Source: an optimization exercise on an open RTL-to-GDS flow (aim: small area, a short achievable clock period and few clock cycles). Production flows keep margins and buffers that such runs may drop.
Only simulation tests tie the RTL to the original design; equivalence was not proved.
Not every run is shown, and edits may drop behaviour that the tests do not exercise.

Figure 1. Congestion heat map (run 1).
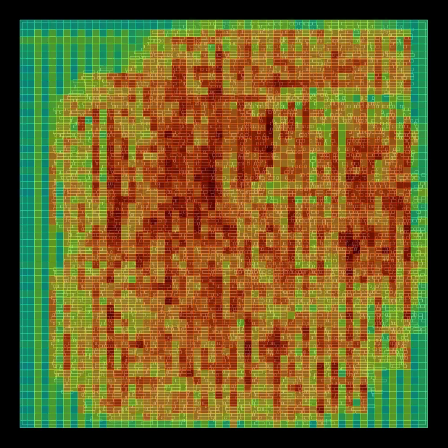
Figure 2. Clock wires, drivers and flops (run 1).
Scale bar: 100 microns.
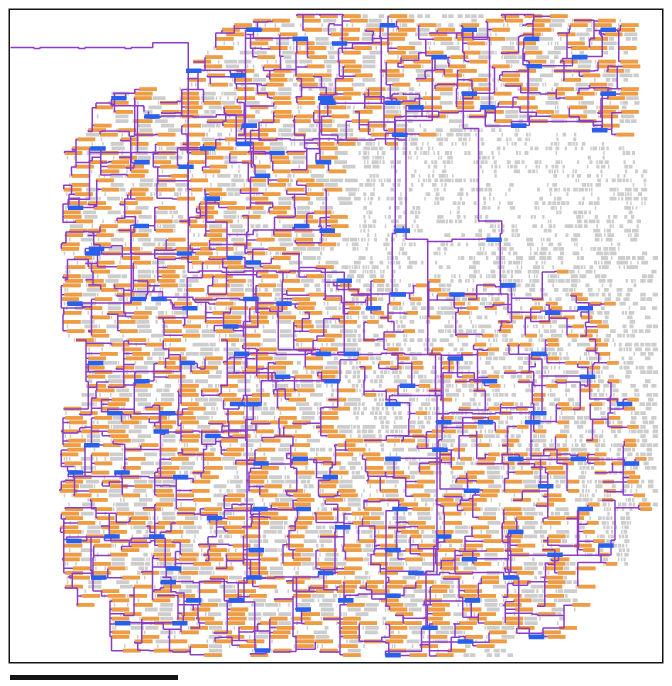
Figure 3. Cell density map (run 1).
Scale bar: 100 microns. The die is cut into 39 by 39 equal tiles; black is low, pale yellow is high, 0 to 100% covered.
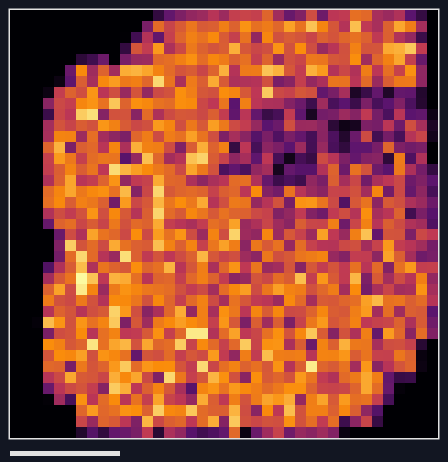
==> flow/design.v <==
module alu (a, b, ctrl, y, zero);
  input [31:0] a, b;
  input [2:0] ctrl;
  output [31:0] y;
  output zero;
  assign y =  (ctrl == 3'b000) ? (a & b) :
              (ctrl == 3'b001) ? (a | b) : 
              (ctrl == 3'b010) ? (a + b) :
              (ctrl == 3'b110) ? (a - b) : ((a < b) ? 32'd1: 32'd0);
  assign zero = (y == 32'd0) ? 1'b1 : 1'b0;
endmodule
module mux2to1_32b (i0, i1, sel, y);
  input [31:0] i0, i1;
  input sel;
  output [31:0] y;
  assign y = (sel==1'b1) ? i1 : i0;
endmodule
module mux4to1_32b (i0, i1, i2, i3, sel, y);
  input [31:0] i0, i1, i2, i3;
  input [1:0] sel;
  output [31:0] y;
  assign y = (sel==2'd0) ? i0 :
            (sel == 2'd1) ? i1 :
            (sel == 2'd2) ? i2 : i3;
endmodule
module mux4to1_5b (i0, i1, i2, i3, sel, y);
  input [4:0] i0, i1, i2, i3;
  input [1:0] sel;
  output [4:0] y;
  assign y = (sel==2'd0) ? i0 :
            (sel == 2'd1) ? i1 :
            (sel == 2'd2) ? i2 : i3;
endmodule
module reg_32b (d_in, sclr, ld, clk, d_out);
  input [31:0] d_in;
  input sclr, ld, clk;
  output [31:0] d_out;
  reg [31:0] d_out;
  always @(posedge clk)
  begin
    if (sclr==1'b1)
      d_out <= 32'd0;
    else if (ld)
      d_out <= d_in;
  end
endmodule
module reg_file (wr_data, rd_reg1, rd_reg2, wr_reg, reg_write, rst, clk, rd_data1, rd_data2);
  input [31:0] wr_data;
  input [4:0] rd_reg1, rd_reg2, wr_reg;
  input reg_write, rst, clk;
  output [31:0] rd_data1, rd_data2;
  reg [31:0] register_file [0:31];
  integer i;
  assign rd_data1 = (rd_reg1 == 5'b0) ? 32'd0 : register_file[rd_reg1];
  assign rd_data2 = (rd_reg2 == 5'b0) ? 32'd0 : register_file[rd_reg2];
  always @(posedge clk)
    if (rst == 1'b1)
      for (i=0; i<32 ; i=i+1 )
        register_file[i] <= 32'd0;
    else if (reg_write == 1'b1)
      if(wr_reg != 5'd0)
        register_file[wr_reg] <= wr_data;
endmodule
module shl2 (d_in, d_out);
  input [31:0] d_in;
  output [31:0] d_out;
  assign d_out = d_in << 2;
endmodule
module sign_ext (d_in, d_out);
  input [15:0] d_in;
  output [31:0] d_out;
  assign d_out = {{16{d_in[15]}}, d_in};
endmodule
module datapath( clk, rst, pc_write, pc_write_con, IorD, 
                mem_read_data, ir_write, reg_dst, reg_wr_dst, reg_write,
                alu_src_A, alu_src_B, alu_op, pc_src, zero, mem_adr, mem_write_data, instruction
                );
    input clk, rst, pc_write, pc_write_con, IorD, ir_write, reg_write, alu_src_A;
    input [1:0] pc_src;
    input [1:0] reg_dst;
    input [1:0] alu_src_B;
    input [1:0] reg_wr_dst;
    input [2:0] alu_op;
    input [31:0] mem_read_data;
    output [31:0] mem_adr;
    output [31:0] mem_write_data;
    output [31:0] instruction;
    output zero;
    wire pc_load;
    wire [31:0] pc_out;
    wire [31:0] IR_out;      
    wire [31:0] MDR_out;     
    wire [31:0] regAlu_out;
    wire [31:0] read_data1;
    wire [31:0] read_data2;
    wire[31:0] SE_out;
    wire [31:0] S1_out;
    wire [31:0] S2_out;
    wire [31:0] alu_out;
    wire[31:0] reg_d1_out;
    wire[31:0] reg_d2_out;
    wire [31:0] mux1_out;
    wire [31:0] mux3_out;
    wire [31:0] mux4_out;
    wire [31:0] mux5_out;
    wire [31:0] mux6_out;
    wire [4:0] mux2_out;
    reg_32b PC(mux6_out, rst, pc_load, clk, pc_out);  
    mux2to1_32b mux1(pc_out, regAlu_out, IorD, mux1_out);
    reg_32b IR(mem_read_data, rst, ir_write, clk, IR_out);
    reg_32b MDR(mem_read_data, rst, 1'b1, clk, MDR_out);
    mux4to1_5b mux2(IR_out[20:16], IR_out[15:11], 5'd31, 5'd0, reg_dst, mux2_out);
    mux4to1_32b mux3(regAlu_out, MDR_out, pc_out, 32'd0, reg_wr_dst, mux3_out);
    reg_file RF(mux3_out, IR_out[25:21], IR_out[20:16], mux2_out, reg_write, rst, clk, read_data1, read_data2);
    sign_ext SE(IR_out[15:0], SE_out);
    shl2 S1(SE_out, S1_out);
    reg_32b regD1(read_data1, rst, 1'b1, clk, reg_d1_out);
    reg_32b regD2(read_data2, rst, 1'b1, clk, reg_d2_out);
    mux2to1_32b mux4(pc_out, reg_d1_out, alu_src_A, mux4_out);
    mux4to1_32b mux5(reg_d2_out, 32'd4, SE_out, S1_out, alu_src_B, mux5_out);
    alu ALU(mux4_out, mux5_out, alu_op, alu_out, zero);      
    shl2 S2({6'd0, IR_out[25:0]}, S2_out);
    reg_32b regAlu(alu_out, rst, 1'b1, clk, regAlu_out);
    mux4to1_32b mux6(alu_out, {pc_out[31:28], S2_out[27:0]}, regAlu_out, read_data1, pc_src, mux6_out);
    assign pc_load = pc_write | (pc_write_con & zero);
    assign mem_adr = mux1_out;
    assign mem_write_data = reg_d2_out;
    assign instruction = IR_out;
endmodule
module mc_controller(clk,rst,opcode,func,alu_op,reg_dst,reg_wdst,reg_write,ir_write,l_or_d,alusrcA,alusrcB,pc_src,pc_write,pc_write_cond,mem_read,mem_write);
  input clk,rst;
  input[5:0] opcode,func;
  output reg[1:0] reg_dst,reg_wdst;
  output reg reg_write,ir_write,l_or_d,alusrcA;
  output reg [1:0] alusrcB;
  output reg [2:0] alu_op;
  output reg [1:0] pc_src;
  output reg pc_write,pc_write_cond;
  output reg mem_read,mem_write;
  reg [3:0] ps,ns;
  always @(posedge clk) begin
    if (rst)
      ps <= 4'd0;
    else
      ps <= ns;
  end
  always @(ps or func or opcode) begin
    ns = ps;
    case(ps)
      4'd0: ns = 4'd1;
      4'd1: case(opcode)
             6'b001010: ns = 4'd13;	 
             6'b001001: ns = 4'd12;	 
             6'b000010: ns = 4'd9;	 
             6'b000011: ns = 4'd10;	 
             6'b000110: ns = 4'd11; 	 
             6'b000000: ns = 4'd6;	 
             6'b100011: ns = 4'd2;	 
             6'b101011: ns = 4'd2;	 
             6'b000100: ns = 4'd8;	 
           endcase
      4'd2: case(opcode)
             6'b100011: ns = 4'd3;	 
             6'b101011: ns = 4'd5;	 
           endcase
      4'd3:  ns = 4'd4;
      4'd4:  ns = 4'd0;
      4'd5:  ns = 4'd0;
      4'd6:  ns = 4'd7;
      4'd7:  ns = 4'd0;
      4'd8:  ns = 4'd0;
      4'd9:  ns = 4'd0;
      4'd10: ns = 4'd0;
      4'd11: ns = 4'd0;
      4'd12: ns = 4'd14;
      4'd13: ns = 4'd14;
      4'd14: ns = 4'd0;
    endcase
  end
  always @(ps) begin
    {reg_dst,reg_wdst,reg_write,ir_write,l_or_d,alusrcA,alusrcB,pc_src,pc_write,pc_write_cond,mem_read,mem_write} = '0;
    case(ps)
      4'd0:  {mem_read,ir_write,alusrcB,pc_write,pc_src} = {1'b1,1'b1,2'b01,1'b1,2'b00};
      4'd1:  {alusrcB} = {2'b11};
      4'd2:  {alusrcA,alusrcB} = {1'b1,2'b10};
      4'd3:  {mem_read,l_or_d} = {1'b1,1'b1};
      4'd4:  {reg_dst,reg_write,reg_wdst} = {2'b00,1'b1,2'b01};
      4'd5:  {mem_write,l_or_d} = {1'b1,1'b1};
      4'd6:  {alusrcA,alusrcB} = {1'b1,2'b00};
      4'd7:  {reg_dst,reg_write,reg_wdst} = {2'b01,1'b1,2'b00};
      4'd8:  {alusrcA,alusrcB,pc_write_cond,pc_src} = {1'b1,2'b00,1'b1,2'b10};
      4'd9:  {pc_write,pc_src} = {1'b1,2'b01};
      4'd10: {reg_dst,reg_wdst,reg_write,pc_write,pc_src} = {2'b10,2'b10,1'b1,1'b1,2'b01};
      4'd11: {pc_write,pc_src} = {1'b1,2'b11};
      4'd12: {alusrcA,alusrcB} = {1'b1,2'b10};
      4'd13: {alusrcA,alusrcB} = {1'b1,2'b10};
      4'd14: {reg_dst,reg_write,reg_wdst} = {2'b00,1'b1,2'b00};
    endcase         
  end
  always @(ps or func) begin
    case(ps)
      4'd0: alu_op = 3'b010;
      4'd1: alu_op = 3'b010;
      4'd2: alu_op = 3'b010;
      4'd6: case(func)
             6'b100000: alu_op = 3'b010;
             6'b100011: alu_op = 3'b110;
             6'b100100: alu_op = 3'b000;
             6'b100101: alu_op = 3'b001;
             6'b101010: alu_op = 3'b111;
             default:   alu_op = 3'b000;
           endcase
      4'd8:  alu_op = 3'b110;
      4'd12: alu_op = 3'b010;
      4'd13: alu_op = 3'b111;
      default: alu_op = 3'b000;
    endcase
  end
endmodule
module mips_multicycle(clk, rst, mem_read_data, mem_adr, mem_write_data, mem_read, mem_write);
  input clk, rst;
  input [31:0] mem_read_data;
  output [31:0] mem_adr;
  output [31:0] mem_write_data;
  output mem_read, mem_write;
  wire pc_write, pc_write_con, IorD, ir_write, reg_write, alu_src_A, zero;
  wire [1:0] pc_src, alu_src_B, reg_wr_dst, reg_dst;
  wire [2:0] alu_op;
  wire [31:0] instruction;
  datapath dp(clk, rst, pc_write, pc_write_con, IorD,
              mem_read_data, ir_write, reg_dst, reg_wr_dst, reg_write,
              alu_src_A, alu_src_B, alu_op, pc_src,
              zero, mem_adr, mem_write_data, instruction);
  mc_controller controller(clk, rst, instruction[31:26], instruction[5:0],
                           alu_op, reg_dst, reg_wr_dst, reg_write, ir_write, IorD,
                           alu_src_A, alu_src_B, pc_src, pc_write, pc_write_con,
                           mem_read, mem_write);
endmodule
==> flow/run.sh <==
#!/bin/bash
# synth_recipe.tcl (not shown) runs the flow's synth.tcl, then flattens the netlist and writes it again
# the make line also repeats each setting of config.mk as NAME=value (left out here)
make -C /OpenROAD-flow-scripts/flow DESIGN_CONFIG=/design/flow/config.mk WORK_HOME=/design/flow/orfs CLKGATE_MAP_FILE= SYNTH_SCRIPT=/design/flow/synth_recipe.tcl finish
==> flow/config.mk <==
export PLATFORM = sky130hd
export DESIGN_NAME = mips_multicycle
export DESIGN_NICKNAME = mips_multicycle
export VERILOG_FILES = /design/flow/design.v
export SDC_FILE = /design/flow/constraint.sdc
export NUM_CORES = 4
export LEC_CHECK = 0
export CAP_MARGIN = 20
export CORE_MARGIN = 2
export CORE_UTILIZATION = 45
export PLACE_DENSITY = 0.6
export SLEW_MARGIN = 20
==> flow/constraint.sdc <==
create_clock -name core_clock -period 6.5 [get_ports {clk}]
set_input_delay 1.3000 -clock core_clock [delete_from_list [all_inputs] [get_ports {clk}]]
set_output_delay 1.3000 -clock core_clock [all_outputs]
set_load 0.01 [all_outputs]
==> flow_summary_export.csv, run 1 <==
group,metric,value,unit
finish,syn2layout_area_growth,12.2,%
setup_path,critPathCaptureType,"register",
finish,largest_reg_flops,1024,
finish,clk_share,5.69,%
outcome,status,"no timing/DRC/antenna violations",
setup_path,worstReg2RegStart,"dp.mux5.sel[0]$_SDFF_PP0_",
placed_design,place_worst_setup_slack,713,ps
route,wl,251,mm
finish,nNetsFinal,5397,
yosys,syn-cell-area,0.0665,sq mm
yosys,synth.distinct_cells,88,
timing,hold_violations,0,
timing,slew-limit-headroom,19.5,%
global_route,top_usage_layer,"met2",
yosys,synthCells,5314,
finish,fill_cells,12600,
run,maxCapViolations,0,
min_path,min_path_type,"register to register",
finish,n_all_buffers,275,
cts,cts_root_buffer,"clkbuf_16",
yosys,synth_top_family_by_area,"multiplexers",
finish,antennaDiodeCount,2,
route,wl_met1,92.7,mm
yosys,ys_seq_area_share,52.7,%
yosys,synth_area_leader_cell,"edfxtp_1",
yosys,postSynthAreaPerCell,12.5,sq um
finish,multiInputCombCellCount,3487,
yosys,synth_most_common_cell,"nor2_1",
finish,sh_seq_area,47.1,%
finish,layout_common_cells,"nor2_1, edfxtp_1, mux4_2, nand2_1, mux2i_1",
finish,seqCellArea,0.0351,sq mm
timing,fin_ws,456,ps
global_route,grt_max_degree,115,
timing,tns,0,ps
die,tapcell.inserted,1930,
setup_path,worst-path-buf-inv,1,
timing,min_period_over_period,93.0,%
setup_path,cpMaxStageDelayCell,"or4_1",
timing,max_freq,165,MHz
global_route,grt_pass1_wl,353,mm
route,top_layer,"met5",
Testbench counts for the RTL of run 1, summed over its fixed seeds: cycles 95,322.
Notes on Figure 1 above:
GR Layer Usage met1: 43.9%
met2 Use GR: 50.2%
met3 GRT Util: 7.74%
utilization after layout: 50.7%
post-DR wirelength/cell: 34.4 microns

Notes on Figure 2 above:
[purple] clock wires | length: 16200 microns
[blue] clock drivers | count: 134
[orange] flip-flops | count: 1240
routed clock nets: 135
flops lie: all over the die

Notes on Figure 3 above:
emptiest ninth of the die: north-west
mean over tiles: 48%
fullest tile: 99%
tiles over 75% full: 12%
nearly empty tiles: 14%

## Run 2: what changed since run 1
==> flow/design.v (replaced) <==
module mips_multicycle(clk, rst, mem_read_data, mem_adr, mem_write_data, mem_read, mem_write);
  input clk, rst;
  input [31:0] mem_read_data;
  output [31:0] mem_adr;
  output [31:0] mem_write_data;
  output mem_read, mem_write;
  reg  [31:0] pc;
  reg         e_valid;
  reg         e_alu;       
  reg         e_lw, e_sw, e_beq, e_jr;
  reg         e_use_imm;
  reg         e_sub;       
  reg         e_and, e_or, e_slt;
  reg  [4:0]  e_rd, e_rs, e_rt;    
  reg  [15:0] e_imm;
  reg  [31:0] a, b;
  reg         m_valid, m_lw;
  reg  [4:0]  m_rd;
  reg  [31:0] m_adr, m_wd;
  reg  [31:0] rf [1:31];
  reg  [31:1] rf_ok;       
  wire [31:0] ok = {rf_ok, 1'b0};
  wire [31:0] y = e_use_imm ? {{16{e_imm[15]}}, e_imm} : b;
  wire [31:0] yx = e_sub ? ~y : y;
  wire [32:0] sum = {1'b0, a} + {1'b0, yx} + {32'd0, e_sub};
  wire [31:0] alu_res = e_and ? (a & y) :
                        e_or  ? (a | y) :
                        e_slt ? {31'd0, ~sum[32]} : sum[31:0];
  wire        e_go    = e_valid & ~m_valid;
  wire        taken   = e_go & ((e_beq & (a == b)) | e_jr);
  wire [31:0] btarget = {pc[31:2] + {{14{e_imm[15]}}, e_imm}, 2'b00};
  wire [4:0]  e_wa    = (e_go & e_alu) ? e_rd : 5'd0;
  wire [31:0] ins   = mem_read_data;
  wire [5:0]  op    = ins[31:26];
  wire [4:0]  f_rs  = ins[25:21];
  wire [4:0]  f_rt  = ins[20:16];
  wire        f_r   = (op == 6'b000000);
  wire        f_addi= (op == 6'b001001);
  wire        f_slti= (op == 6'b001010);
  wire        f_lw  = (op == 6'b100011);
  wire        f_sw  = (op == 6'b101011);
  wire        f_beq = (op == 6'b000100);
  wire        f_j   = (op == 6'b000010);
  wire        f_jal = (op == 6'b000011);
  wire        f_jr  = (op == 6'b000110);
  wire [5:0]  fn    = ins[5:0];
  wire [31:0] pc4   = pc + 32'd4;
  wire [31:0] rs_rf = ok[f_rs] ? rf[f_rs] : 32'd0;
  wire [31:0] rt_rf = ok[f_rt] ? rf[f_rt] : 32'd0;
  wire [31:0] rs_v  = (e_wa != 5'd0 && e_wa == f_rs) ? alu_res : rs_rf;
  wire [31:0] rt_v  = (e_wa != 5'd0 && e_wa == f_rt) ? alu_res : rt_rf;
  wire [4:0]  w_a = m_valid ? (m_lw ? m_rd : 5'd0) : e_wa;
  wire [31:0] w_d = m_valid ? mem_read_data : alu_res;
  integer i;
  always @(posedge clk) begin
    for (i = 1; i < 32; i = i + 1)
      if (w_a == i) rf[i] <= w_d;
    if (rst) rf_ok <= 31'd0;
    else if (w_a != 5'd0) rf_ok[w_a] <= 1'b1;
  end
  always @(posedge clk) begin
    if (rst) begin
      pc      <= 32'd0;
      e_valid <= 1'b0;
      m_valid <= 1'b0;
    end else if (m_valid) begin
      m_valid <= 1'b0;
      if (m_lw && m_rd != 5'd0 && m_rd == e_rs) a <= mem_read_data;
      if (m_lw && m_rd != 5'd0 && m_rd == e_rt) b <= mem_read_data;
    end else begin
      m_valid <= e_valid & (e_lw | e_sw);
      m_lw    <= e_lw;
      m_rd    <= e_rd;
      m_adr   <= sum[31:0];
      m_wd    <= b;
      if (taken) pc <= e_jr ? a : btarget;
      else if (f_j | f_jal) pc <= {pc4[31:28], ins[25:0], 2'b00};
      else pc <= pc4;
      e_valid   <= ~taken;
      e_alu     <= f_r | f_addi | f_slti | f_jal;
      e_lw      <= f_lw;
      e_sw      <= f_sw;
      e_beq     <= f_beq;
      e_jr      <= f_jr;
      e_use_imm <= f_addi | f_slti | f_lw | f_sw;
      e_sub     <= (f_r & (fn == 6'b100011 || fn == 6'b101010)) | f_slti;
      e_and     <= f_r & ~(fn == 6'b100000 || fn == 6'b100011 || fn == 6'b100101 || fn == 6'b101010);
      e_or      <= f_r & (fn == 6'b100101);
      e_slt     <= (f_r & (fn == 6'b101010)) | f_slti;
      e_rd      <= f_r ? ins[15:11] : f_jal ? 5'd31 : (f_addi | f_slti | f_lw) ? f_rt : 5'd0;
      e_rs      <= (f_j | f_jal) ? 5'd0 : f_rs;
      e_rt      <= (f_r | f_beq | f_sw) ? f_rt : 5'd0;
      e_imm     <= ins[15:0];
      a         <= f_jal ? 32'd0 : rs_v;
      b         <= f_jal ? pc4 : rt_v;
    end
  end
  assign mem_adr        = m_valid ? m_adr : pc;
  assign mem_write_data = m_wd;
  assign mem_write      = m_valid & ~m_lw;
  assign mem_read       = ~mem_write;
endmodule
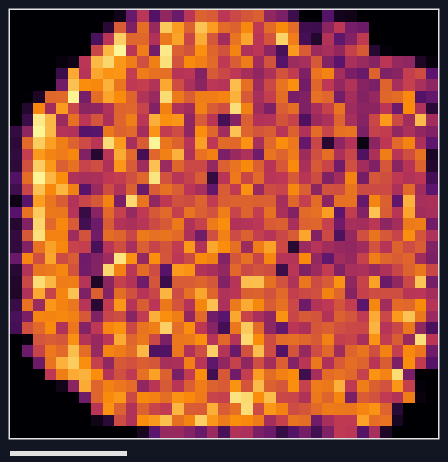
Figure 4: run 2, cell density map.
Scale bar: 100 microns. The die is cut into 37 by 37 equal tiles; black is low, pale yellow is high, 0 to 100% covered.
tiles over 75% full: 12%
fullest tile: 98%
nearly empty tiles: 9.6%
mean over tiles: 50%

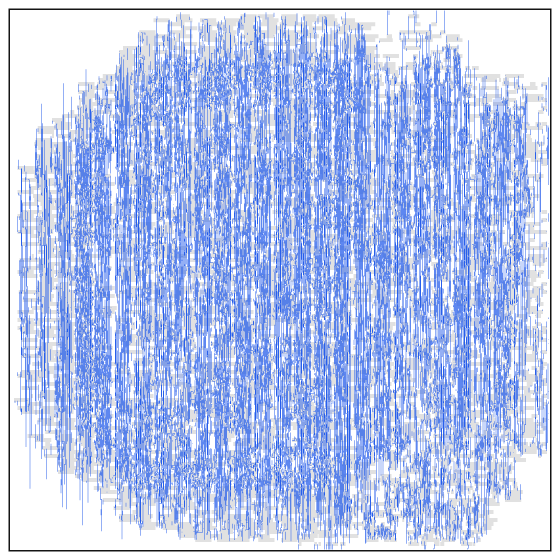
Figure 5: run 2, metal 2.
main direction: vertical
nets with wire on the layer: 4422
share of all routed wire: 40%

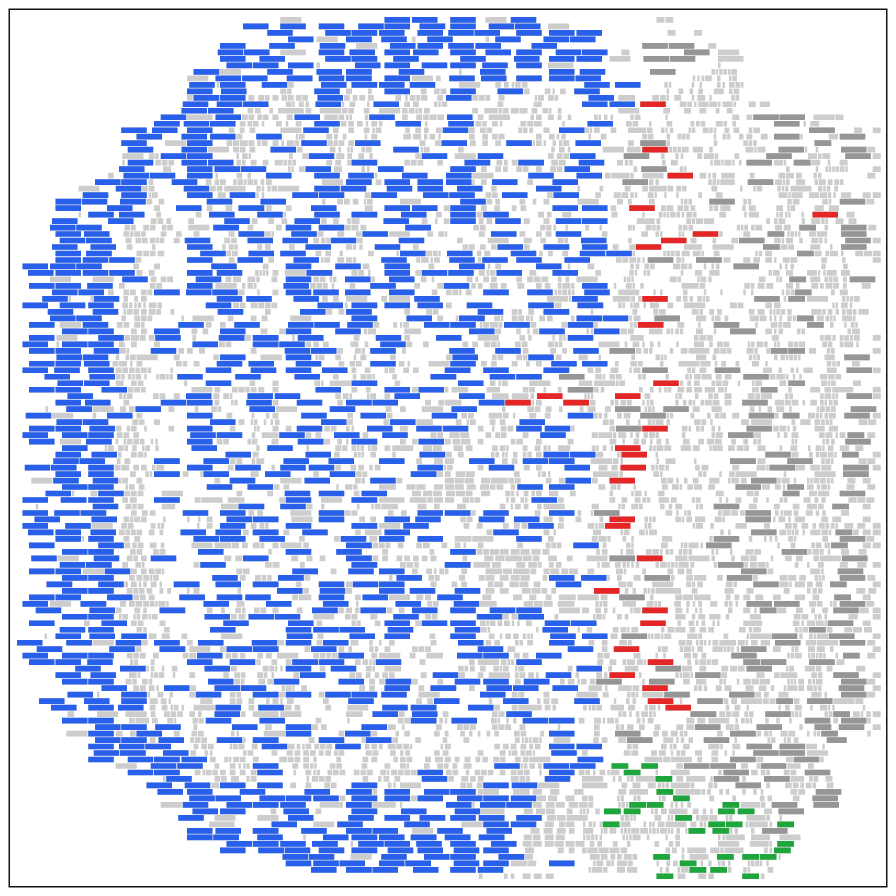
Figure 6: run 2, sequential cells grouped by signal name.
| colour | signal | placed flops |
|---|---|---|
| blue | rf | 992 |
| red | a | 32 |
| green | rf_ok | 31 |
not coloured: 177

==> run 2 against run 1 <==
  * Critical path depth fell by 2
  * First-iteration DRC count is 110% higher
  * Wire length increased by 20%
  * Sequential share of layout area rose by 5.5 points
  * Largest cell class unchanged
  * Highest routed layer unchanged
==> flow_summary_export.csv, run 2 <==
group,metric,value,unit
route,top_layer,"met5",
global_route,grt_pass1_wl,404,mm
finish,syn2layout_area_growth,16.5,%
global_route,grt_max_degree,86,
die,tapcell.inserted,1755,
yosys,synth_area_leader_cell,"edfxtp_1",
timing,max_freq,180,MHz
yosys,ys_seq_area_share,61.2,%
yosys,synth_common_cells,"edfxtp_1, a22oi_1, nor2_1",
finish,seq_cells,1232,
finish,n_all_buffers,390,
yosys,synthCells,4898,
route,wire_per_inst,43.2,microns
finish,multi_input_area_share,32.3,%
finish,multiInputCombCellCount,3278,
timing,finalMaxSlewViolations,0,
finish,layout_common_cells,"edfxtp_1, a22oi_1, nand2_1, a21oi_1, nor2_1",
yosys,postSynthAreaPerCell,12.1,sq um
finish,nNetsFinal,5200,
timing,rsz0062_at_grt,"false",
timing,min_period_over_period,85.5,%
finish,seqCellArea,0.0363,sq mm
yosys,ys_seq_elements,1232,
finish,antennaDiodeCount,9,
run,maxCapViolations,0,
die,die_w,367,microns
finish,post-route-util,52.7,%
setup_path,cpMaxStageDelayCell,"edfxtp_1",
min_path,min_path_type,"register to register",
route,wl_met1,102,mm
finish,fill_cells,11200,
die,die_area,0.135,sq mm
yosys,syn-cell-area,0.0594,sq mm
setup_path,critPathCaptureType,"register",
timing,tightest_slew,1310,ps
placed_design,place_hpwl,196,mm
global_route,use_met1,53.6,%
yosys,synth_top_family_by_area,"compound AO/OA/AOI/OAI gates",
setup_path,worstSetupPathType,"register to register",
route,drtAntennaViolNets,0,
setup_path,worst-path-buf-inv,1,
timing,final.min_clock_period,5560,ps
global_route,use_met3,19.4,%
setup_path,worstReg2RegStart,"e_imm[15]$_DFFE_PP_",
timing,hold_violations,0,
finish,clk_share,6.42,%
global_route,grtUsageMet2,60.9,%
cts,cts_root_buffer,"clkbuf_16",
yosys,synth_most_common_cell,"edfxtp_1",
finish,design_area,0.0692,sq mm
placed_design,place_worst_setup_slack,856,ps
route,wl,301,mm
timing,setup_viol,0,
finish,sh_seq_area,52.5,%
timing,tns,0,ps
outcome,status,"no timing/DRC/antenna violations",
finish,instances_no_fill,6964,
global_route,top_usage_layer,"met2",
timing,fin_ws,943,ps
global_route,grt_util_all_layers,43.3,%
cts,clk_latency,830,ps
timing,slew-limit-headroom,12.4,%
Testbench counts for the RTL of run 2, summed over its fixed seeds: cycles 34,184.
## Run 3: what changed since run 2
--- a/flow/config.mk
+++ b/flow/config.mk
@@ -5,8 +5,10 @@
 export SDC_FILE = /design/flow/constraint.sdc
 export NUM_CORES = 4
 export LEC_CHECK = 0
+export ABC_CLOCK_PERIOD_IN_PS = 3500
 export CAP_MARGIN = 20
 export CORE_MARGIN = 2
 export CORE_UTILIZATION = 45
 export PLACE_DENSITY = 0.6
+export SETUP_SLACK_MARGIN = 2.5
 export SLEW_MARGIN = 20
==> run 3 against run 2 <==
  * Core utilization up 3.3 points
  * Via count up 3.9%
  * Setup slack gained 1300 ps
  * Global-route usage up 2.8 points
  * Non-clock buffer count rose by 239
  * Maximum frequency increased by 31%
  * Die area stayed put
  * Design area grew 6.3%
  * Highest routed layer unchanged
==> flow_summary_export.csv, run 3 <==
group,metric,value,unit
run,maxCapViolations,0,
timing,setup_viol,0,
finish,final_common_cell,"edfxtp_1",
min_path,min_path_type,"register to register",
timing,tightest_slew,1270,ps
yosys,synthCells,4898,
timing,fin_ws,2250,ps
setup_path,worst-path-buf-inv,7,
finish,layout_common_cells,"edfxtp_1, a22oi_1, buf_4, nand2_1, a21oi_1",
route,first_iter_violations,13000,
finish,nNetsFinal,5448,
timing,finalMaxSlewViolations,0,
setup_path,worstSetupPathType,"register to register",
route,wl,323,mm
yosys,synthSimpleGateAreaFrac,10.2,%
yosys,synth_common_cells,"edfxtp_1, a22oi_1, nor2_1",
yosys,syn-cell-area,0.0594,sq mm
finish,multi_input_area_share,31.9,%
timing,hold_violations,0,
finish,largest_class,"sequential cells",
cts,clockBufferDepth,3,
yosys,ys_warn_count,34,
die,die_w,367,microns
finish,n_all_buffers,629,
finish,multi_input_area,0.0235,sq mm
global_route,grt_util_all_layers,46.1,%
finish,antennaDiodeCount,17,
timing,tns,0,ps
finish,syn2layout_area_growth,23.8,%
finish,sh_seq_area,49.4,%
global_route,grt_max_degree,77,
route,wl_met1,107,mm
finish,seqCellArea,0.0364,sq mm
global_route,top_usage_layer,"met2",
die,io_pins,100,
placed_design,io_buffers,99,
yosys,synth_ff_type,"edfxtp_1",
outcome,status,"no timing/DRC/antenna violations",
placed_design,place_hpwl,193,mm
timing,final.min_clock_period,4250,ps
route,drtAntennaViolNets,0,
min_path,hold_depth,0,
finish,fill_cells,10800,
finish,post-route-util,56.0,%
yosys,synth_area_leader_cell,"edfxtp_1",
global_route,grtUsageMet2,65.1,%
setup_path,cpMaxStageDelayCell,"edfxtp_1",
yosys,synth_most_common_cell,"edfxtp_1",
yosys,ys_seq_elements,1232,
yosys,synth_edf_count,1167,
finish,design_area,0.0735,sq mm
yosys,postSynthAreaPerCell,12.1,sq um
die,die_area,0.135,sq mm
timing,slew-limit-headroom,15.0,%
cts,clock_sinks,1232,
route,top_layer,"met5",
timing,min_period_over_period,65.4,%
setup_path,worstReg2RegStart,"e_use_imm$_DFFE_PP_",
finish,multiInputCombCellCount,3284,
yosys,ys_seq_area_share,61.2,%
timing,rsz0062_at_grt,"true",
placed_design,place_worst_setup_slack,905,ps
global_route,grt_pass1_wl,427,mm
timing,max_freq,235,MHz
global_route,use_met1,56.2,%
cts,clk_latency,830,ps
route,wire_per_inst,44.8,microns
route,dr_wl_met2,130,mm
global_route,use_met3,19.5,%
finish,clk_share,6.15,%
setup_path,critPathCaptureType,"register",
route,first_pass_iters,11,
finish,seq_cells,1232,
yosys,synth_top_family_by_area,"compound AO/OA/AOI/OAI gates",
cts,cts_root_buffer,"clkbuf_16",
die,tapcell.inserted,1755,
finish,instances_no_fill,7223,
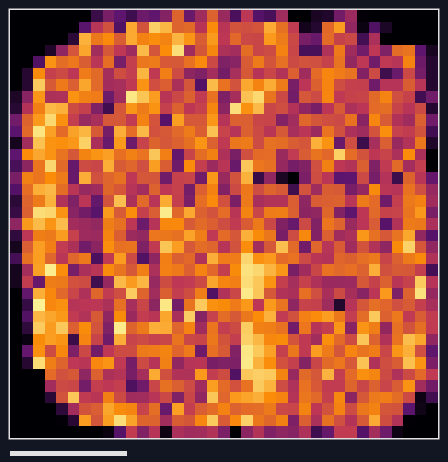
Figure 7: run 3, cell density map.
Scale bar: 100 microns. The die is cut into 37 by 37 equal tiles; black is low, pale yellow is high, 0 to 100% covered.
nearly empty tiles: 6.4%
fullest tile: 97%
tiles over 75% full: 15%

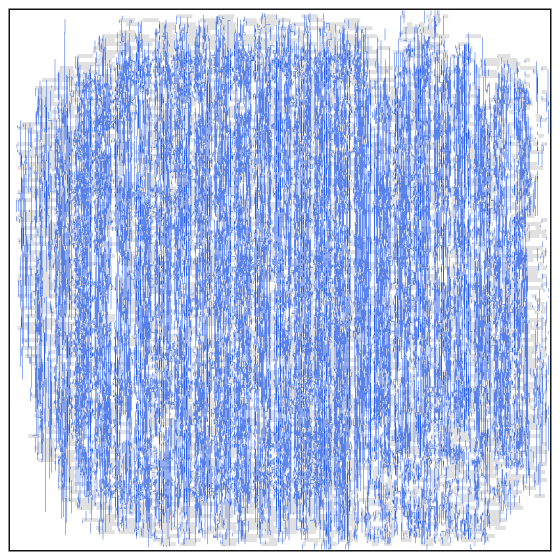
Figure 8: run 3, metal 2.
wire length on this layer: 130 mm
main direction: vertical
nets with wire on the layer: 4696

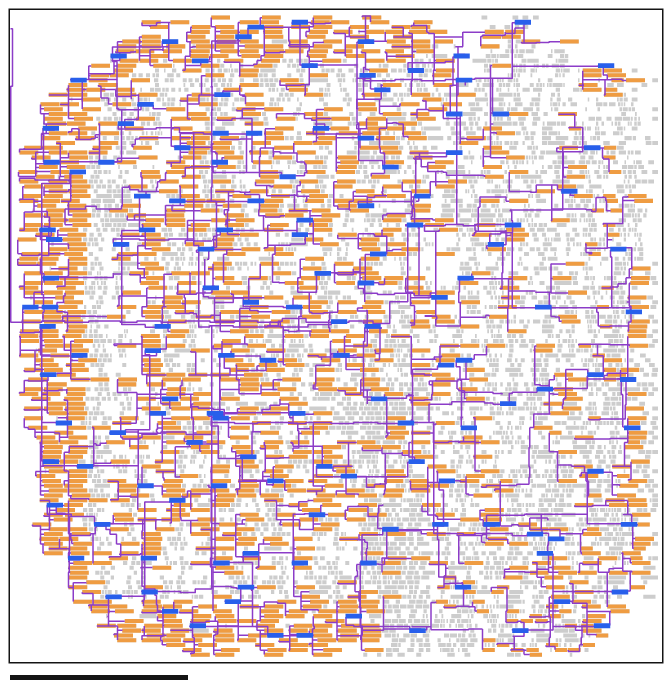
Figure 9: run 3, clock wires, drivers and flops.
Scale bar: 100 microns.
[blue] clock drivers | count: 137
[orange] flip-flops | count: 1232
[purple] clock wires | length: 16100 microns
routed clock nets: 138

==> run 4: a larger rewrite; changed files in full <==
==> flow/design.v <==
module mips_multicycle(clk, rst, mem_read_data, mem_adr, mem_write_data, mem_read, mem_write);
  input clk, rst;
  input [31:0] mem_read_data;
  output [31:0] mem_adr;
  output [31:0] mem_write_data;
  output mem_read, mem_write;
  reg  [31:0] pc;
  reg         e_valid;
  reg         e_alu;       
  reg         e_lw, e_sw, e_beq, e_jr;
  reg         e_use_imm;
  reg         e_sub;       
  reg         e_and, e_or, e_slt;
  reg  [4:0]  e_rd, e_rs, e_rt;    
  reg  [15:0] e_imm;
  reg  [31:0] a, b;
  reg         hit_a, hit_b;
  reg  [31:0] r;
  reg  [4:0]  w_rd;
  reg         m_valid, m_lw;
  reg  [4:0]  m_rd;
  reg  [31:0] m_adr, m_wd;
  reg  [31:0] rf [1:31];
  reg  [31:1] rf_ok;       
  wire [31:0] ok = {rf_ok, 1'b0};
  wire [31:0] a_e = hit_a ? r : a;
  wire [31:0] b_e = hit_b ? r : b;
  wire [31:0] y   = e_use_imm ? {{16{e_imm[15]}}, e_imm} : b_e;
  wire [31:0] yx  = e_sub ? ~y : y;
  wire [33:0] sum_x = {1'b0, a_e, 1'b1} + {1'b0, yx, e_sub};
  wire [32:0] sum = sum_x[33:1];
  wire [31:0] alu_res = e_and ? (a_e & y) :
                        e_or  ? (a_e | y) :
                        e_slt ? {31'd0, ~sum[32]} : sum[31:0];
  wire        e_go    = e_valid & ~m_valid;
  wire        taken   = e_go & ((e_beq & (a_e == b_e)) | e_jr);
  wire [31:0] btarget = {pc[31:2] + {{14{e_imm[15]}}, e_imm}, 2'b00};
  wire [4:0]  e_wa    = (e_go & e_alu) ? e_rd : 5'd0;
  wire [31:0] ins   = mem_read_data;
  wire [5:0]  op    = ins[31:26];
  wire [4:0]  f_rs  = ins[25:21];
  wire [4:0]  f_rt  = ins[20:16];
  wire        f_r   = (op == 6'b000000);
  wire        f_addi= (op == 6'b001001);
  wire        f_slti= (op == 6'b001010);
  wire        f_lw  = (op == 6'b100011);
  wire        f_sw  = (op == 6'b101011);
  wire        f_beq = (op == 6'b000100);
  wire        f_j   = (op == 6'b000010);
  wire        f_jal = (op == 6'b000011);
  wire        f_jr  = (op == 6'b000110);
  wire [5:0]  fn    = ins[5:0];
  wire [31:0] pc4   = pc + 32'd4;
  wire [31:0] rs_v = (w_rd != 5'd0 && w_rd == f_rs) ? r : ok[f_rs] ? rf[f_rs] : 32'd0;
  wire [31:0] rt_v = (w_rd != 5'd0 && w_rd == f_rt) ? r : ok[f_rt] ? rf[f_rt] : 32'd0;
  wire [4:0]  rf_wa = m_valid ? (m_lw ? m_rd : 5'd0) : w_rd;
  wire [31:0] rf_wd = m_valid ? mem_read_data : r;
  integer i;
  always @(posedge clk) begin
    for (i = 1; i < 32; i = i + 1)
      if (rf_wa == i) rf[i] <= rf_wd;
    if (rst) rf_ok <= 31'd0;
    else if (rf_wa != 5'd0) rf_ok[rf_wa] <= 1'b1;
  end
  always @(posedge clk) begin
    r     <= alu_res;
    m_lw  <= e_lw;
    m_rd  <= e_rd;
    m_adr <= sum[31:0];
    m_wd  <= b_e;
  end
  always @(posedge clk) begin
    if (rst) begin
      pc      <= 32'd0;
      e_valid <= 1'b0;
      m_valid <= 1'b0;
      w_rd    <= 5'd0;
    end else if (m_valid) begin
      m_valid <= 1'b0;
      w_rd    <= 5'd0;
      if (m_lw && m_rd != 5'd0 && m_rd == e_rs) a <= mem_read_data;
      if (m_lw && m_rd != 5'd0 && m_rd == e_rt) b <= mem_read_data;
    end else begin
      m_valid <= e_valid & (e_lw | e_sw);
      w_rd    <= e_wa;
      if (taken) pc <= e_jr ? a_e : btarget;
      else if (f_j | f_jal) pc <= {pc4[31:28], ins[25:0], 2'b00};
      else pc <= pc4;
      e_valid   <= ~taken;
      e_alu     <= f_r | f_addi | f_slti | f_jal;
      e_lw      <= f_lw;
      e_sw      <= f_sw;
      e_beq     <= f_beq;
      e_jr      <= f_jr;
      e_use_imm <= f_addi | f_slti | f_lw | f_sw;
      e_sub     <= (f_r & (fn == 6'b100011 || fn == 6'b101010)) | f_slti;
      e_and     <= f_r & ~(fn == 6'b100000 || fn == 6'b100011 || fn == 6'b100101 || fn == 6'b101010);
      e_or      <= f_r & (fn == 6'b100101);
      e_slt     <= (f_r & (fn == 6'b101010)) | f_slti;
      e_rd      <= f_r ? ins[15:11] : f_jal ? 5'd31 : (f_addi | f_slti | f_lw) ? f_rt : 5'd0;
      e_rs      <= (f_j | f_jal) ? 5'd0 : f_rs;
      e_rt      <= (f_r | f_beq | f_sw) ? f_rt : 5'd0;
      e_imm     <= ins[15:0];
      hit_a     <= ~(f_j | f_jal) && e_wa != 5'd0 && e_wa == f_rs;
      hit_b     <= (f_r | f_beq | f_sw) && e_wa != 5'd0 && e_wa == f_rt;
      a         <= f_jal ? 32'd0 : rs_v;
      b         <= f_jal ? pc4 : rt_v;
    end
  end
  assign mem_adr        = m_valid ? m_adr : pc;
  assign mem_write_data = m_wd;
  assign mem_write      = m_valid & ~m_lw;
  assign mem_read       = ~mem_write;
endmodule
==> flow/config.mk <==
export PLATFORM = sky130hd
export DESIGN_NAME = mips_multicycle
export DESIGN_NICKNAME = mips_multicycle
export VERILOG_FILES = /design/flow/design.v
export SDC_FILE = /design/flow/constraint.sdc
export NUM_CORES = 4
export LEC_CHECK = 0
export CAP_MARGIN = 20
export CORE_MARGIN = 2
export CORE_UTILIZATION = 40
export PLACE_DENSITY = 0.6
export SETUP_SLACK_MARGIN = 3.0
export SLEW_MARGIN = 20
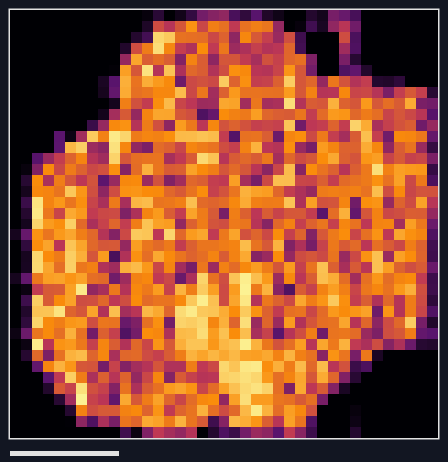
Figure 10: run 4, cell density map.
Scale bar: 100 microns. The die is cut into 39 by 39 equal tiles; black is low, pale yellow is high, 0 to 100% covered.
starting density of the core: 40.3%
utilization after layout: 51.4%

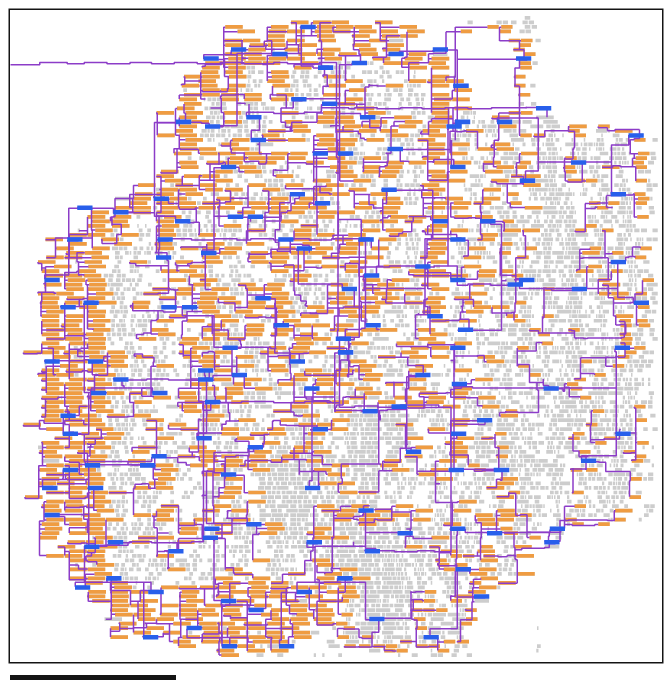
Figure 11: run 4, clock wires, drivers and flops.
Scale bar: 100 microns.
[blue] clock drivers | count: 139
[orange] flip-flops | count: 1271
[purple] clock wires | length: 16500 microns
routed clock nets: 140
flops lie: all over the die

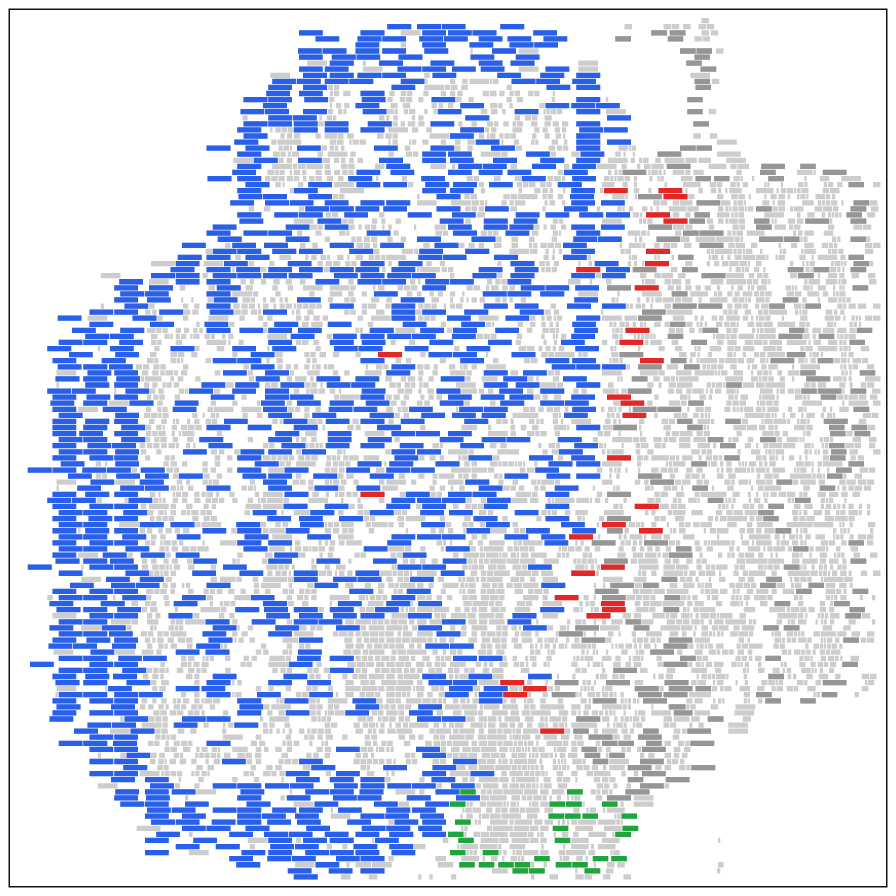
Figure 12: run 4, sequential cells grouped by signal name.
sequential cell area share: 47.3%
FF/Latch Area: 0.0365 sq mm

==> run 4 against run 3 <==
  * Synthesized cell count increased by 0.73%
  * Clock skew is 14 ps higher
  * Wire length fell by 0.46%
  * Register-to-register slack better by 450 ps
  * Die area rose by 14%
  * Count of clock-buffer cells in the layout grew 13
  * Critical path type unchanged
==> flow_summary_export.csv, run 4 <==
group,metric,value,unit
route,wire_per_inst,41.8,microns
setup_path,crit_end,"r[12]$_DFF_P_",
yosys,synthCells,4934,
global_route,grtUsageMet2,55.2,%
timing,min_period_over_period,58.4,%
cts,cts_root_buffer,"clkbuf_16",
yosys,syn-cell-area,0.0603,sq mm
finish,final_common_cell,"edfxtp_1",
die,die_area,0.154,sq mm
yosys,ys_seq_area_share,60.4,%
finish,fill_cells,12600,
cts,clk_latency,840,ps
die,tapcell.inserted,2016,
yosys,synth_adder_area_share,1.51,%
route,drtAntennaViolNets,0,
run,maxCapViolations,0,
setup_path,worst-path-buf-inv,3,
timing,final.min_clock_period,3800,ps
outcome,status,"no timing/DRC/antenna violations",
route,dr_wl_met2,126,mm
min_path,min_path_type,"register to register",
finish,seq_cells,1271,
yosys,synth_edf_count,1099,
setup_path,worstReg2RegStart,"hit_b$_DFFE_PP_",
yosys,postSynthAreaPerCell,12.2,sq um
min_path,hold_depth,0,
yosys,ys_seq_elements,1271,
timing,slew-limit-headroom,20.0,%
finish,n_all_buffers,808,
finish,largest_class,"sequential cells",
setup_path,critPathCaptureType,"register",
cts,clockBufferDepth,3,
yosys,ys_warn_count,34,
yosys,synth_ff_type,"edfxtp_1",
global_route,grt_max_degree,65,
global_route,top_usage_layer,"met2",
finish,antennaDiodeCount,24,
yosys,synth_area_leader_cell,"edfxtp_1",
die,io_pins,100,
timing,tns,0,ps
finish,design_area,0.0770,sq mm
timing,rsz0062_at_grt,"true",
yosys,synth_common_cells,"edfxtp_1, a22oi_1, nor2_1",
global_route,use_met1,47.3,%
timing,tightest_slew,1200,ps
timing,max_freq,263,MHz
route,first_pass_iters,20,
global_route,grt_util_all_layers,40.3,%
setup_path,worstSetupPathType,"register to register",
die,die_w,392,microns
route,top_layer,"met5",
setup_path,cpMaxStageDelayCell,"edfxtp_1",
finish,multiInputCombCellCount,3222,
yosys,synth_most_common_cell,"edfxtp_1",
route,wl_met1,105,mm
route,first_iter_violations,14000,
finish,multi_input_area_share,32.5,%
finish,syn2layout_area_growth,27.7,%
placed_design,place_hpwl,196,mm
yosys,synthSimpleGateAreaFrac,9.58,%
timing,finalMaxSlewViolations,0,
yosys,synth_top_family_by_area,"compound AO/OA/AOI/OAI gates",
finish,nNetsFinal,5648,
Testbench counts for the RTL of run 4, summed over its fixed seeds: cycles 34,184.
--- run 5 (changed files replaced; the others as in run 4) ---
==> flow/design.v <==
module mips_multicycle(clk, rst, mem_read_data, mem_adr, mem_write_data, mem_read, mem_write);
  input clk, rst;
  input [31:0] mem_read_data;
  output [31:0] mem_adr;
  output [31:0] mem_write_data;
  output mem_read, mem_write;
  reg  [31:0] pc;          
  reg  [31:0] adr;         
  reg         e_valid;
  reg         e_alu;       
  reg         e_lw, e_sw, e_beq, e_jr;
  reg         e_sub;       
  reg         e_and, e_or, e_slt;
  reg  [4:0]  e_rd, e_rs, e_rt;    
  reg  [15:0] e_imm;
  reg  [31:0] a, b, sd;    
  reg         hit_a, hit_b, hit_sd;
  reg  [31:0] r;
  reg  [4:0]  w_rd;
  reg         m_valid, m_lw, mw;
  reg  [4:0]  m_rd;
  reg  [31:0] m_wd;
  reg  [31:0] rf [1:31];
  reg  [31:1] rf_ok;       
  wire [31:0] ok = {rf_ok, 1'b0};
  wire [31:0] a_e = hit_a ? r : a;
  wire [31:0] y   = hit_b ? r : b;
  wire [31:0] yx  = e_sub ? ~y : y;
  wire [33:0] sum_x = {1'b0, a_e, 1'b1} + {1'b0, yx, e_sub};
  wire [32:0] sum = sum_x[33:1];
  wire [31:0] alu_res = e_and ? (a_e & y) :
                        e_or  ? (a_e | y) :
                        e_slt ? {31'd0, ~sum[32]} : sum[31:0];
  wire        e_go    = e_valid & ~m_valid;
  wire        e_mem   = e_go & (e_lw | e_sw);
  wire        taken   = e_go & ((e_beq & (a_e == y)) | e_jr);
  wire [31:0] btarget = {pc[31:2] + {{14{e_imm[15]}}, e_imm}, 2'b00};
  wire [4:0]  e_wa    = (e_go & e_alu) ? e_rd : 5'd0;
  wire [31:0] ins   = mem_read_data;
  wire [5:0]  op    = ins[31:26];
  wire [4:0]  f_rs  = ins[25:21];
  wire [4:0]  f_rt  = ins[20:16];
  wire        f_r   = (op == 6'b000000);
  wire        f_addi= (op == 6'b001001);
  wire        f_slti= (op == 6'b001010);
  wire        f_lw  = (op == 6'b100011);
  wire        f_sw  = (op == 6'b101011);
  wire        f_beq = (op == 6'b000100);
  wire        f_j   = (op == 6'b000010);
  wire        f_jal = (op == 6'b000011);
  wire        f_jr  = (op == 6'b000110);
  wire        f_imm = f_addi | f_slti | f_lw | f_sw;
  wire [5:0]  fn    = ins[5:0];
  wire [31:0] pc4   = pc + 32'd4;
  wire [31:0] pc_n  = taken ? (e_jr ? a_e : btarget) :
                      (f_j | f_jal) ? {pc4[31:28], ins[25:0], 2'b00} : pc4;
  wire [31:0] rs_v = (w_rd != 5'd0 && w_rd == f_rs) ? r : ok[f_rs] ? rf[f_rs] : 32'd0;
  wire [31:0] rt_v = (w_rd != 5'd0 && w_rd == f_rt) ? r : ok[f_rt] ? rf[f_rt] : 32'd0;
  wire [4:0]  rf_wa = m_valid ? (m_lw ? m_rd : 5'd0) : w_rd;
  wire [31:0] rf_wd = m_valid ? mem_read_data : r;
  integer i;
  always @(posedge clk) begin
    for (i = 1; i < 32; i = i + 1)
      if (rf_wa == i) rf[i] <= rf_wd;
    if (rst) rf_ok <= 31'd0;
    else if (rf_wa != 5'd0) rf_ok[rf_wa] <= 1'b1;
  end
  always @(posedge clk) begin
    r     <= alu_res;
    m_lw  <= e_lw;
    m_rd  <= e_rd;
    m_wd  <= hit_sd ? r : sd;
  end
  always @(posedge clk) begin
    if (rst) begin
      pc      <= 32'd0;
      adr     <= 32'd0;
      e_valid <= 1'b0;
      m_valid <= 1'b0;
      mw      <= 1'b0;
      w_rd    <= 5'd0;
    end else if (m_valid) begin
      m_valid <= 1'b0;
      mw      <= 1'b0;
      adr     <= pc;
      w_rd    <= 5'd0;
      if (m_lw && m_rd != 5'd0 && m_rd == e_rs) a <= mem_read_data;
      if (m_lw && m_rd != 5'd0 && m_rd == e_rt) begin
        if (e_sw) sd <= mem_read_data;
        else      b  <= mem_read_data;
      end
    end else begin
      m_valid <= e_mem;
      mw      <= e_go & e_sw;
      adr     <= e_mem ? sum[31:0] : pc_n;
      w_rd    <= e_wa;
      pc        <= pc_n;
      e_valid   <= ~taken;
      e_alu     <= f_r | f_addi | f_slti | f_jal;
      e_lw      <= f_lw;
      e_sw      <= f_sw;
      e_beq     <= f_beq;
      e_jr      <= f_jr;
      e_sub     <= (f_r & (fn == 6'b100011 || fn == 6'b101010)) | f_slti;
      e_and     <= f_r & ~(fn == 6'b100000 || fn == 6'b100011 || fn == 6'b100101 || fn == 6'b101010);
      e_or      <= f_r & (fn == 6'b100101);
      e_slt     <= (f_r & (fn == 6'b101010)) | f_slti;
      e_rd      <= f_r ? ins[15:11] : f_jal ? 5'd31 : (f_addi | f_slti | f_lw) ? f_rt : 5'd0;
      e_rs      <= (f_j | f_jal) ? 5'd0 : f_rs;
      e_rt      <= (f_r | f_beq | f_sw) ? f_rt : 5'd0;
      e_imm     <= ins[15:0];
      hit_a     <= ~(f_j | f_jal) && e_wa != 5'd0 && e_wa == f_rs;
      hit_b     <= (f_r | f_beq) && e_wa != 5'd0 && e_wa == f_rt;
      hit_sd    <= f_sw && e_wa != 5'd0 && e_wa == f_rt;
      a         <= f_jal ? 32'd0 : rs_v;
      b         <= f_jal ? pc4 : f_imm ? {{16{ins[15]}}, ins[15:0]} : rt_v;
      sd        <= rt_v;
    end
  end
  assign mem_adr        = adr;
  assign mem_write_data = m_wd;
  assign mem_write      = mw;
  assign mem_read       = ~mw;
endmodule
==> flow/config.mk <==
export PLATFORM = sky130hd
export DESIGN_NAME = mips_multicycle
export DESIGN_NICKNAME = mips_multicycle
export VERILOG_FILES = /design/flow/design.v
export SDC_FILE = /design/flow/constraint.sdc
export NUM_CORES = 4
export LEC_CHECK = 0
export CAP_MARGIN = 20
export CORE_MARGIN = 2
export CORE_UTILIZATION = 40
export PLACE_DENSITY = 0.6
export SETUP_SLACK_MARGIN = 3.5
export SLEW_MARGIN = 20
==> run 5 against run 4 <==
  * Sequential share of layout area shrank 3.6 points
  * Maximum frequency increased by 3.0%
  * Cell count rose by 5.8%
  * Highest routed layer unchanged
  * Still clean on timing, DRC and antenna
  * Sequential cell count is 33 higher
  * Critical path depth fell by 3
  * Via count is 4.6% higher
==> flow_summary_export.csv, run 5 <==
group,metric,value,unit
finish,design_area,0.0855,sq mm
timing,min_period_over_period,56.7,%
yosys,synth_most_common_cell,"edfxtp_1",
finish,fill_cells,12600,
route,dr_wl_met2,137,mm
route,wl_met1,112,mm
setup_path,worstSetupPathType,"register to register",
route,first_iter_violations,13800,
route,num_vias,60100,
placed_design,place_hpwl,195,mm
timing,tightest_slew,1190,ps
setup_path,worst-path-buf-inv,3,
yosys,syn-cell-area,0.0625,sq mm
finish,seq_cells,1304,
timing,clock-skew-final,50.3,ps
timing,tns,0,ps
setup_path,rr_worst_depth,13,
finish,antennaDiodeCount,35,
yosys,synth_adder_area_share,2.73,%
yosys,synth_area_leader_cell,"edfxtp_1",
yosys,ys_seq_area_share,59.8,%
finish,sh_seq_area,43.8,%
global_route,use_met1,47.3,%
global_route,grt_max_degree,66,
cts,clockBufferDepth,3,
timing,max_freq,271,MHz
die,io_pins,100,
yosys,synthCells,5124,
finish,nNetsFinal,6101,
min_path,min_path_type,"register to register",
yosys,synth_edf_count,1131,
timing,final.min_clock_period,3690,ps
die,die_area,0.160,sq mm
yosys,synth_ff_type,"edfxtp_1",
yosys,ys_warn_count,34,
yosys,postSynthAreaPerCell,12.2,sq um
cts,cts_root_buffer,"clkbuf_16",
yosys,synth_common_cells,"edfxtp_1, a22oi_1, nand2_1",
finish,final_common_cell,"edfxtp_1",
finish,multi_input_area_share,33.6,%
min_path,hold_depth,1,
run,maxCapViolations,0,
yosys,ys_seq_elements,1304,
finish,largest_class,"sequential cells",
finish,n_all_buffers,1012,
finish,syn2layout_area_growth,36.7,%
setup_path,crit_end,"r[28]$_DFF_P_",
setup_path,worstReg2RegStart,"hit_a$_DFFE_PP_",
yosys,synth_top_family_by_area,"compound AO/OA/AOI/OAI gates",
timing,slew-limit-headroom,20.8,%
route,drtAntennaViolNets,0,
outcome,status,"no timing/DRC/antenna violations",
yosys,synthSimpleGateAreaFrac,9.56,%
timing,rsz0062_at_grt,"true",
die,die_w,399,microns
route,first_pass_iters,14,
finish,multi_input_area,0.0288,sq mm
route,top_layer,"met5",
Testbench counts for the RTL of run 5, summed over its fixed seeds: cycles 34,184.
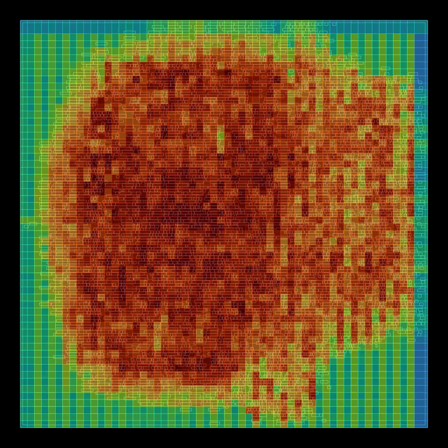
Figure 13: run 5, congestion heat map.
met2 Use GR: 57.8%
global routing's busiest layer: met2
post-DR wirelength/cell: 42.7 microns
GRT Overall Usage: 41.0%

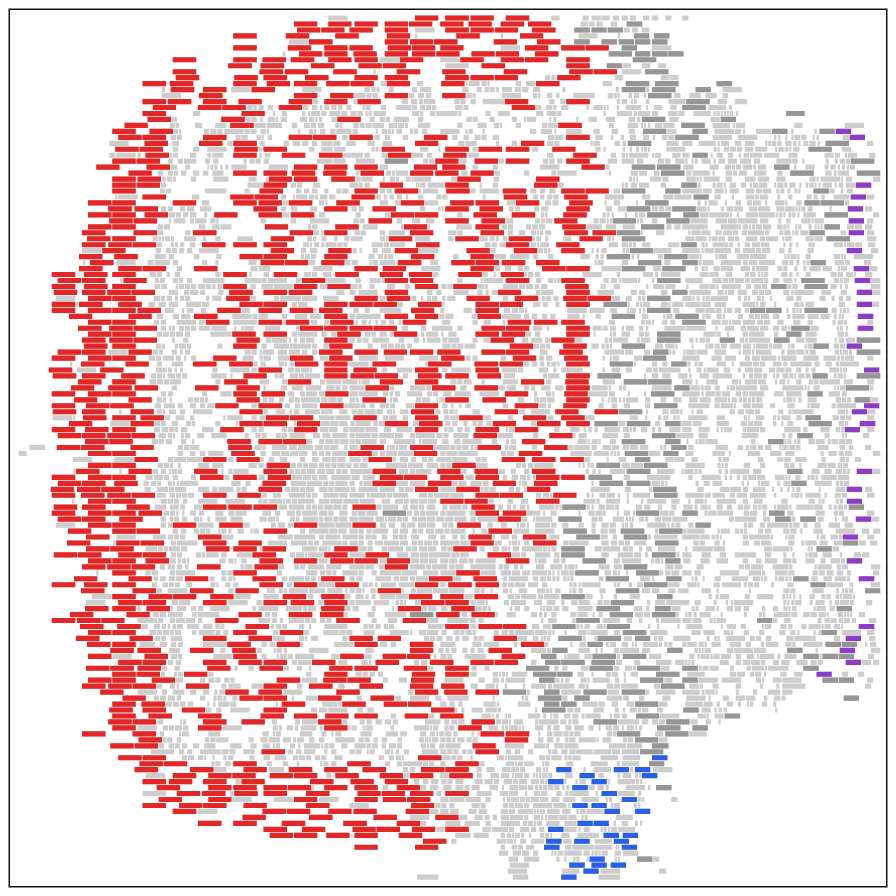
Figure 14: run 5, sequential cells grouped by signal name.
FF/Latch Area: 0.0374 sq mm
utilization after layout: 54.9%

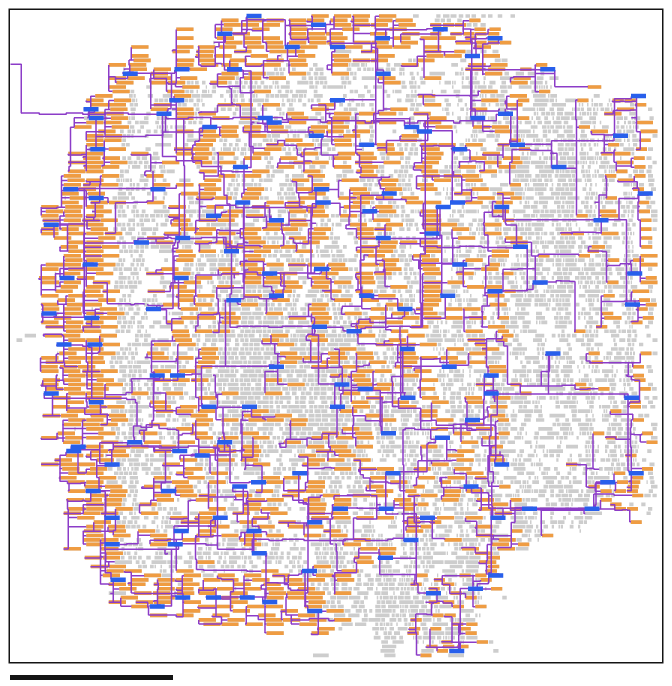
Figure 15: run 5, clock wires, drivers and flops.
Scale bar: 100 microns.
[orange] flip-flops | count: 1304
[blue] clock drivers | count: 144
[purple] clock wires | length: 17100 microns
routed clock nets: 145
flops lie: all over the die

Figure 16. Cell density map (run 5).
Scale bar: 100 microns. The die is cut into 40 by 40 equal tiles; black is low, pale yellow is high, 0 to 100% covered.
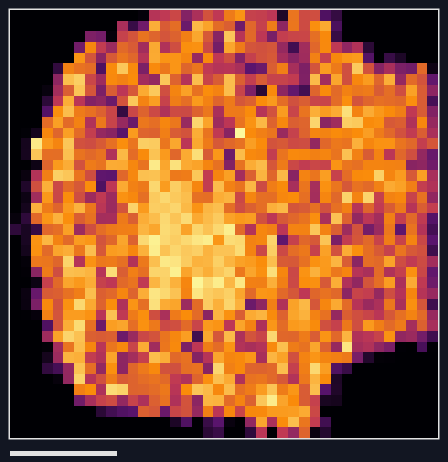

==> run 6: a larger rewrite; changed files in full <==
==> flow/design.v <==
module mips_multicycle(clk, rst, mem_read_data, mem_adr, mem_write_data, mem_read, mem_write);
  input clk, rst;
  input [31:0] mem_read_data;
  output [31:0] mem_adr;
  output [31:0] mem_write_data;
  output mem_read, mem_write;
  reg  [31:0] pc;          
  reg  [31:0] adr;         
  reg         e_valid;
  reg         e_alu;       
  reg         e_lw, e_sw, e_beq, e_jr;
  reg         e_sub;       
  reg         e_and, e_or, e_slt;
  reg  [4:0]  e_rd, e_rs, e_rt;    
  reg  [15:0] e_imm;
  reg  [31:0] a, b, sd;    
  reg  [31:0] r;
  reg  [4:0]  w_rd;
  reg         m_valid, m_lw, mw;
  reg  [4:0]  m_rd;
  reg  [31:0] m_wd;
  reg  [31:0] rf [1:31];
  reg  [31:1] rf_ok;       
  wire [31:0] a_e = a;
  wire [31:0] y   = b;
  wire [31:0] yx  = e_sub ? ~y : y;
  wire [32:0] kg [0:6];
  wire [32:0] kp [0:6];
  assign kg[0] = {a_e & yx, e_sub};
  assign kp[0] = {a_e ^ yx, 1'b0};
  genvar ks, kb;
  generate for (ks = 0; ks < 6; ks = ks + 1) begin : kst
    for (kb = 0; kb < 33; kb = kb + 1) begin : kbt
      if (kb >= (1 << ks)) begin : c
        assign kg[ks+1][kb] = kg[ks][kb] | (kp[ks][kb] & kg[ks][kb - (1 << ks)]);
        assign kp[ks+1][kb] = kp[ks][kb] & kp[ks][kb - (1 << ks)];
      end else begin : p
        assign kg[ks+1][kb] = kg[ks][kb];
        assign kp[ks+1][kb] = kp[ks][kb];
      end
    end
  end endgenerate
  wire [32:0] sum = {kg[6][32], (a_e ^ yx) ^ kg[6][31:0]};    
  wire [31:0] alu_res = e_and ? (a_e & y) :
                        e_or  ? (a_e | y) :
                        e_slt ? {31'd0, ~sum[32]} : sum[31:0];
  wire        e_go    = e_valid & ~m_valid;
  wire        e_mem   = e_go & (e_lw | e_sw);
  wire        taken   = e_go & ((e_beq & (a_e == y)) | e_jr);
  wire [31:0] btarget = {pc[31:2] + {{14{e_imm[15]}}, e_imm}, 2'b00};
  wire [4:0]  e_wa    = (e_go & e_alu) ? e_rd : 5'd0;
  wire [31:0] ins   = mem_read_data;
  wire [5:0]  op    = ins[31:26];
  wire [4:0]  f_rs  = ins[25:21];
  wire [4:0]  f_rt  = ins[20:16];
  wire        f_r   = (op == 6'b000000);
  wire        f_addi= (op == 6'b001001);
  wire        f_slti= (op == 6'b001010);
  wire        f_lw  = (op == 6'b100011);
  wire        f_sw  = (op == 6'b101011);
  wire        f_beq = (op == 6'b000100);
  wire        f_j   = (op == 6'b000010);
  wire        f_jal = (op == 6'b000011);
  wire        f_jr  = (op == 6'b000110);
  wire        f_imm = f_addi | f_slti | f_lw | f_sw;
  wire [5:0]  fn    = ins[5:0];
  wire [31:0] pc4   = pc + 32'd4;
  wire        hit_a = e_wa != 5'd0 && e_wa == f_rs;    
  wire        hit_b = e_wa != 5'd0 && e_wa == f_rt;
  reg  [31:0] rs_v, rt_v;
  reg  [31:1] rd_ok;
  integer k;
  always @(*) begin
    for (k = 1; k < 32; k = k + 1) rd_ok[k] = rf_ok[k] & (w_rd != k);
    rs_v = r & {32{w_rd != 5'd0 && w_rd == f_rs}};
    rt_v = r & {32{w_rd != 5'd0 && w_rd == f_rt}};
    for (k = 1; k < 32; k = k + 1) begin
      rs_v = rs_v | (rf[k] & {32{f_rs == k && rd_ok[k]}});
      rt_v = rt_v | (rf[k] & {32{f_rt == k && rd_ok[k]}});
    end
  end
  wire        f_jr_go = f_jr & ~hit_a;
  wire [31:0] pc_n  = taken ? (e_jr ? a_e : btarget) :
                      f_jr_go ? rs_v :
                      (f_j | f_jal) ? {pc4[31:28], ins[25:0], 2'b00} : pc4;
  wire [4:0]  rf_wa = m_valid ? (m_lw ? m_rd : 5'd0) : w_rd;
  wire [31:0] rf_wd = m_valid ? mem_read_data : r;
  integer i;
  always @(posedge clk) begin
    for (i = 1; i < 32; i = i + 1)
      if (rf_wa == i) rf[i] <= rf_wd;
    if (rst) rf_ok <= 31'd0;
    else if (rf_wa != 5'd0) rf_ok[rf_wa] <= 1'b1;
  end
  always @(posedge clk) begin
    r     <= alu_res;
    m_lw  <= e_lw;
    m_rd  <= e_rd;
    m_wd  <= sd;
  end
  always @(posedge clk) begin
    if (rst) begin
      pc      <= 32'd0;
      adr     <= 32'd0;
      e_valid <= 1'b0;
      m_valid <= 1'b0;
      mw      <= 1'b0;
      w_rd    <= 5'd0;
    end else if (m_valid) begin
      m_valid <= 1'b0;
      mw      <= 1'b0;
      adr     <= pc;
      w_rd    <= 5'd0;
      if (m_lw && m_rd != 5'd0 && m_rd == e_rs) a <= mem_read_data;
      if (m_lw && m_rd != 5'd0 && m_rd == e_rt) begin
        if (e_sw) sd <= mem_read_data;
        else      b  <= mem_read_data;
      end
    end else begin
      m_valid <= e_mem;
      mw      <= e_go & e_sw;
      adr     <= e_mem ? sum[31:0] : pc_n;
      w_rd    <= e_wa;
      pc        <= pc_n;
      e_valid   <= ~taken;
      e_alu     <= f_r | f_addi | f_slti | f_jal;
      e_lw      <= f_lw;
      e_sw      <= f_sw;
      e_beq     <= f_beq;
      e_jr      <= f_jr & hit_a;
      e_sub     <= (f_r & (fn == 6'b100011 || fn == 6'b101010)) | f_slti;
      e_and     <= f_r & ~(fn == 6'b100000 || fn == 6'b100011 || fn == 6'b100101 || fn == 6'b101010);
      e_or      <= f_r & (fn == 6'b100101);
      e_slt     <= (f_r & (fn == 6'b101010)) | f_slti;
      e_rd      <= f_r ? ins[15:11] : f_jal ? 5'd31 : (f_addi | f_slti | f_lw) ? f_rt : 5'd0;
      e_rs      <= (f_j | f_jal) ? 5'd0 : f_rs;
      e_rt      <= (f_r | f_beq | f_sw) ? f_rt : 5'd0;
      e_imm     <= ins[15:0];
      a         <= f_jal ? 32'd0 : hit_a ? alu_res : rs_v;
      b         <= f_jal ? pc4 : f_imm ? {{16{ins[15]}}, ins[15:0]} : hit_b ? alu_res : rt_v;
      sd        <= hit_b ? alu_res : rt_v;
    end
  end
  assign mem_adr        = adr;
  assign mem_write_data = m_wd;
  assign mem_write      = mw;
  assign mem_read       = ~mw;
endmodule
==> flow/config.mk <==
export PLATFORM = sky130hd
export DESIGN_NAME = mips_multicycle
export DESIGN_NICKNAME = mips_multicycle
export VERILOG_FILES = /design/flow/design.v
export SDC_FILE = /design/flow/constraint.sdc
export NUM_CORES = 4
export LEC_CHECK = 0
export CAP_MARGIN = 20
export CORE_MARGIN = 2
export CORE_UTILIZATION = 40
export PLACE_DENSITY = 0.6
export SETUP_SLACK_MARGIN = 2.6
export SLEW_MARGIN = 20
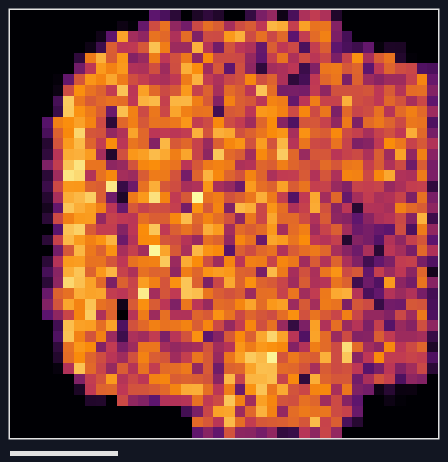
Figure 17: run 6, cell density map.
Scale bar: 100 microns. The die is cut into 40 by 40 equal tiles; black is low, pale yellow is high, 0 to 100% covered.
densest ninth of the die: centre
emptiest ninth of the die: south-west
tiles over 75% full: 13%

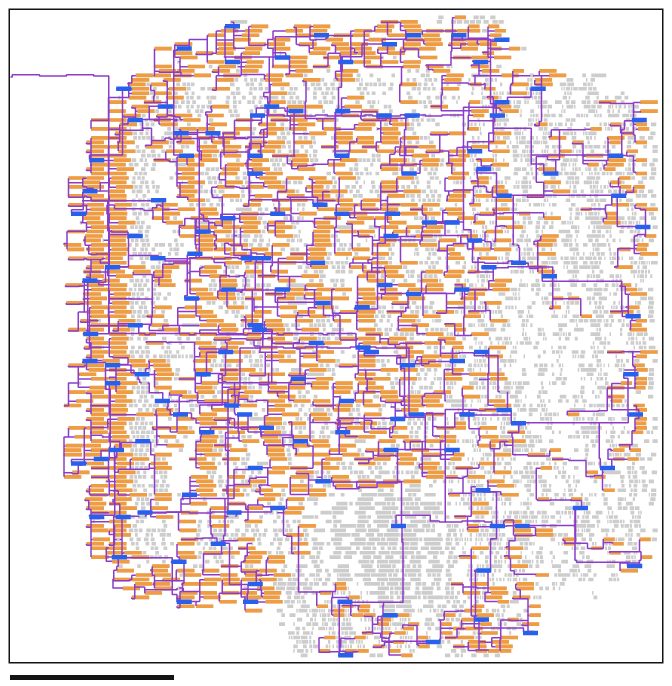
Figure 18: run 6, clock wires, drivers and flops.
Scale bar: 100 microns.
[purple] clock wires | length: 16500 microns
[orange] flip-flops | count: 1301
[blue] clock drivers | count: 139
routed clock nets: 140

==> run 6 against run 5 <==
  * Sequential share of layout area rose by 6.5 points
  * Setup slack lost 280 ps
  * Clock skew fell by 13 ps
  * Count of clock-buffer cells in the layout shrank 10
  * Critical path depth decreased by 1
==> flow_summary_export.csv, run 6 <==
group,metric,value,unit
setup_path,crit_end,"sd[18]$_DFFE_PP_",
global_route,grt_max_degree,63,
cts,clockBufferDepth,3,
yosys,synthSimpleGateAreaFrac,9.14,%
placed_design,gp_congestion,1.01,
timing,rsz0062_at_grt,"true",
timing,max_freq,252,MHz
die,die_w,398,microns
finish,post-route-util,48.3,%
route,dr_wl_met2,130,mm
yosys,ys_seq_elements,1301,
global_route,top_usage_layer,"met2",
yosys,synth_top_family_by_area,"compound AO/OA/AOI/OAI gates",
timing,tightest_slew,1190,ps
finish,largest_class,"sequential cells",
cts,cts_resized,179,
global_route,grtUsageMet2,56.2,%
yosys,syn-cell-area,0.0620,sq mm
placed_design,place_worst_setup_slack,694,ps
route,drtAntennaViolNets,0,
finish,regMostFlops,"rf",
setup_path,worst-path-buf-inv,4,
yosys,synth_common_cells,"edfxtp_1, a22oi_1, nand2_1",
yosys,ys_seq_area_share,60.3,%
global_route,grt_util_all_layers,39.2,%
route,num_vias,55900,
outcome,status,"no timing/DRC/antenna violations",
timing,final.min_clock_period,3970,ps
cts,cts_root_buffer,"clkbuf_16",
route,wire_per_inst,42.8,microns
finish,nNetsFinal,5475,
finish,sh_seq_area,50.2,%
route,wl_met3,52.5,mm
finish,multi_input_area,0.0244,sq mm
min_path,hold_depth,0,
finish,multi_input_area_share,32.8,%
timing,tns,0,ps
finish,antennaDiodeCount,14,
route,first_pass_iters,10,
yosys,synth_edf_count,1128,
yosys,synth_area_leader_cell,"edfxtp_1",
timing,slew-limit-headroom,20.7,%
finish,final_common_cell,"edfxtp_1",
finish,design_area,0.0743,sq mm
placed_design,placed_cell_area,0.0677,sq mm
global_route,grt_pass1_wl,428,mm
yosys,ys_warn_count,2,
finish,seq_cells,1301,
finish,n_all_buffers,453,
setup_path,crit_family,"buffers and inverters",
finish,seqCellArea,0.0373,sq mm
global_route,use_met1,47.0,%
placed_design,place_hpwl,186,mm
die,die_area,0.158,sq mm
timing,min_period_over_period,61.0,%
setup_path,worstReg2RegStart,"e_sub$_DFFE_PP_",
yosys,postSynthAreaPerCell,12.3,sq um
yosys,synth_ff_type,"edfxtp_1",
setup_path,path_depth,12,
finish,syn2layout_area_growth,20.0,%
global_route,grt_pass1_vias,51100,
route,wl_met1,107,mm
yosys,synth_most_common_cell,"edfxtp_1",
timing,clock-skew-final,37.2,ps
setup_path,worstSetupPathType,"input pin to register",
finish,fill_cells,13600,
finish,multiInputCombCellCount,3225,
yosys,synthCells,5056,
die,io_pins,100,
run,maxCapViolations,0,
Testbench counts for the RTL of run 6, summed over its fixed seeds: cycles 33,395.
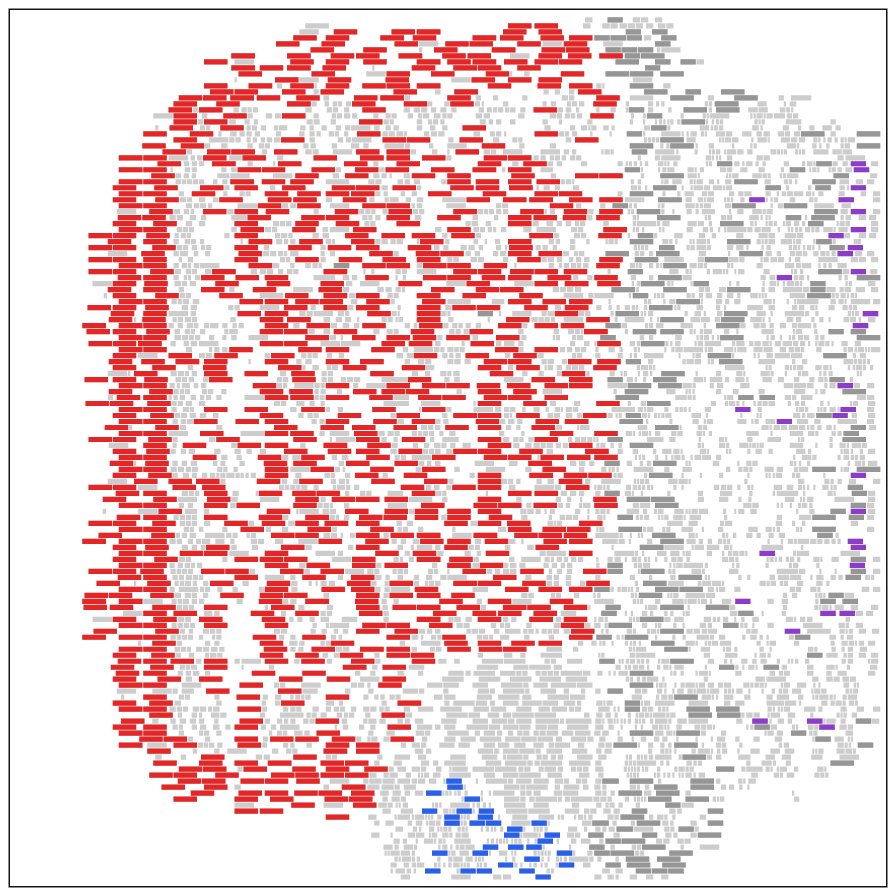
Figure 19: run 6, sequential cells grouped by signal name.
| colour | signal | placed flops |
|---|---|---|
| red | rf | 992 |
| purple | adr | 32 |
| blue | rf_ok | 31 |
not coloured: 246

## Run 7: what changed since run 6
--- a/flow/config.mk
+++ b/flow/config.mk
@@ -9,5 +9,6 @@
 export CORE_MARGIN = 2
 export CORE_UTILIZATION = 40
 export PLACE_DENSITY = 0.6
-export SETUP_SLACK_MARGIN = 2.6
+export SETUP_SLACK_MARGIN = 3.5
 export SLEW_MARGIN = 20
+export TNS_END_PERCENT = 0
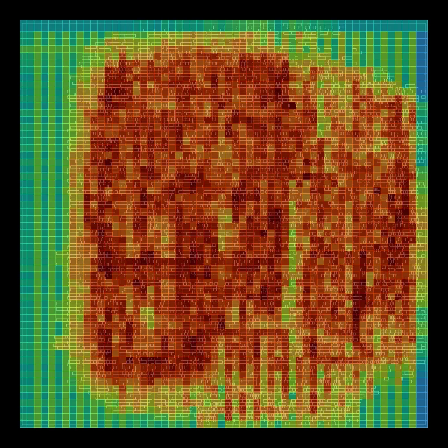
Figure 20: run 7, congestion heat map.
utilization after layout: 48.3%
met2 Use GR: 58.4%
post-DR wirelength/cell: 43.8 microns

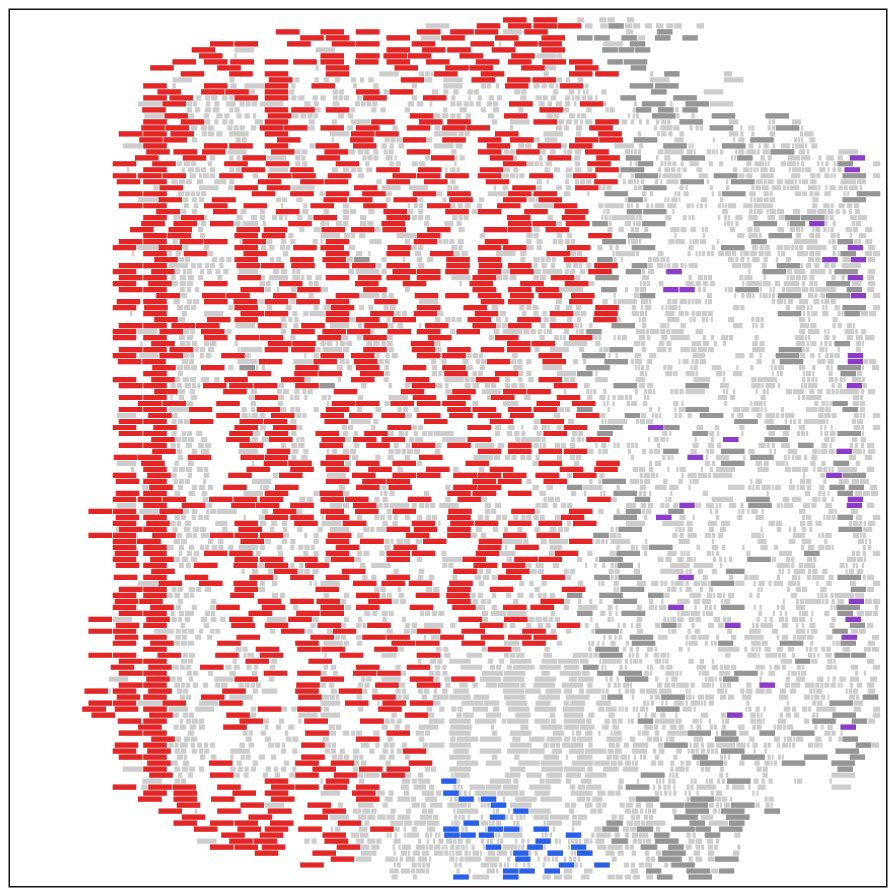
Figure 21: run 7, sequential cells grouped by signal name.
FF/Latch Area: 0.0373 sq mm
sequential cell area share: 50.2%

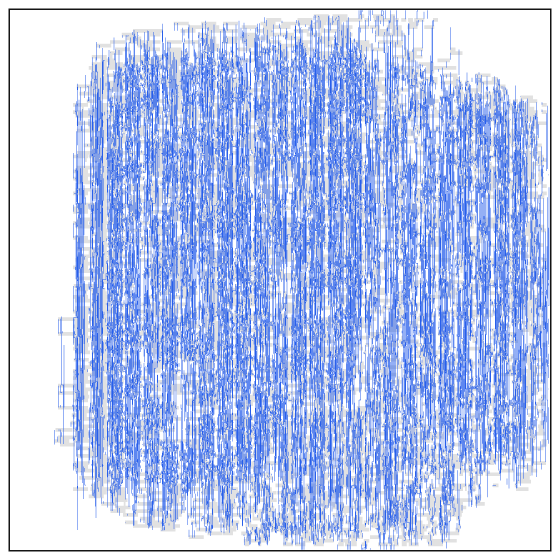
Figure 22: run 7, metal 2.
share of all routed wire: 41%
nets with wire on the layer: 4682
main direction: vertical
wire length on this layer: 134 mm

==> run 7 against run 6 <==
  * Die area did not move
  * Still clean on timing, DRC and antenna
  * Synthesized area stayed put
  * Cell count is essentially flat
  * Largest cell class unchanged
  * Maximum frequency fell by 0.63%
==> flow_summary_export.csv, run 7 <==
group,metric,value,unit
outcome,status,"no timing/DRC/antenna violations",
global_route,grt_overflow,0,
finish,syn2layout_area_growth,20.1,%
yosys,postSynthAreaPerCell,12.3,sq um
placed_design,placed_cell_area,0.0680,sq mm
yosys,synth_area_leader_cell,"edfxtp_1",
global_route,grt_pass1_vias,51800,
min_path,min_path_type,"register to register",
die,io_pins,100,
cts,cts_root_buffer,"clkbuf_16",
yosys,synthSimpleGateAreaFrac,9.14,%
setup_path,worstReg2RegStart,"e_sub$_DFFE_PP_",
setup_path,crit_end,"adr[26]$_SDFF_PP0_",
global_route,top_usage_layer,"met2",
finish,design_area,0.0744,sq mm
finish,n_all_buffers,461,
global_route,grt_pass1_wl,437,mm
yosys,ys_warn_count,2,
cts,cts_resized,180,
timing,finalMaxSlewViolations,0,
finish,final_common_cell,"edfxtp_1",
global_route,antenna_found_initial,26,
yosys,synth.top_cells.by_area,"edfxtp_1, a22oi_1, dfxtp_1",
yosys,syn-cell-area,0.0620,sq mm
finish,fill_cells,13500,
setup_path,cpMostUsedCell,"nor3_1",
finish,multi_input_area_share,32.9,%
yosys,synth.distinct_cells,91,
finish,seq_cells,1301,
placed_design,place_worst_setup_slack,614,ps
min_path,hold_depth,0,
cts,path_clk_slew,70,ps
finish,largest_class,"sequential cells",
route,num_vias,55800,
setup_path,worst-path-buf-inv,3,
route,wl_met1,109,mm
timing,slew-limit-headroom,18.3,%
yosys,synthCells,5056,
finish,nNetsFinal,5483,
finish,multi_input_area,0.0245,sq mm
yosys,synth_ff_type,"edfxtp_1",
timing,min_period_over_period,61.4,%
setup_path,path_depth,12,
die,die_area,0.158,sq mm
route,drtAntennaViolNets,0,
die,die_w,398,microns
die,die_h,398,microns
yosys,ys_seq_area_share,60.3,%
die,tapcell.inserted,2044,
yosys,ys_seq_elements,1301,
timing,rsz0062_at_grt,"true",
setup_path,crit_family,"compound AO/OA/AOI/OAI gates",
placed_design,place_hpwl,194,mm
yosys,synthDominantCellAreaShare,54.7,%
global_route,grt_max_degree,58,
yosys,synth_common_cells,"edfxtp_1, a22oi_1, nand2_1",
timing,hold-worst-slack,341,ps
timing,clock-skew-final,40.6,ps
setup_path,start_kind,"input pin",
timing,max_freq,250,MHz
cts,clockBufferDepth,3,
setup_path,worstSetupPathType,"input pin to register",
yosys,synth_edf_count,1128,
route,dr_wl_met2,134,mm
timing,final.min_clock_period,3990,ps
route,first_pass_iters,12,
placed_design,gp_congestion,0.996,
timing,tns,0,ps
global_route,grt_util_all_layers,40.3,%
route,wl_met3,51.8,mm
timing,tightest_slew,1220,ps
finish,drive_above_1_share,15.7,%
global_route,use_met1,47.4,%
run,maxCapViolations,0,
yosys,synth_top_family_by_area,"compound AO/OA/AOI/OAI gates",
finish,multiInputCombCellCount,3225,
finish,antennaDiodeCount,10,
setup_path,crit_chain,"clkdlybuf4s15_2, nand3_2, a2111oi_4, buf_12, a22oi_1, nand4_1, nor3_1, a2111oi_0, buf_4, nor3_1, o21ai_1, a2bb2oi_1",
yosys,synth_most_common_cell,"edfxtp_1",
finish,regMostFlops,"rf",
min_path,hold_start,"sd[8]$_DFFE_PP_",
## Run 8: what changed since run 7
--- a/flow/design.v
+++ b/flow/design.v
@@ -79,7 +79,8 @@
       rt_v = rt_v | (rf[k] & {32{f_rt == k && rd_ok[k]}});
     end
   end
-  wire        f_jr_go = f_jr & ~hit_a;
+  wire        ld_hit  = e_go & e_lw & (e_rd != 5'd0) & (e_rd == f_rs);
+  wire        f_jr_go = f_jr & ~hit_a & ~ld_hit;
   wire [31:0] pc_n  = taken ? (e_jr ? a_e : btarget) :
                       f_jr_go ? rs_v :
                       (f_j | f_jal) ? {pc4[31:28], ins[25:0], 2'b00} : pc4;
@@ -127,7 +128,7 @@
       e_lw      <= f_lw;
       e_sw      <= f_sw;
       e_beq     <= f_beq;
-      e_jr      <= f_jr & hit_a;
+      e_jr      <= f_jr & (hit_a | ld_hit);
       e_sub     <= (f_r & (fn == 6'b100011 || fn == 6'b101010)) | f_slti;
       e_and     <= f_r & ~(fn == 6'b100000 || fn == 6'b100011 || fn == 6'b100101 || fn == 6'b101010);
       e_or      <= f_r & (fn == 6'b100101);
--- a/flow/config.mk
+++ b/flow/config.mk
@@ -8,7 +8,8 @@
 export CAP_MARGIN = 20
 export CORE_MARGIN = 2
 export CORE_UTILIZATION = 40
+export CTS_BUF_LIST = sky130_fd_sc_hd__clkbuf_8
+export CTS_CLUSTER_SIZE = 30
 export PLACE_DENSITY = 0.6
-export SETUP_SLACK_MARGIN = 3.5
+export SETUP_SLACK_MARGIN = 2.6
 export SLEW_MARGIN = 20
-export TNS_END_PERCENT = 0
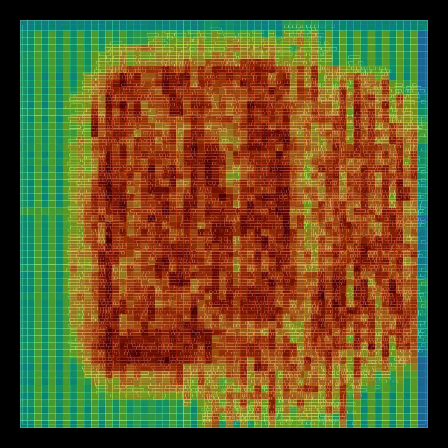
Figure 23: run 8, congestion heat map.
met2 Use GR: 54.9%
GRT Overall Usage: 38.1%

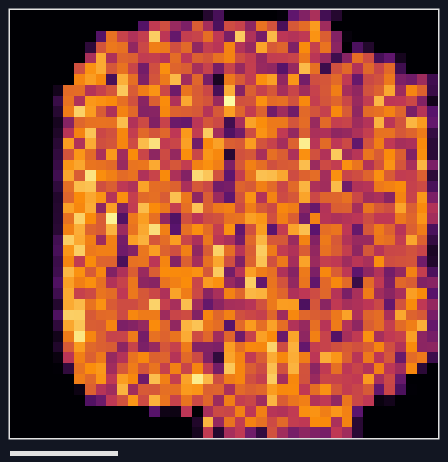
Figure 24: run 8, cell density map.
Scale bar: 100 microns. The die is cut into 40 by 40 equal tiles; black is low, pale yellow is high, 0 to 100% covered.
fullest tile: 100%
mean over tiles: 45%
tiles over 75% full: 12%
nearly empty tiles: 20%
densest ninth of the die: centre

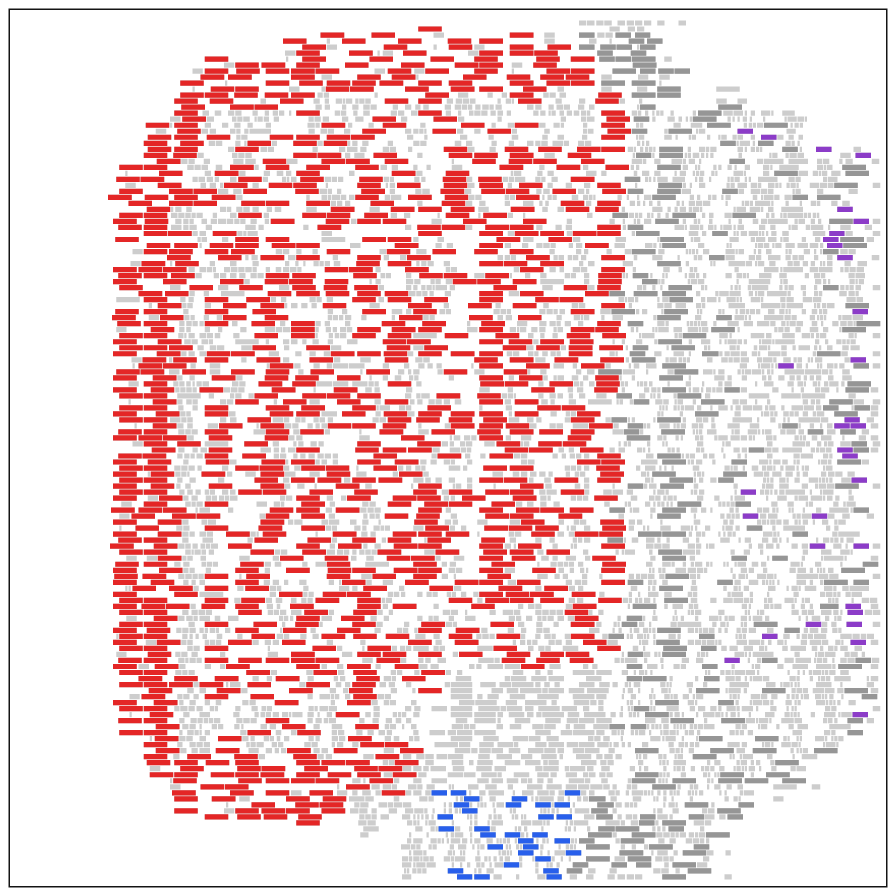
Figure 25: run 8, sequential cells grouped by signal name.
| colour | signal | placed flops |
|---|---|---|
| purple | adr | 32 |
| blue | rf_ok | 31 |
| red | rf | 992 |
not coloured: 246

==> run 8 against run 7 <==
  * Still clean
  * Clock skew grew 17 ps
  * Via count shrank 1.1%
  * Synthesized cell count shrank 1.9%
  * Critical path depth grew 2
  * Critical path type is now register to register
  * Critical endpoint is now sd[26]$_DFFE_PP_
==> flow_summary_export.csv, run 8 <==
group,metric,value,unit
outcome,status,"no timing/DRC/antenna violations",
route,wl_met3,49.3,mm
cts,clockBufferDepth,3,
cts,cts_resized,188,
placed_design,place_hpwl,179,mm
timing,finalMaxSlewViolations,0,
global_route,top_usage_layer,"met2",
setup_path,worst-path-buf-inv,3,
finish,post-route-util,48.2,%
timing,slew-limit-headroom,20.2,%
die,die_w,396,microns
min_path,hold_depth,0,
finish,sh_seq_area,50.9,%
finish,drive_above_1_share,17.0,%
timing,clock-skew-final,57.9,ps
yosys,ys_seq_elements,1301,
setup_path,crit_family,"simple AND/OR/NAND/NOR gates",
die,die_h,396,microns
placed_design,gp_congestion,1.01,
route,num_vias,55200,
finish,multi_input_area,0.0242,sq mm
route,first_pass_iters,12,
finish,design_area,0.0733,sq mm
route,dr_wl_met2,128,mm
route,wire_per_inst,41.4,microns
setup_path,crit_chain,"buf_6, buf_12, xor2_2, ha_4, nand2_2, or4_4, or4_4, o211a_4, a21o_4, or3_4, a32oi_4, o21ai_2, o21ai_2, buf_6",
cts,path_clk_slew,60,ps
setup_path,cpPeakStageDelay,530,ps
timing,min_period_over_period,62.7,%
finish,multiInputCombCellCount,3144,
timing,tns,0,ps
yosys,ys_seq_area_share,60.7,%
timing,final.min_clock_period,4080,ps
global_route,antenna_found_initial,17,
yosys,postSynthAreaPerCell,12.4,sq um
yosys,ys_warn_count,2,
global_route,use_met1,45.7,%
placed_design,placed_cell_area,0.0668,sq mm
timing,max_freq,245,MHz
finish,fill_cells,13300,
finish,syn2layout_area_growth,19.2,%
yosys,synth.distinct_cells,86,
yosys,synth.top_cells.by_area,"edfxtp_1, dfxtp_1, a22oi_1",
yosys,syn-cell-area,0.0615,sq mm
yosys,synthCells,4962,
finish,multi_input_area_share,32.9,%
setup_path,worstReg2RegStart,"e_sub$_DFFE_PP_",
route,wl_met1,104,mm
die,tapcell.inserted,2030,
yosys,synth_top_family_by_area,"compound AO/OA/AOI/OAI gates",
yosys,synthSimpleGateAreaFrac,8.74,%
run,maxCapViolations,0,
die,io_pins,100,
finish,regMostFlops,"rf",
placed_design,place_worst_setup_slack,629,ps
yosys,synth_ff_type,"edfxtp_1",
finish,clk_share,5.79,%
global_route,grt_pass1_vias,50900,
finish,n_all_buffers,414,
timing,tightest_slew,1190,ps
global_route,grt_overflow,0,
yosys,synth_edf_count,1128,
yosys,synthDominantCellAreaShare,55.1,%
finish,final_common_cell,"edfxtp_1",
route,drtAntennaViolNets,0,
timing,hold-worst-slack,343,ps
yosys,synth_common_cells,"edfxtp_1, a22oi_1, a221oi_1",
yosys,synth_area_leader_cell,"edfxtp_1",
timing,rsz0062_at_grt,"true",
setup_path,path_depth,14,
setup_path,worstSetupPathType,"register to register",
finish,seqCellArea,0.0373,sq mm
min_path,min_path_type,"register to register",
setup_path,crit_end,"sd[26]$_DFFE_PP_",
finish,largest_class,"sequential cells",
min_path,hold_start,"sd[21]$_DFFE_PP_",
Testbench counts for the RTL of run 8, summed over its fixed seeds: cycles 33,395.
## Run 9: what changed since run 8
==> flow/flow/run.sh (new file) <==
#!/bin/bash
# Layout: the standard flow (standard synthesis and ORFS steps unchanged), with two
# placement/sizing options: the port buffers are sky130_fd_sc_hd__buf_4 instead of the
# delay cell buffer_ports picks by default, and the sizer may change a cell's footprint.
# make's full output goes to make.log in this folder; ORFS keeps its per-step logs in orfs/logs.
set -euo pipefail
bash standard.sh MATCH_CELL_FOOTPRINT=0 "BUFFER_PORTS_ARGS=-buffer_cell sky130_fd_sc_hd__buf_4" finish > make.log 2>&1
==> flow/standard.sh (new file) <==
#!/bin/bash
# synth_recipe.tcl (not shown) runs the flow's synth.tcl, then flattens the netlist and writes it again
# the make line also repeats each setting of config.mk as NAME=value (left out here)
make -C /OpenROAD-flow-scripts/flow DESIGN_CONFIG=/design/flow/config.mk WORK_HOME=/design/flow/orfs CLKGATE_MAP_FILE= SYNTH_SCRIPT=/design/flow/synth_recipe.tcl "${@:-finish}"
removed: flow/run.sh
==> run 9 against run 8 <==
  * First-iteration DRC count rose by 3.8%
  * Still clean
  * Count of clock-buffer cells in the layout up 7
  * Synthesized area unchanged
  * Sequential share of layout area increased by 0.89 points
  * Largest cell class unchanged
  * Sequential cell count did not move
  * Highest routed layer unchanged
  * Register-to-register slack better by 20 ps
  * Cell count fell by 0.75%
==> flow_summary_export.csv, run 9 <==
group,metric,value,unit
global_route,grt_pass1_vias,51100,
finish,fill_cells,13500,
yosys,syn-cell-area,0.0615,sq mm
timing,rsz0062_at_grt,"true",
timing,finalMaxSlewViolations,0,
placed_design,gp_congestion,0.984,
finish,regMostFlops,"rf",
setup_path,worstReg2RegStart,"w_rd[3]$_SDFF_PN0_",
min_path,hold_depth,0,
yosys,postSynthAreaPerCell,12.4,sq um
yosys,synth.top_cells.by_area,"edfxtp_1, dfxtp_1, a22oi_1",
setup_path,worstSetupPathType,"register to register",
setup_path,crit_chain,"and3b_2, a2111oi_4, buf_4, a22o_1, a221oi_1, nand4_1, or3_1, a222oi_1, o211ai_1, and2_1",
finish,multiInputCombCellCount,3144,
yosys,synth_top_family_by_area,"compound AO/OA/AOI/OAI gates",
setup_path,path_depth,10,
global_route,grt_overflow,0,
route,wl_met3,51.0,mm
finish,seqCellArea,0.0374,sq mm
cts,cts_resized,101,
finish,post-route-util,47.3,%
global_route,top_usage_layer,"met2",
cts,path_clk_slew,60,ps
placed_design,place_worst_setup_slack,1580,ps
global_route,antenna_found_initial,13,
finish,design_area,0.0721,sq mm
timing,tightest_slew,1260,ps
route,first_pass_iters,14,
yosys,synth_ff_type,"edfxtp_1",
yosys,synthSimpleGateAreaFrac,8.74,%
outcome,status,"no timing/DRC/antenna violations",
die,tapcell.inserted,2030,
timing,final.min_clock_period,4060,ps
die,io_pins,100,
finish,multi_input_area,0.0236,sq mm
run,maxCapViolations,0,
route,drtAntennaViolNets,0,
placed_design,place_hpwl,184,mm
yosys,ys_warn_count,2,
setup_path,crit_family,"compound AO/OA/AOI/OAI gates",
finish,clk_share,5.87,%
yosys,ys_seq_elements,1301,
timing,hold-worst-slack,340,ps
finish,n_all_buffers,362,
cts,clockBufferDepth,3,
placed_design,placed_cell_area,0.0666,sq mm
finish,drive_above_1_share,16.7,%
route,num_vias,55100,
route,dr_wl_met2,130,mm
timing,slew-limit-headroom,15.5,%
global_route,grtUsageMet2,55.9,%
timing,clock-skew-final,49.8,ps
yosys,synth.distinct_cells,86,
yosys,synth_common_cells,"edfxtp_1, a22oi_1, a221oi_1",
yosys,synthDominantCellAreaShare,55.1,%
yosys,synth_area_leader_cell,"edfxtp_1",
setup_path,crit_end,"adr[0]$_SDFF_PP0_",
route,wl_met1,106,mm
die,die_h,396,microns
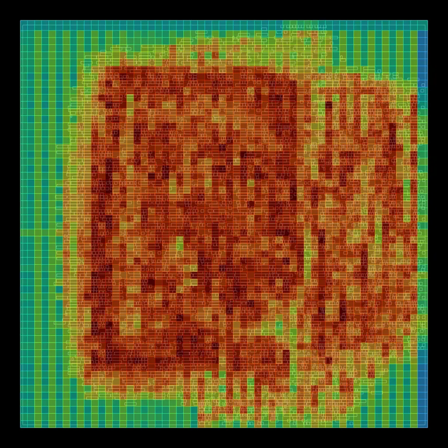
Figure 26: run 9, congestion heat map.
GR Layer Usage met1: 46.3%
post-DR wirelength/cell: 42.5 microns
GRT Overall Usage: 38.8%
met3 GRT Util: 17.6%

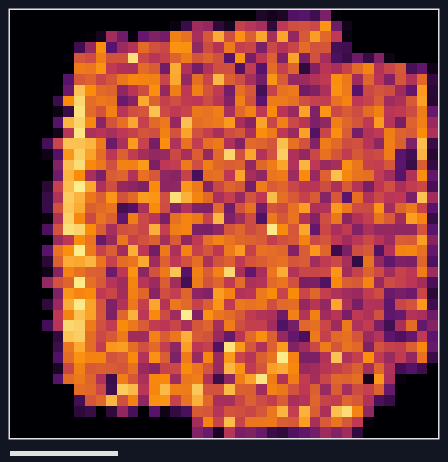
Figure 27: run 9, cell density map.
Scale bar: 100 microns. The die is cut into 40 by 40 equal tiles; black is low, pale yellow is high, 0 to 100% covered.
tiles over 75% full: 10%
mean over tiles: 44%
nearly empty tiles: 18%
fullest tile: 96%

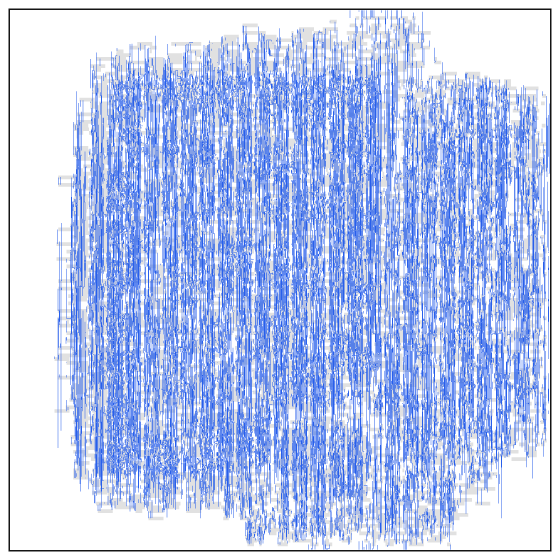
Figure 28: run 9, metal 2.
nets with wire on the layer: 4578
share of all routed wire: 41%

## Run 10: files that changed since run 9, shown whole
==> flow/design.v <==
module mips_multicycle(clk, rst, mem_read_data, mem_adr, mem_write_data, mem_read, mem_write);
  input clk, rst;
  input [31:0] mem_read_data;
  output [31:0] mem_adr;
  output [31:0] mem_write_data;
  output mem_read, mem_write;
  reg  [31:0] pc;          
  reg  [31:0] adr;         
  reg         e_valid;
  reg         e_alu;       
  reg         e_lw, e_sw, e_beq, e_jr;
  reg         e_sub;       
  reg         e_and, e_or, e_slt;
  reg  [4:0]  e_rd, e_rs, e_rt;    
  reg  [15:0] e_imm;
  reg  [31:0] a, b, sd;    
  reg  [31:0] r;
  reg  [4:0]  w_rd;
  reg         w_ld;
  reg         m_valid, mw;
  reg  [31:0] m_wd;
  reg  [31:0] rf [1:31];
  reg  [31:1] rf_ok;       
  wire [31:0] a_e = a;
  wire [31:0] y   = b;     
  wire [31:0] yx  = b;
  wire [32:0] kg [0:6];
  wire [32:0] kp [0:6];
  assign kg[0] = {a_e & yx, e_sub};
  assign kp[0] = {a_e ^ yx, 1'b0};
  genvar ks, kb;
  generate for (ks = 0; ks < 6; ks = ks + 1) begin : kst
    for (kb = 0; kb < 33; kb = kb + 1) begin : kbt
      if (kb >= (1 << ks)) begin : c
        assign kg[ks+1][kb] = kg[ks][kb] | (kp[ks][kb] & kg[ks][kb - (1 << ks)]);
        assign kp[ks+1][kb] = kp[ks][kb] & kp[ks][kb - (1 << ks)];
      end else begin : p
        assign kg[ks+1][kb] = kg[ks][kb];
        assign kp[ks+1][kb] = kp[ks][kb];
      end
    end
  end endgenerate
  wire [32:0] sum = {kg[6][32], (a_e ^ yx) ^ kg[6][31:0]};    
  wire [31:0] alu_res = e_and ? (a_e & y) :
                        e_or  ? (a_e | y) :
                        e_slt ? {31'd0, ~sum[32]} : sum[31:0];
  wire        e_go    = e_valid & ~m_valid;
  wire        e_mem   = e_go & (e_lw | e_sw);
  wire        taken   = e_go & ((e_beq & (a_e == y)) | e_jr);
  wire [31:0] btarget = {pc[31:2] + {{14{e_imm[15]}}, e_imm}, 2'b00};
  wire [4:0]  e_wa    = (e_go & e_alu) ? e_rd : 5'd0;
  wire [31:0] ins   = mem_read_data;
  wire [5:0]  op    = ins[31:26];
  wire [4:0]  f_rs  = ins[25:21];
  wire [4:0]  f_rt  = ins[20:16];
  wire        f_r   = (op == 6'b000000);
  wire        f_addi= (op == 6'b001001);
  wire        f_slti= (op == 6'b001010);
  wire        f_lw  = (op == 6'b100011);
  wire        f_sw  = (op == 6'b101011);
  wire        f_beq = (op == 6'b000100);
  wire        f_j   = (op == 6'b000010);
  wire        f_jal = (op == 6'b000011);
  wire        f_jr  = (op == 6'b000110);
  wire        f_imm = f_addi | f_slti | f_lw | f_sw;
  wire [5:0]  fn    = ins[5:0];
  wire        f_sub = (f_r & (fn == 6'b100011 || fn == 6'b101010)) | f_slti;
  wire [31:0] pc4   = pc + 32'd4;
  reg  [31:1] rs_dec, rt_dec, w_dec, e_dec;
  integer k;
  always @(*)
    for (k = 1; k < 32; k = k + 1) begin
      rs_dec[k] = (f_rs == k);
      rt_dec[k] = (f_rt == k);
      w_dec[k]  = (w_rd == k);
      e_dec[k]  = (e_rd == k) & e_go & e_alu;
    end
  wire        hit_a = |(rs_dec & e_dec);    
  wire        hit_b = |(rt_dec & e_dec);
  reg  [31:0] rs_v, rt_v;
  wire [31:1] rd_ok = rf_ok & ~w_dec;
  integer j;
  always @(*) begin
    rs_v = r & {32{|(rs_dec & w_dec)}};
    rt_v = r & {32{|(rt_dec & w_dec)}};
    for (j = 1; j < 32; j = j + 1) begin
      rs_v = rs_v | (rf[j] & {32{rs_dec[j] & rd_ok[j]}});
      rt_v = rt_v | (rf[j] & {32{rt_dec[j] & rd_ok[j]}});
    end
  end
  wire [31:0] b_v   = f_jal ? pc4 : f_imm ? {{16{ins[15]}}, ins[15:0]} : hit_b ? alu_res : rt_v;
  wire        ld_hit  = e_go & e_lw & (e_rd != 5'd0) & (e_rd == f_rs);
  wire        f_jr_go = f_jr & ~hit_a & ~ld_hit;
  wire [31:0] pc_n  = taken ? (e_jr ? a_e : btarget) :
                      f_jr_go ? rs_v :
                      (f_j | f_jal) ? {pc4[31:28], ins[25:0], 2'b00} : pc4;
  wire [31:0] rf_wd = w_ld ? mem_read_data : r;
  integer i;
  always @(posedge clk) begin
    for (i = 1; i < 32; i = i + 1)
      if (w_dec[i]) rf[i] <= rf_wd;
    if (rst) rf_ok <= 31'd0;
    else rf_ok <= rf_ok | w_dec;
  end
  always @(posedge clk) begin
    r     <= alu_res;
    m_wd  <= sd;
  end
  always @(posedge clk) begin
    if (rst) begin
      pc      <= 32'd0;
      adr     <= 32'd0;
      e_valid <= 1'b0;
      m_valid <= 1'b0;
      mw      <= 1'b0;
      w_rd    <= 5'd0;
      w_ld    <= 1'b0;
    end else if (m_valid) begin
      m_valid <= 1'b0;
      mw      <= 1'b0;
      adr     <= pc;
      w_rd    <= 5'd0;
      w_ld    <= 1'b0;
      if (w_ld && w_rd != 5'd0 && w_rd == e_rs) a <= mem_read_data;
      if (w_ld && w_rd != 5'd0 && w_rd == e_rt) begin
        if (e_sw) sd <= mem_read_data;
        else      b  <= e_sub ? ~mem_read_data : mem_read_data;
      end
    end else begin
      m_valid <= e_mem;
      mw      <= e_go & e_sw;
      adr     <= e_mem ? sum[31:0] : pc_n;
      w_rd    <= (e_go & (e_alu | e_lw)) ? e_rd : 5'd0;
      w_ld    <= e_go & e_lw;
      pc        <= pc_n;
      e_valid   <= ~taken;
      e_alu     <= f_r | f_addi | f_slti | f_jal;
      e_lw      <= f_lw;
      e_sw      <= f_sw;
      e_beq     <= f_beq;
      e_jr      <= f_jr & (hit_a | ld_hit);
      e_sub     <= f_sub;
      e_and     <= f_r & ~(fn == 6'b100000 || fn == 6'b100011 || fn == 6'b100101 || fn == 6'b101010);
      e_or      <= f_r & (fn == 6'b100101);
      e_slt     <= (f_r & (fn == 6'b101010)) | f_slti;
      e_rd      <= f_r ? ins[15:11] : f_jal ? 5'd31 : (f_addi | f_slti | f_lw) ? f_rt : 5'd0;
      e_rs      <= (f_j | f_jal) ? 5'd0 : f_rs;
      e_rt      <= (f_r | f_beq | f_sw) ? f_rt : 5'd0;
      e_imm     <= ins[15:0];
      a         <= f_jal ? 32'd0 : hit_a ? alu_res : rs_v;
      b         <= f_sub ? ~b_v : b_v;
      sd        <= hit_b ? alu_res : rt_v;
    end
  end
  assign mem_adr        = adr;
  assign mem_write_data = m_wd;
  assign mem_write      = mw;
  assign mem_read       = ~mw;
endmodule
==> run 10 against run 9 <==
  * Critical path type is now input pin to register
  * Synthesized cell count up 3.6%
  * Critical endpoint is now b[26]$_DFFE_PP_
  * Still clean
  * Sequential share of layout area down 1.6 points
  * Global-route usage up 0.43 points
  * Cell count up 2.9%
  * Core utilization up 0.17 points
  * Wire length up 4.3%
  * Critical path depth up 4
==> flow_summary_export.csv, run 10 <==
group,metric,value,unit
global_route,use_met1,46.7,%
route,dr_wl_met2,133,mm
finish,design_area,0.0741,sq mm
route,num_vias,57500,
yosys,ys_warn_count,2,
yosys,synth.distinct_cells,94,
yosys,synth_top_family_by_area,"compound AO/OA/AOI/OAI gates",
setup_path,crit_chain,"buf_4, or2_4, buf_4, a2111oi_4, clkbuf_16, buf_4, a22o_1, a221oi_2, nand4_1, a211o_1, a41oi_1, o21ai_1, nor2_1, a221oi_2",
setup_path,setup.worst_path.start,"mem_read_data[20]",
global_route,grt_pass1_vias,52700,
yosys,synthSimpleGateAreaFrac,9.52,%
finish,post-route-util,47.5,%
finish,clk_share,5.44,%
yosys,postSynthAreaPerCell,12.2,sq um
timing,slew-limit-headroom,15.9,%
setup_path,worstSetupPathType,"input pin to register",
timing,final.min_clock_period,4060,ps
timing,tightest_slew,1260,ps
placed_design,gp_congestion,0.984,
die,tapcell.inserted,2058,
min_path,hold_depth,0,
finish,regMostFlops,"rf",
global_route,grt_overflow,0,
route,via_per_inst,7.54,
route,wire_per_inst,43.1,microns
outcome,status,"no timing/DRC/antenna violations",
cts,cts_root_buffer,"clkbuf_8",
route,drtAntennaViolNets,0,
yosys,synthDominantCellAreaShare,53.9,%
cts,clockBufferDepth,3,
route,wl_met3,54.9,mm
cts,path_clk_slew,70,ps
placed_design,place_worst_setup_slack,966,ps
placed_design,place_hpwl,190,mm
global_route,top_usage_layer,"met2",
die,die_h,400,microns
setup_path,worstReg2RegStart,"w_rd[0]$_SDFF_PP0_",
route,first_pass_iters,14,
finish,multiInputCombCellCount,3288,
timing,finalMaxSlewViolations,0,
route,wl_met1,109,mm
run,maxCapViolations,0,
finish,seqCellArea,0.0373,sq mm
yosys,syn-cell-area,0.0628,sq mm
finish,drive_above_1_share,18.9,%
setup_path,crit_family,"compound AO/OA/AOI/OAI gates",
setup_path,path_depth,14,
timing,hold-worst-slack,347,ps
cts,cts_resized,116,
finish,fill_cells,13900,
finish,inverters,152,
yosys,synth.top_cells.by_area,"edfxtp_1, dfxtp_1, a22oi_1",
yosys,ys_seq_elements,1296,
finish,multi_input_area,0.0254,sq mm
global_route,antenna_found_initial,18,
setup_path,crit_end,"b[26]$_DFFE_PP_",
global_route,use_met3,18.4,%
global_route,grt_util_all_layers,39.3,%
finish,multi_input_area_share,34.2,%
yosys,synth_ff_type,"edfxtp_1",
die,io_pins,100,
Testbench counts for the RTL of run 10, summed over its fixed seeds: cycles 33,395.
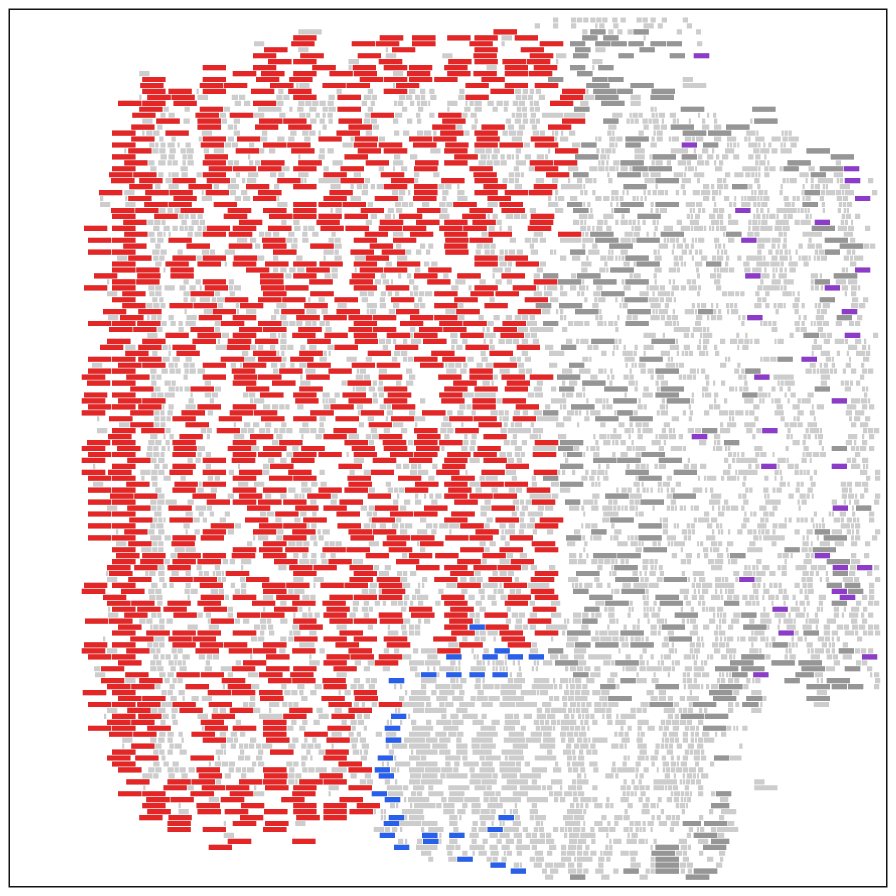
Figure 29: run 10, sequential cells grouped by signal name.
| colour | signal | placed flops |
|---|---|---|
| blue | rf_ok | 31 |
| purple | adr | 32 |
| red | rf | 992 |

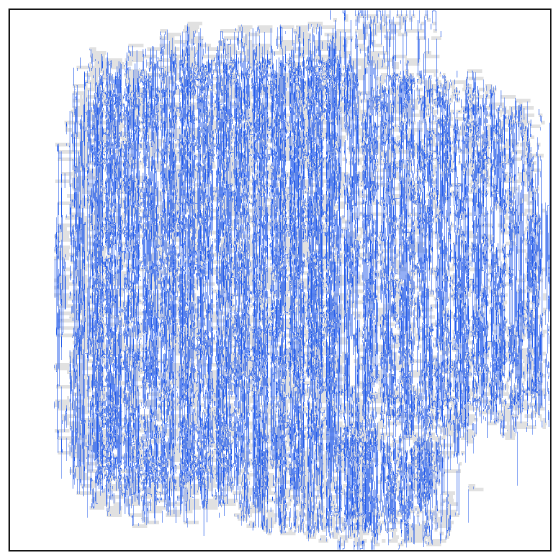
Figure 30: run 10, metal 2.
longest straight run: 144 microns
share of all routed wire: 40%
wire length on this layer: 133 mm

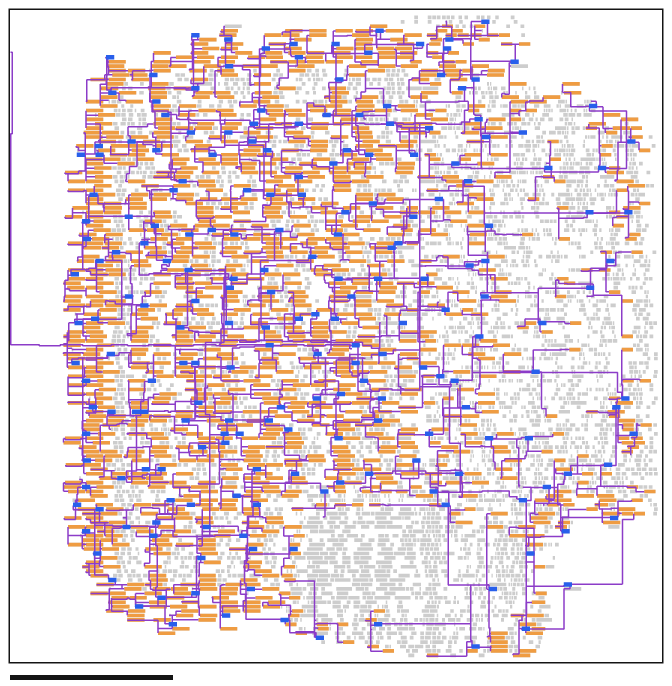
Figure 31: run 10, clock wires, drivers and flops.
Scale bar: 100 microns.
clock skew: 54.2 ps

## Run 11: what changed since run 10
==> flow/run.sh (new file) <==
#!/bin/bash
# synth_recipe.tcl (not shown) runs the flow's synth.tcl, then flattens the netlist and writes it again
# the make line also repeats each setting of config.mk as NAME=value (left out here)
make -C /OpenROAD-flow-scripts/flow DESIGN_CONFIG=/design/flow/config.mk WORK_HOME=/design/flow/orfs CLKGATE_MAP_FILE= SYNTH_SCRIPT=/design/flow/synth_recipe.tcl finish
removed: flow/flow/run.sh
removed: flow/standard.sh
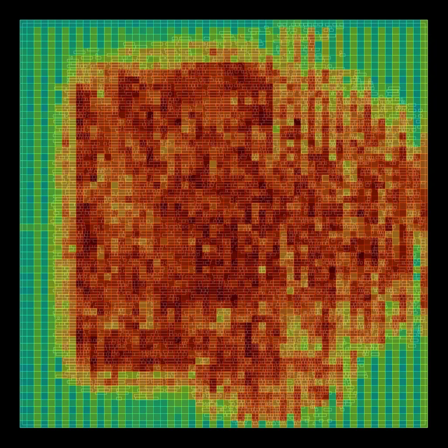
Figure 32: run 11, congestion heat map.
utilization after layout: 49.0%
GRT Overall Usage: 40.0%
GR Layer Usage met1: 47.3%
post-DR wirelength/cell: 43.5 microns

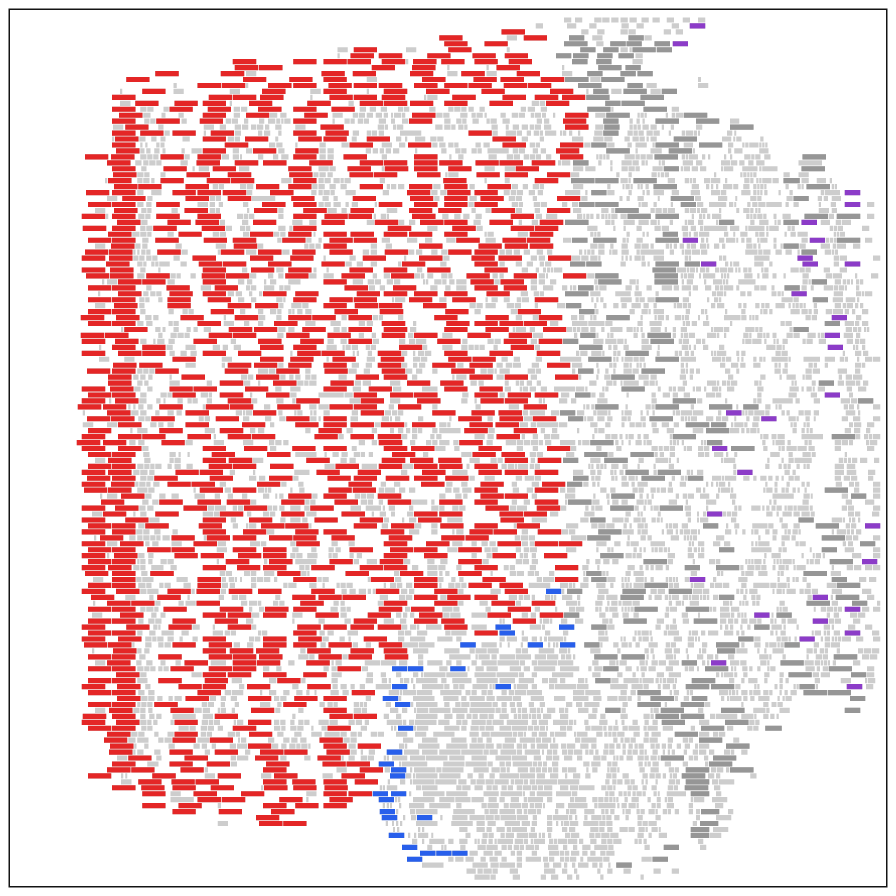
Figure 33: run 11, sequential cells grouped by signal name.
| colour | signal | placed flops |
|---|---|---|
| blue | rf_ok | 31 |
| red | rf | 992 |
| purple | adr | 32 |
not coloured: 241

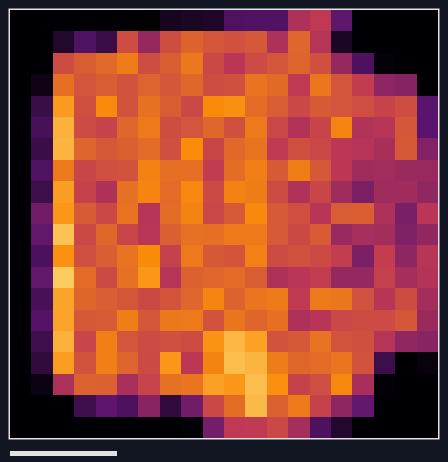
Figure 34: run 11, cell density map.
Scale bar: 100 microns. The die is cut into 20 by 20 equal tiles; black is low, pale yellow is high, 0 to 100% covered.
mean over tiles: 46%
fullest tile: 89%
tiles over 75% full: 6.5%
nearly empty tiles: 15%

==> run 11 against run 10 <==
  * Largest cell class unchanged
  * Critical endpoint is now adr[10]$_SDFF_PP0_
  * Highest routed layer unchanged
  * Setup slack lost 56 ps
  * Cell count grew 2.0%
==> flow_summary_export.csv, run 11 <==
group,metric,value,unit
yosys,synth_adder_area_share,1.94,%
timing,slew-limit-headroom,16.2,%
finish,multiInputCombCellCount,3288,
placed_design,gp_congestion,1.07,
cts,clockBufferDepth,3,
placed_design,place_hpwl,192,mm
cts,cts_root_buffer,"clkbuf_8",
yosys,synth_top_family_by_area,"compound AO/OA/AOI/OAI gates",
global_route,top_usage_layer,"met2",
yosys,ys_warn_count,2,
setup_path,crit_family,"compound AO/OA/AOI/OAI gates",
finish,design_area,0.0765,sq mm
die,tapcell.inserted,2058,
route,via_per_inst,7.54,
yosys,ys_seq_elements,1296,
finish,drive_above_1_share,19.9,%
finish,multi_input_area_share,33.6,%
route,drtAntennaViolNets,0,
yosys,synthDominantCellAreaShare,53.9,%
setup_path,critPathCaptureType,"register",
setup_path,crit_end,"adr[10]$_SDFF_PP0_",
setup_path,path_depth,13,
outcome,status,"no timing/DRC/antenna violations",
timing,clock-skew-final,89.8,ps
cts,cts_resized,205,
yosys,syn-cell-area,0.0628,sq mm
cts,path_clk_slew,60,ps
timing,tightest_slew,1260,ps
yosys,synth.top_cells.by_area,"edfxtp_1, dfxtp_1, a22oi_1",
die,die_h,400,microns
global_route,grt_overflow,0,
die,io_pins,100,
run,maxCapViolations,0,
yosys,synthSimpleGateAreaFrac,9.52,%
finish,regMostFlops,"rf",
finish,fill_cells,13800,
timing,final.min_clock_period,4120,ps
setup_path,setup.worst_path.start,"w_rd[1]$_SDFF_PP0_",
finish,multi_input_area,0.0257,sq mm
finish,clk_share,5.29,%
finish,inverters,151,
yosys,synth_common_cells,"edfxtp_1, a22oi_1, nand2_1",
placed_design,place_worst_setup_slack,451,ps
global_route,use_met3,17.8,%
route,dr_wl_met2,135,mm
yosys,synth_ff_type,"edfxtp_1",
finish,seqCellArea,0.0373,sq mm
setup_path,crit_required,7320,ps
setup_path,worstReg2RegStart,"w_rd[1]$_SDFF_PP0_",
timing,finalMaxSlewViolations,0,
route,wl_met3,56.9,mm
setup_path,crit_chain,"buf_4, clkbuf_16, and3b_4, a2111oi_4, clkbuf_16, buf_4, buf_4, a222oi_1, nand4_1, a211oi_1, o221ai_1, nor2_1, nor3_1",
setup_path,worstSetupPathType,"register to register",
route,first_pass_iters,14,
min_path,hold_depth,0,

==> notes/layouts.md <==
Pictures saved along the way, in no particular order.

Clock wires, drivers and flops.
Scale bar: 100 microns.
(a)
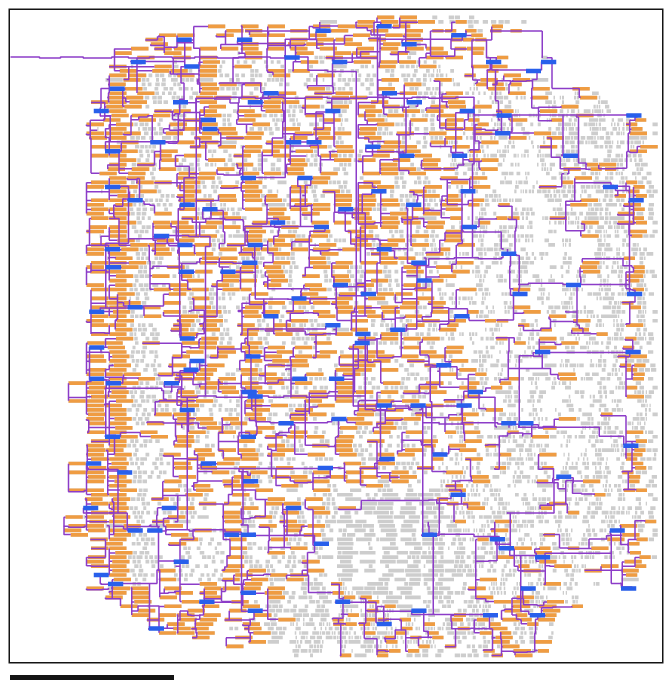
(b)
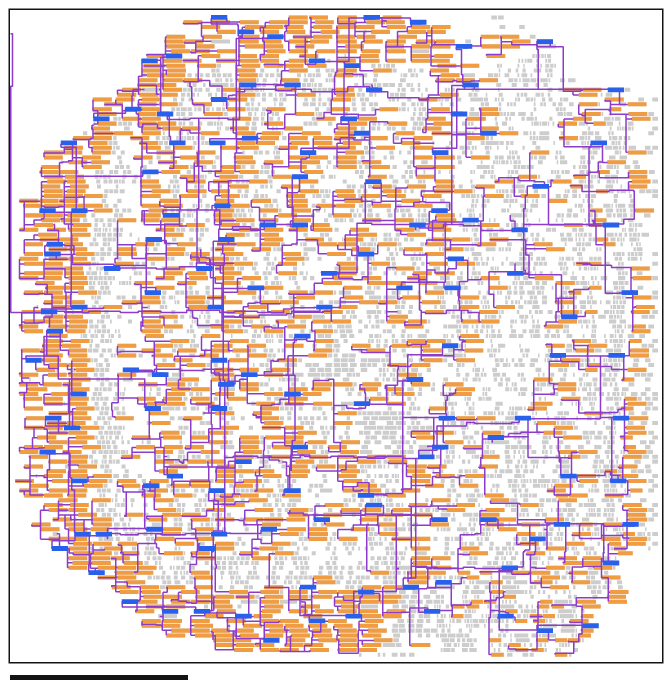
(a) -> run 7
(b) -> run 2
- largest die: (a)

Key to (a):
[orange] flip-flops | count: 1301
[purple] clock wires | length: 16400 microns
[blue] clock drivers | count: 139
flops lie: all over the die

==> re-timing with driven ports <==
How much do the figures lean on ideal ports? The routed layouts below were timed once more, with nothing changed but the port constraints.
Step 1 assumes that a clkbuf_16 drives the clock port and a buf_2 every other input.
Step 2, shift: input delay + t, output delay - t, t = (earliest + latest rising clock arrival at the registers) / 2. This alone moves slack from input paths to output paths.
Three values: no drivers, after step 1, after step 2; two values: the first two.
run | t (ns) | setup WS [ns] | hold slack, ns | worst register clock-pin slew, ns | worst slew at a driven data input, ns
run 1 | 0.873 | 0.456 / 0.456 / 0.456 | 0.499 / 0.499 / 0.499 | 0.07 / 0.07 | 0.07
run 2 | 0.879 | 0.943 / 0.943 / 0.328 | 0.458 / 0.458 / 0.458 | 0.07 / 0.07 | 0.05
run 3 | 0.893 | 2.249 / 2.249 / 1.590 | 0.460 / 0.460 / 0.460 | 0.07 / 0.07 | 0.06
run 4 | 0.901 | 2.703 / 2.703 / 2.026 | 0.430 / 0.430 / 0.430 | 0.07 / 0.07 | 0.17
run 5 | 0.923 | 2.813 / 2.806 / 1.883 | 0.463 / 0.463 / 0.463 | 0.07 / 0.07 | 0.45
run 6 | 0.895 | 2.532 / 2.579 / 1.707 | 0.342 / 0.342 / 0.342 | 0.07 / 0.07 | 0.10
run 7 | 0.899 | 2.507 / 2.574 / 1.676 | 0.341 / 0.341 / 0.341 | 0.07 / 0.07 | 0.07
run 8 | 1.068 | 2.422 / 2.422 / 1.555 | 0.343 / 0.343 / 0.343 | 0.08 / 0.08 | 0.09
run 9 | 1.046 | 2.441 / 2.441 / 1.473 | 0.340 / 0.340 / 0.340 | 0.08 / 0.08 | 0.10
run 10 | 1.028 | 2.439 / 2.493 / 1.465 | 0.347 / 0.347 / 0.347 | 0.07 / 0.07 | 0.20
run 11 | 1.046 | 2.384 / 2.384 / 1.428 | 0.340 / 0.340 / 0.340 | 0.08 / 0.08 | 0.15
After both steps every run listed still meets setup and hold. The setup slack of run 10, which loses most, moves by +0.054 ns with the drivers and by -0.974 ns with both steps.
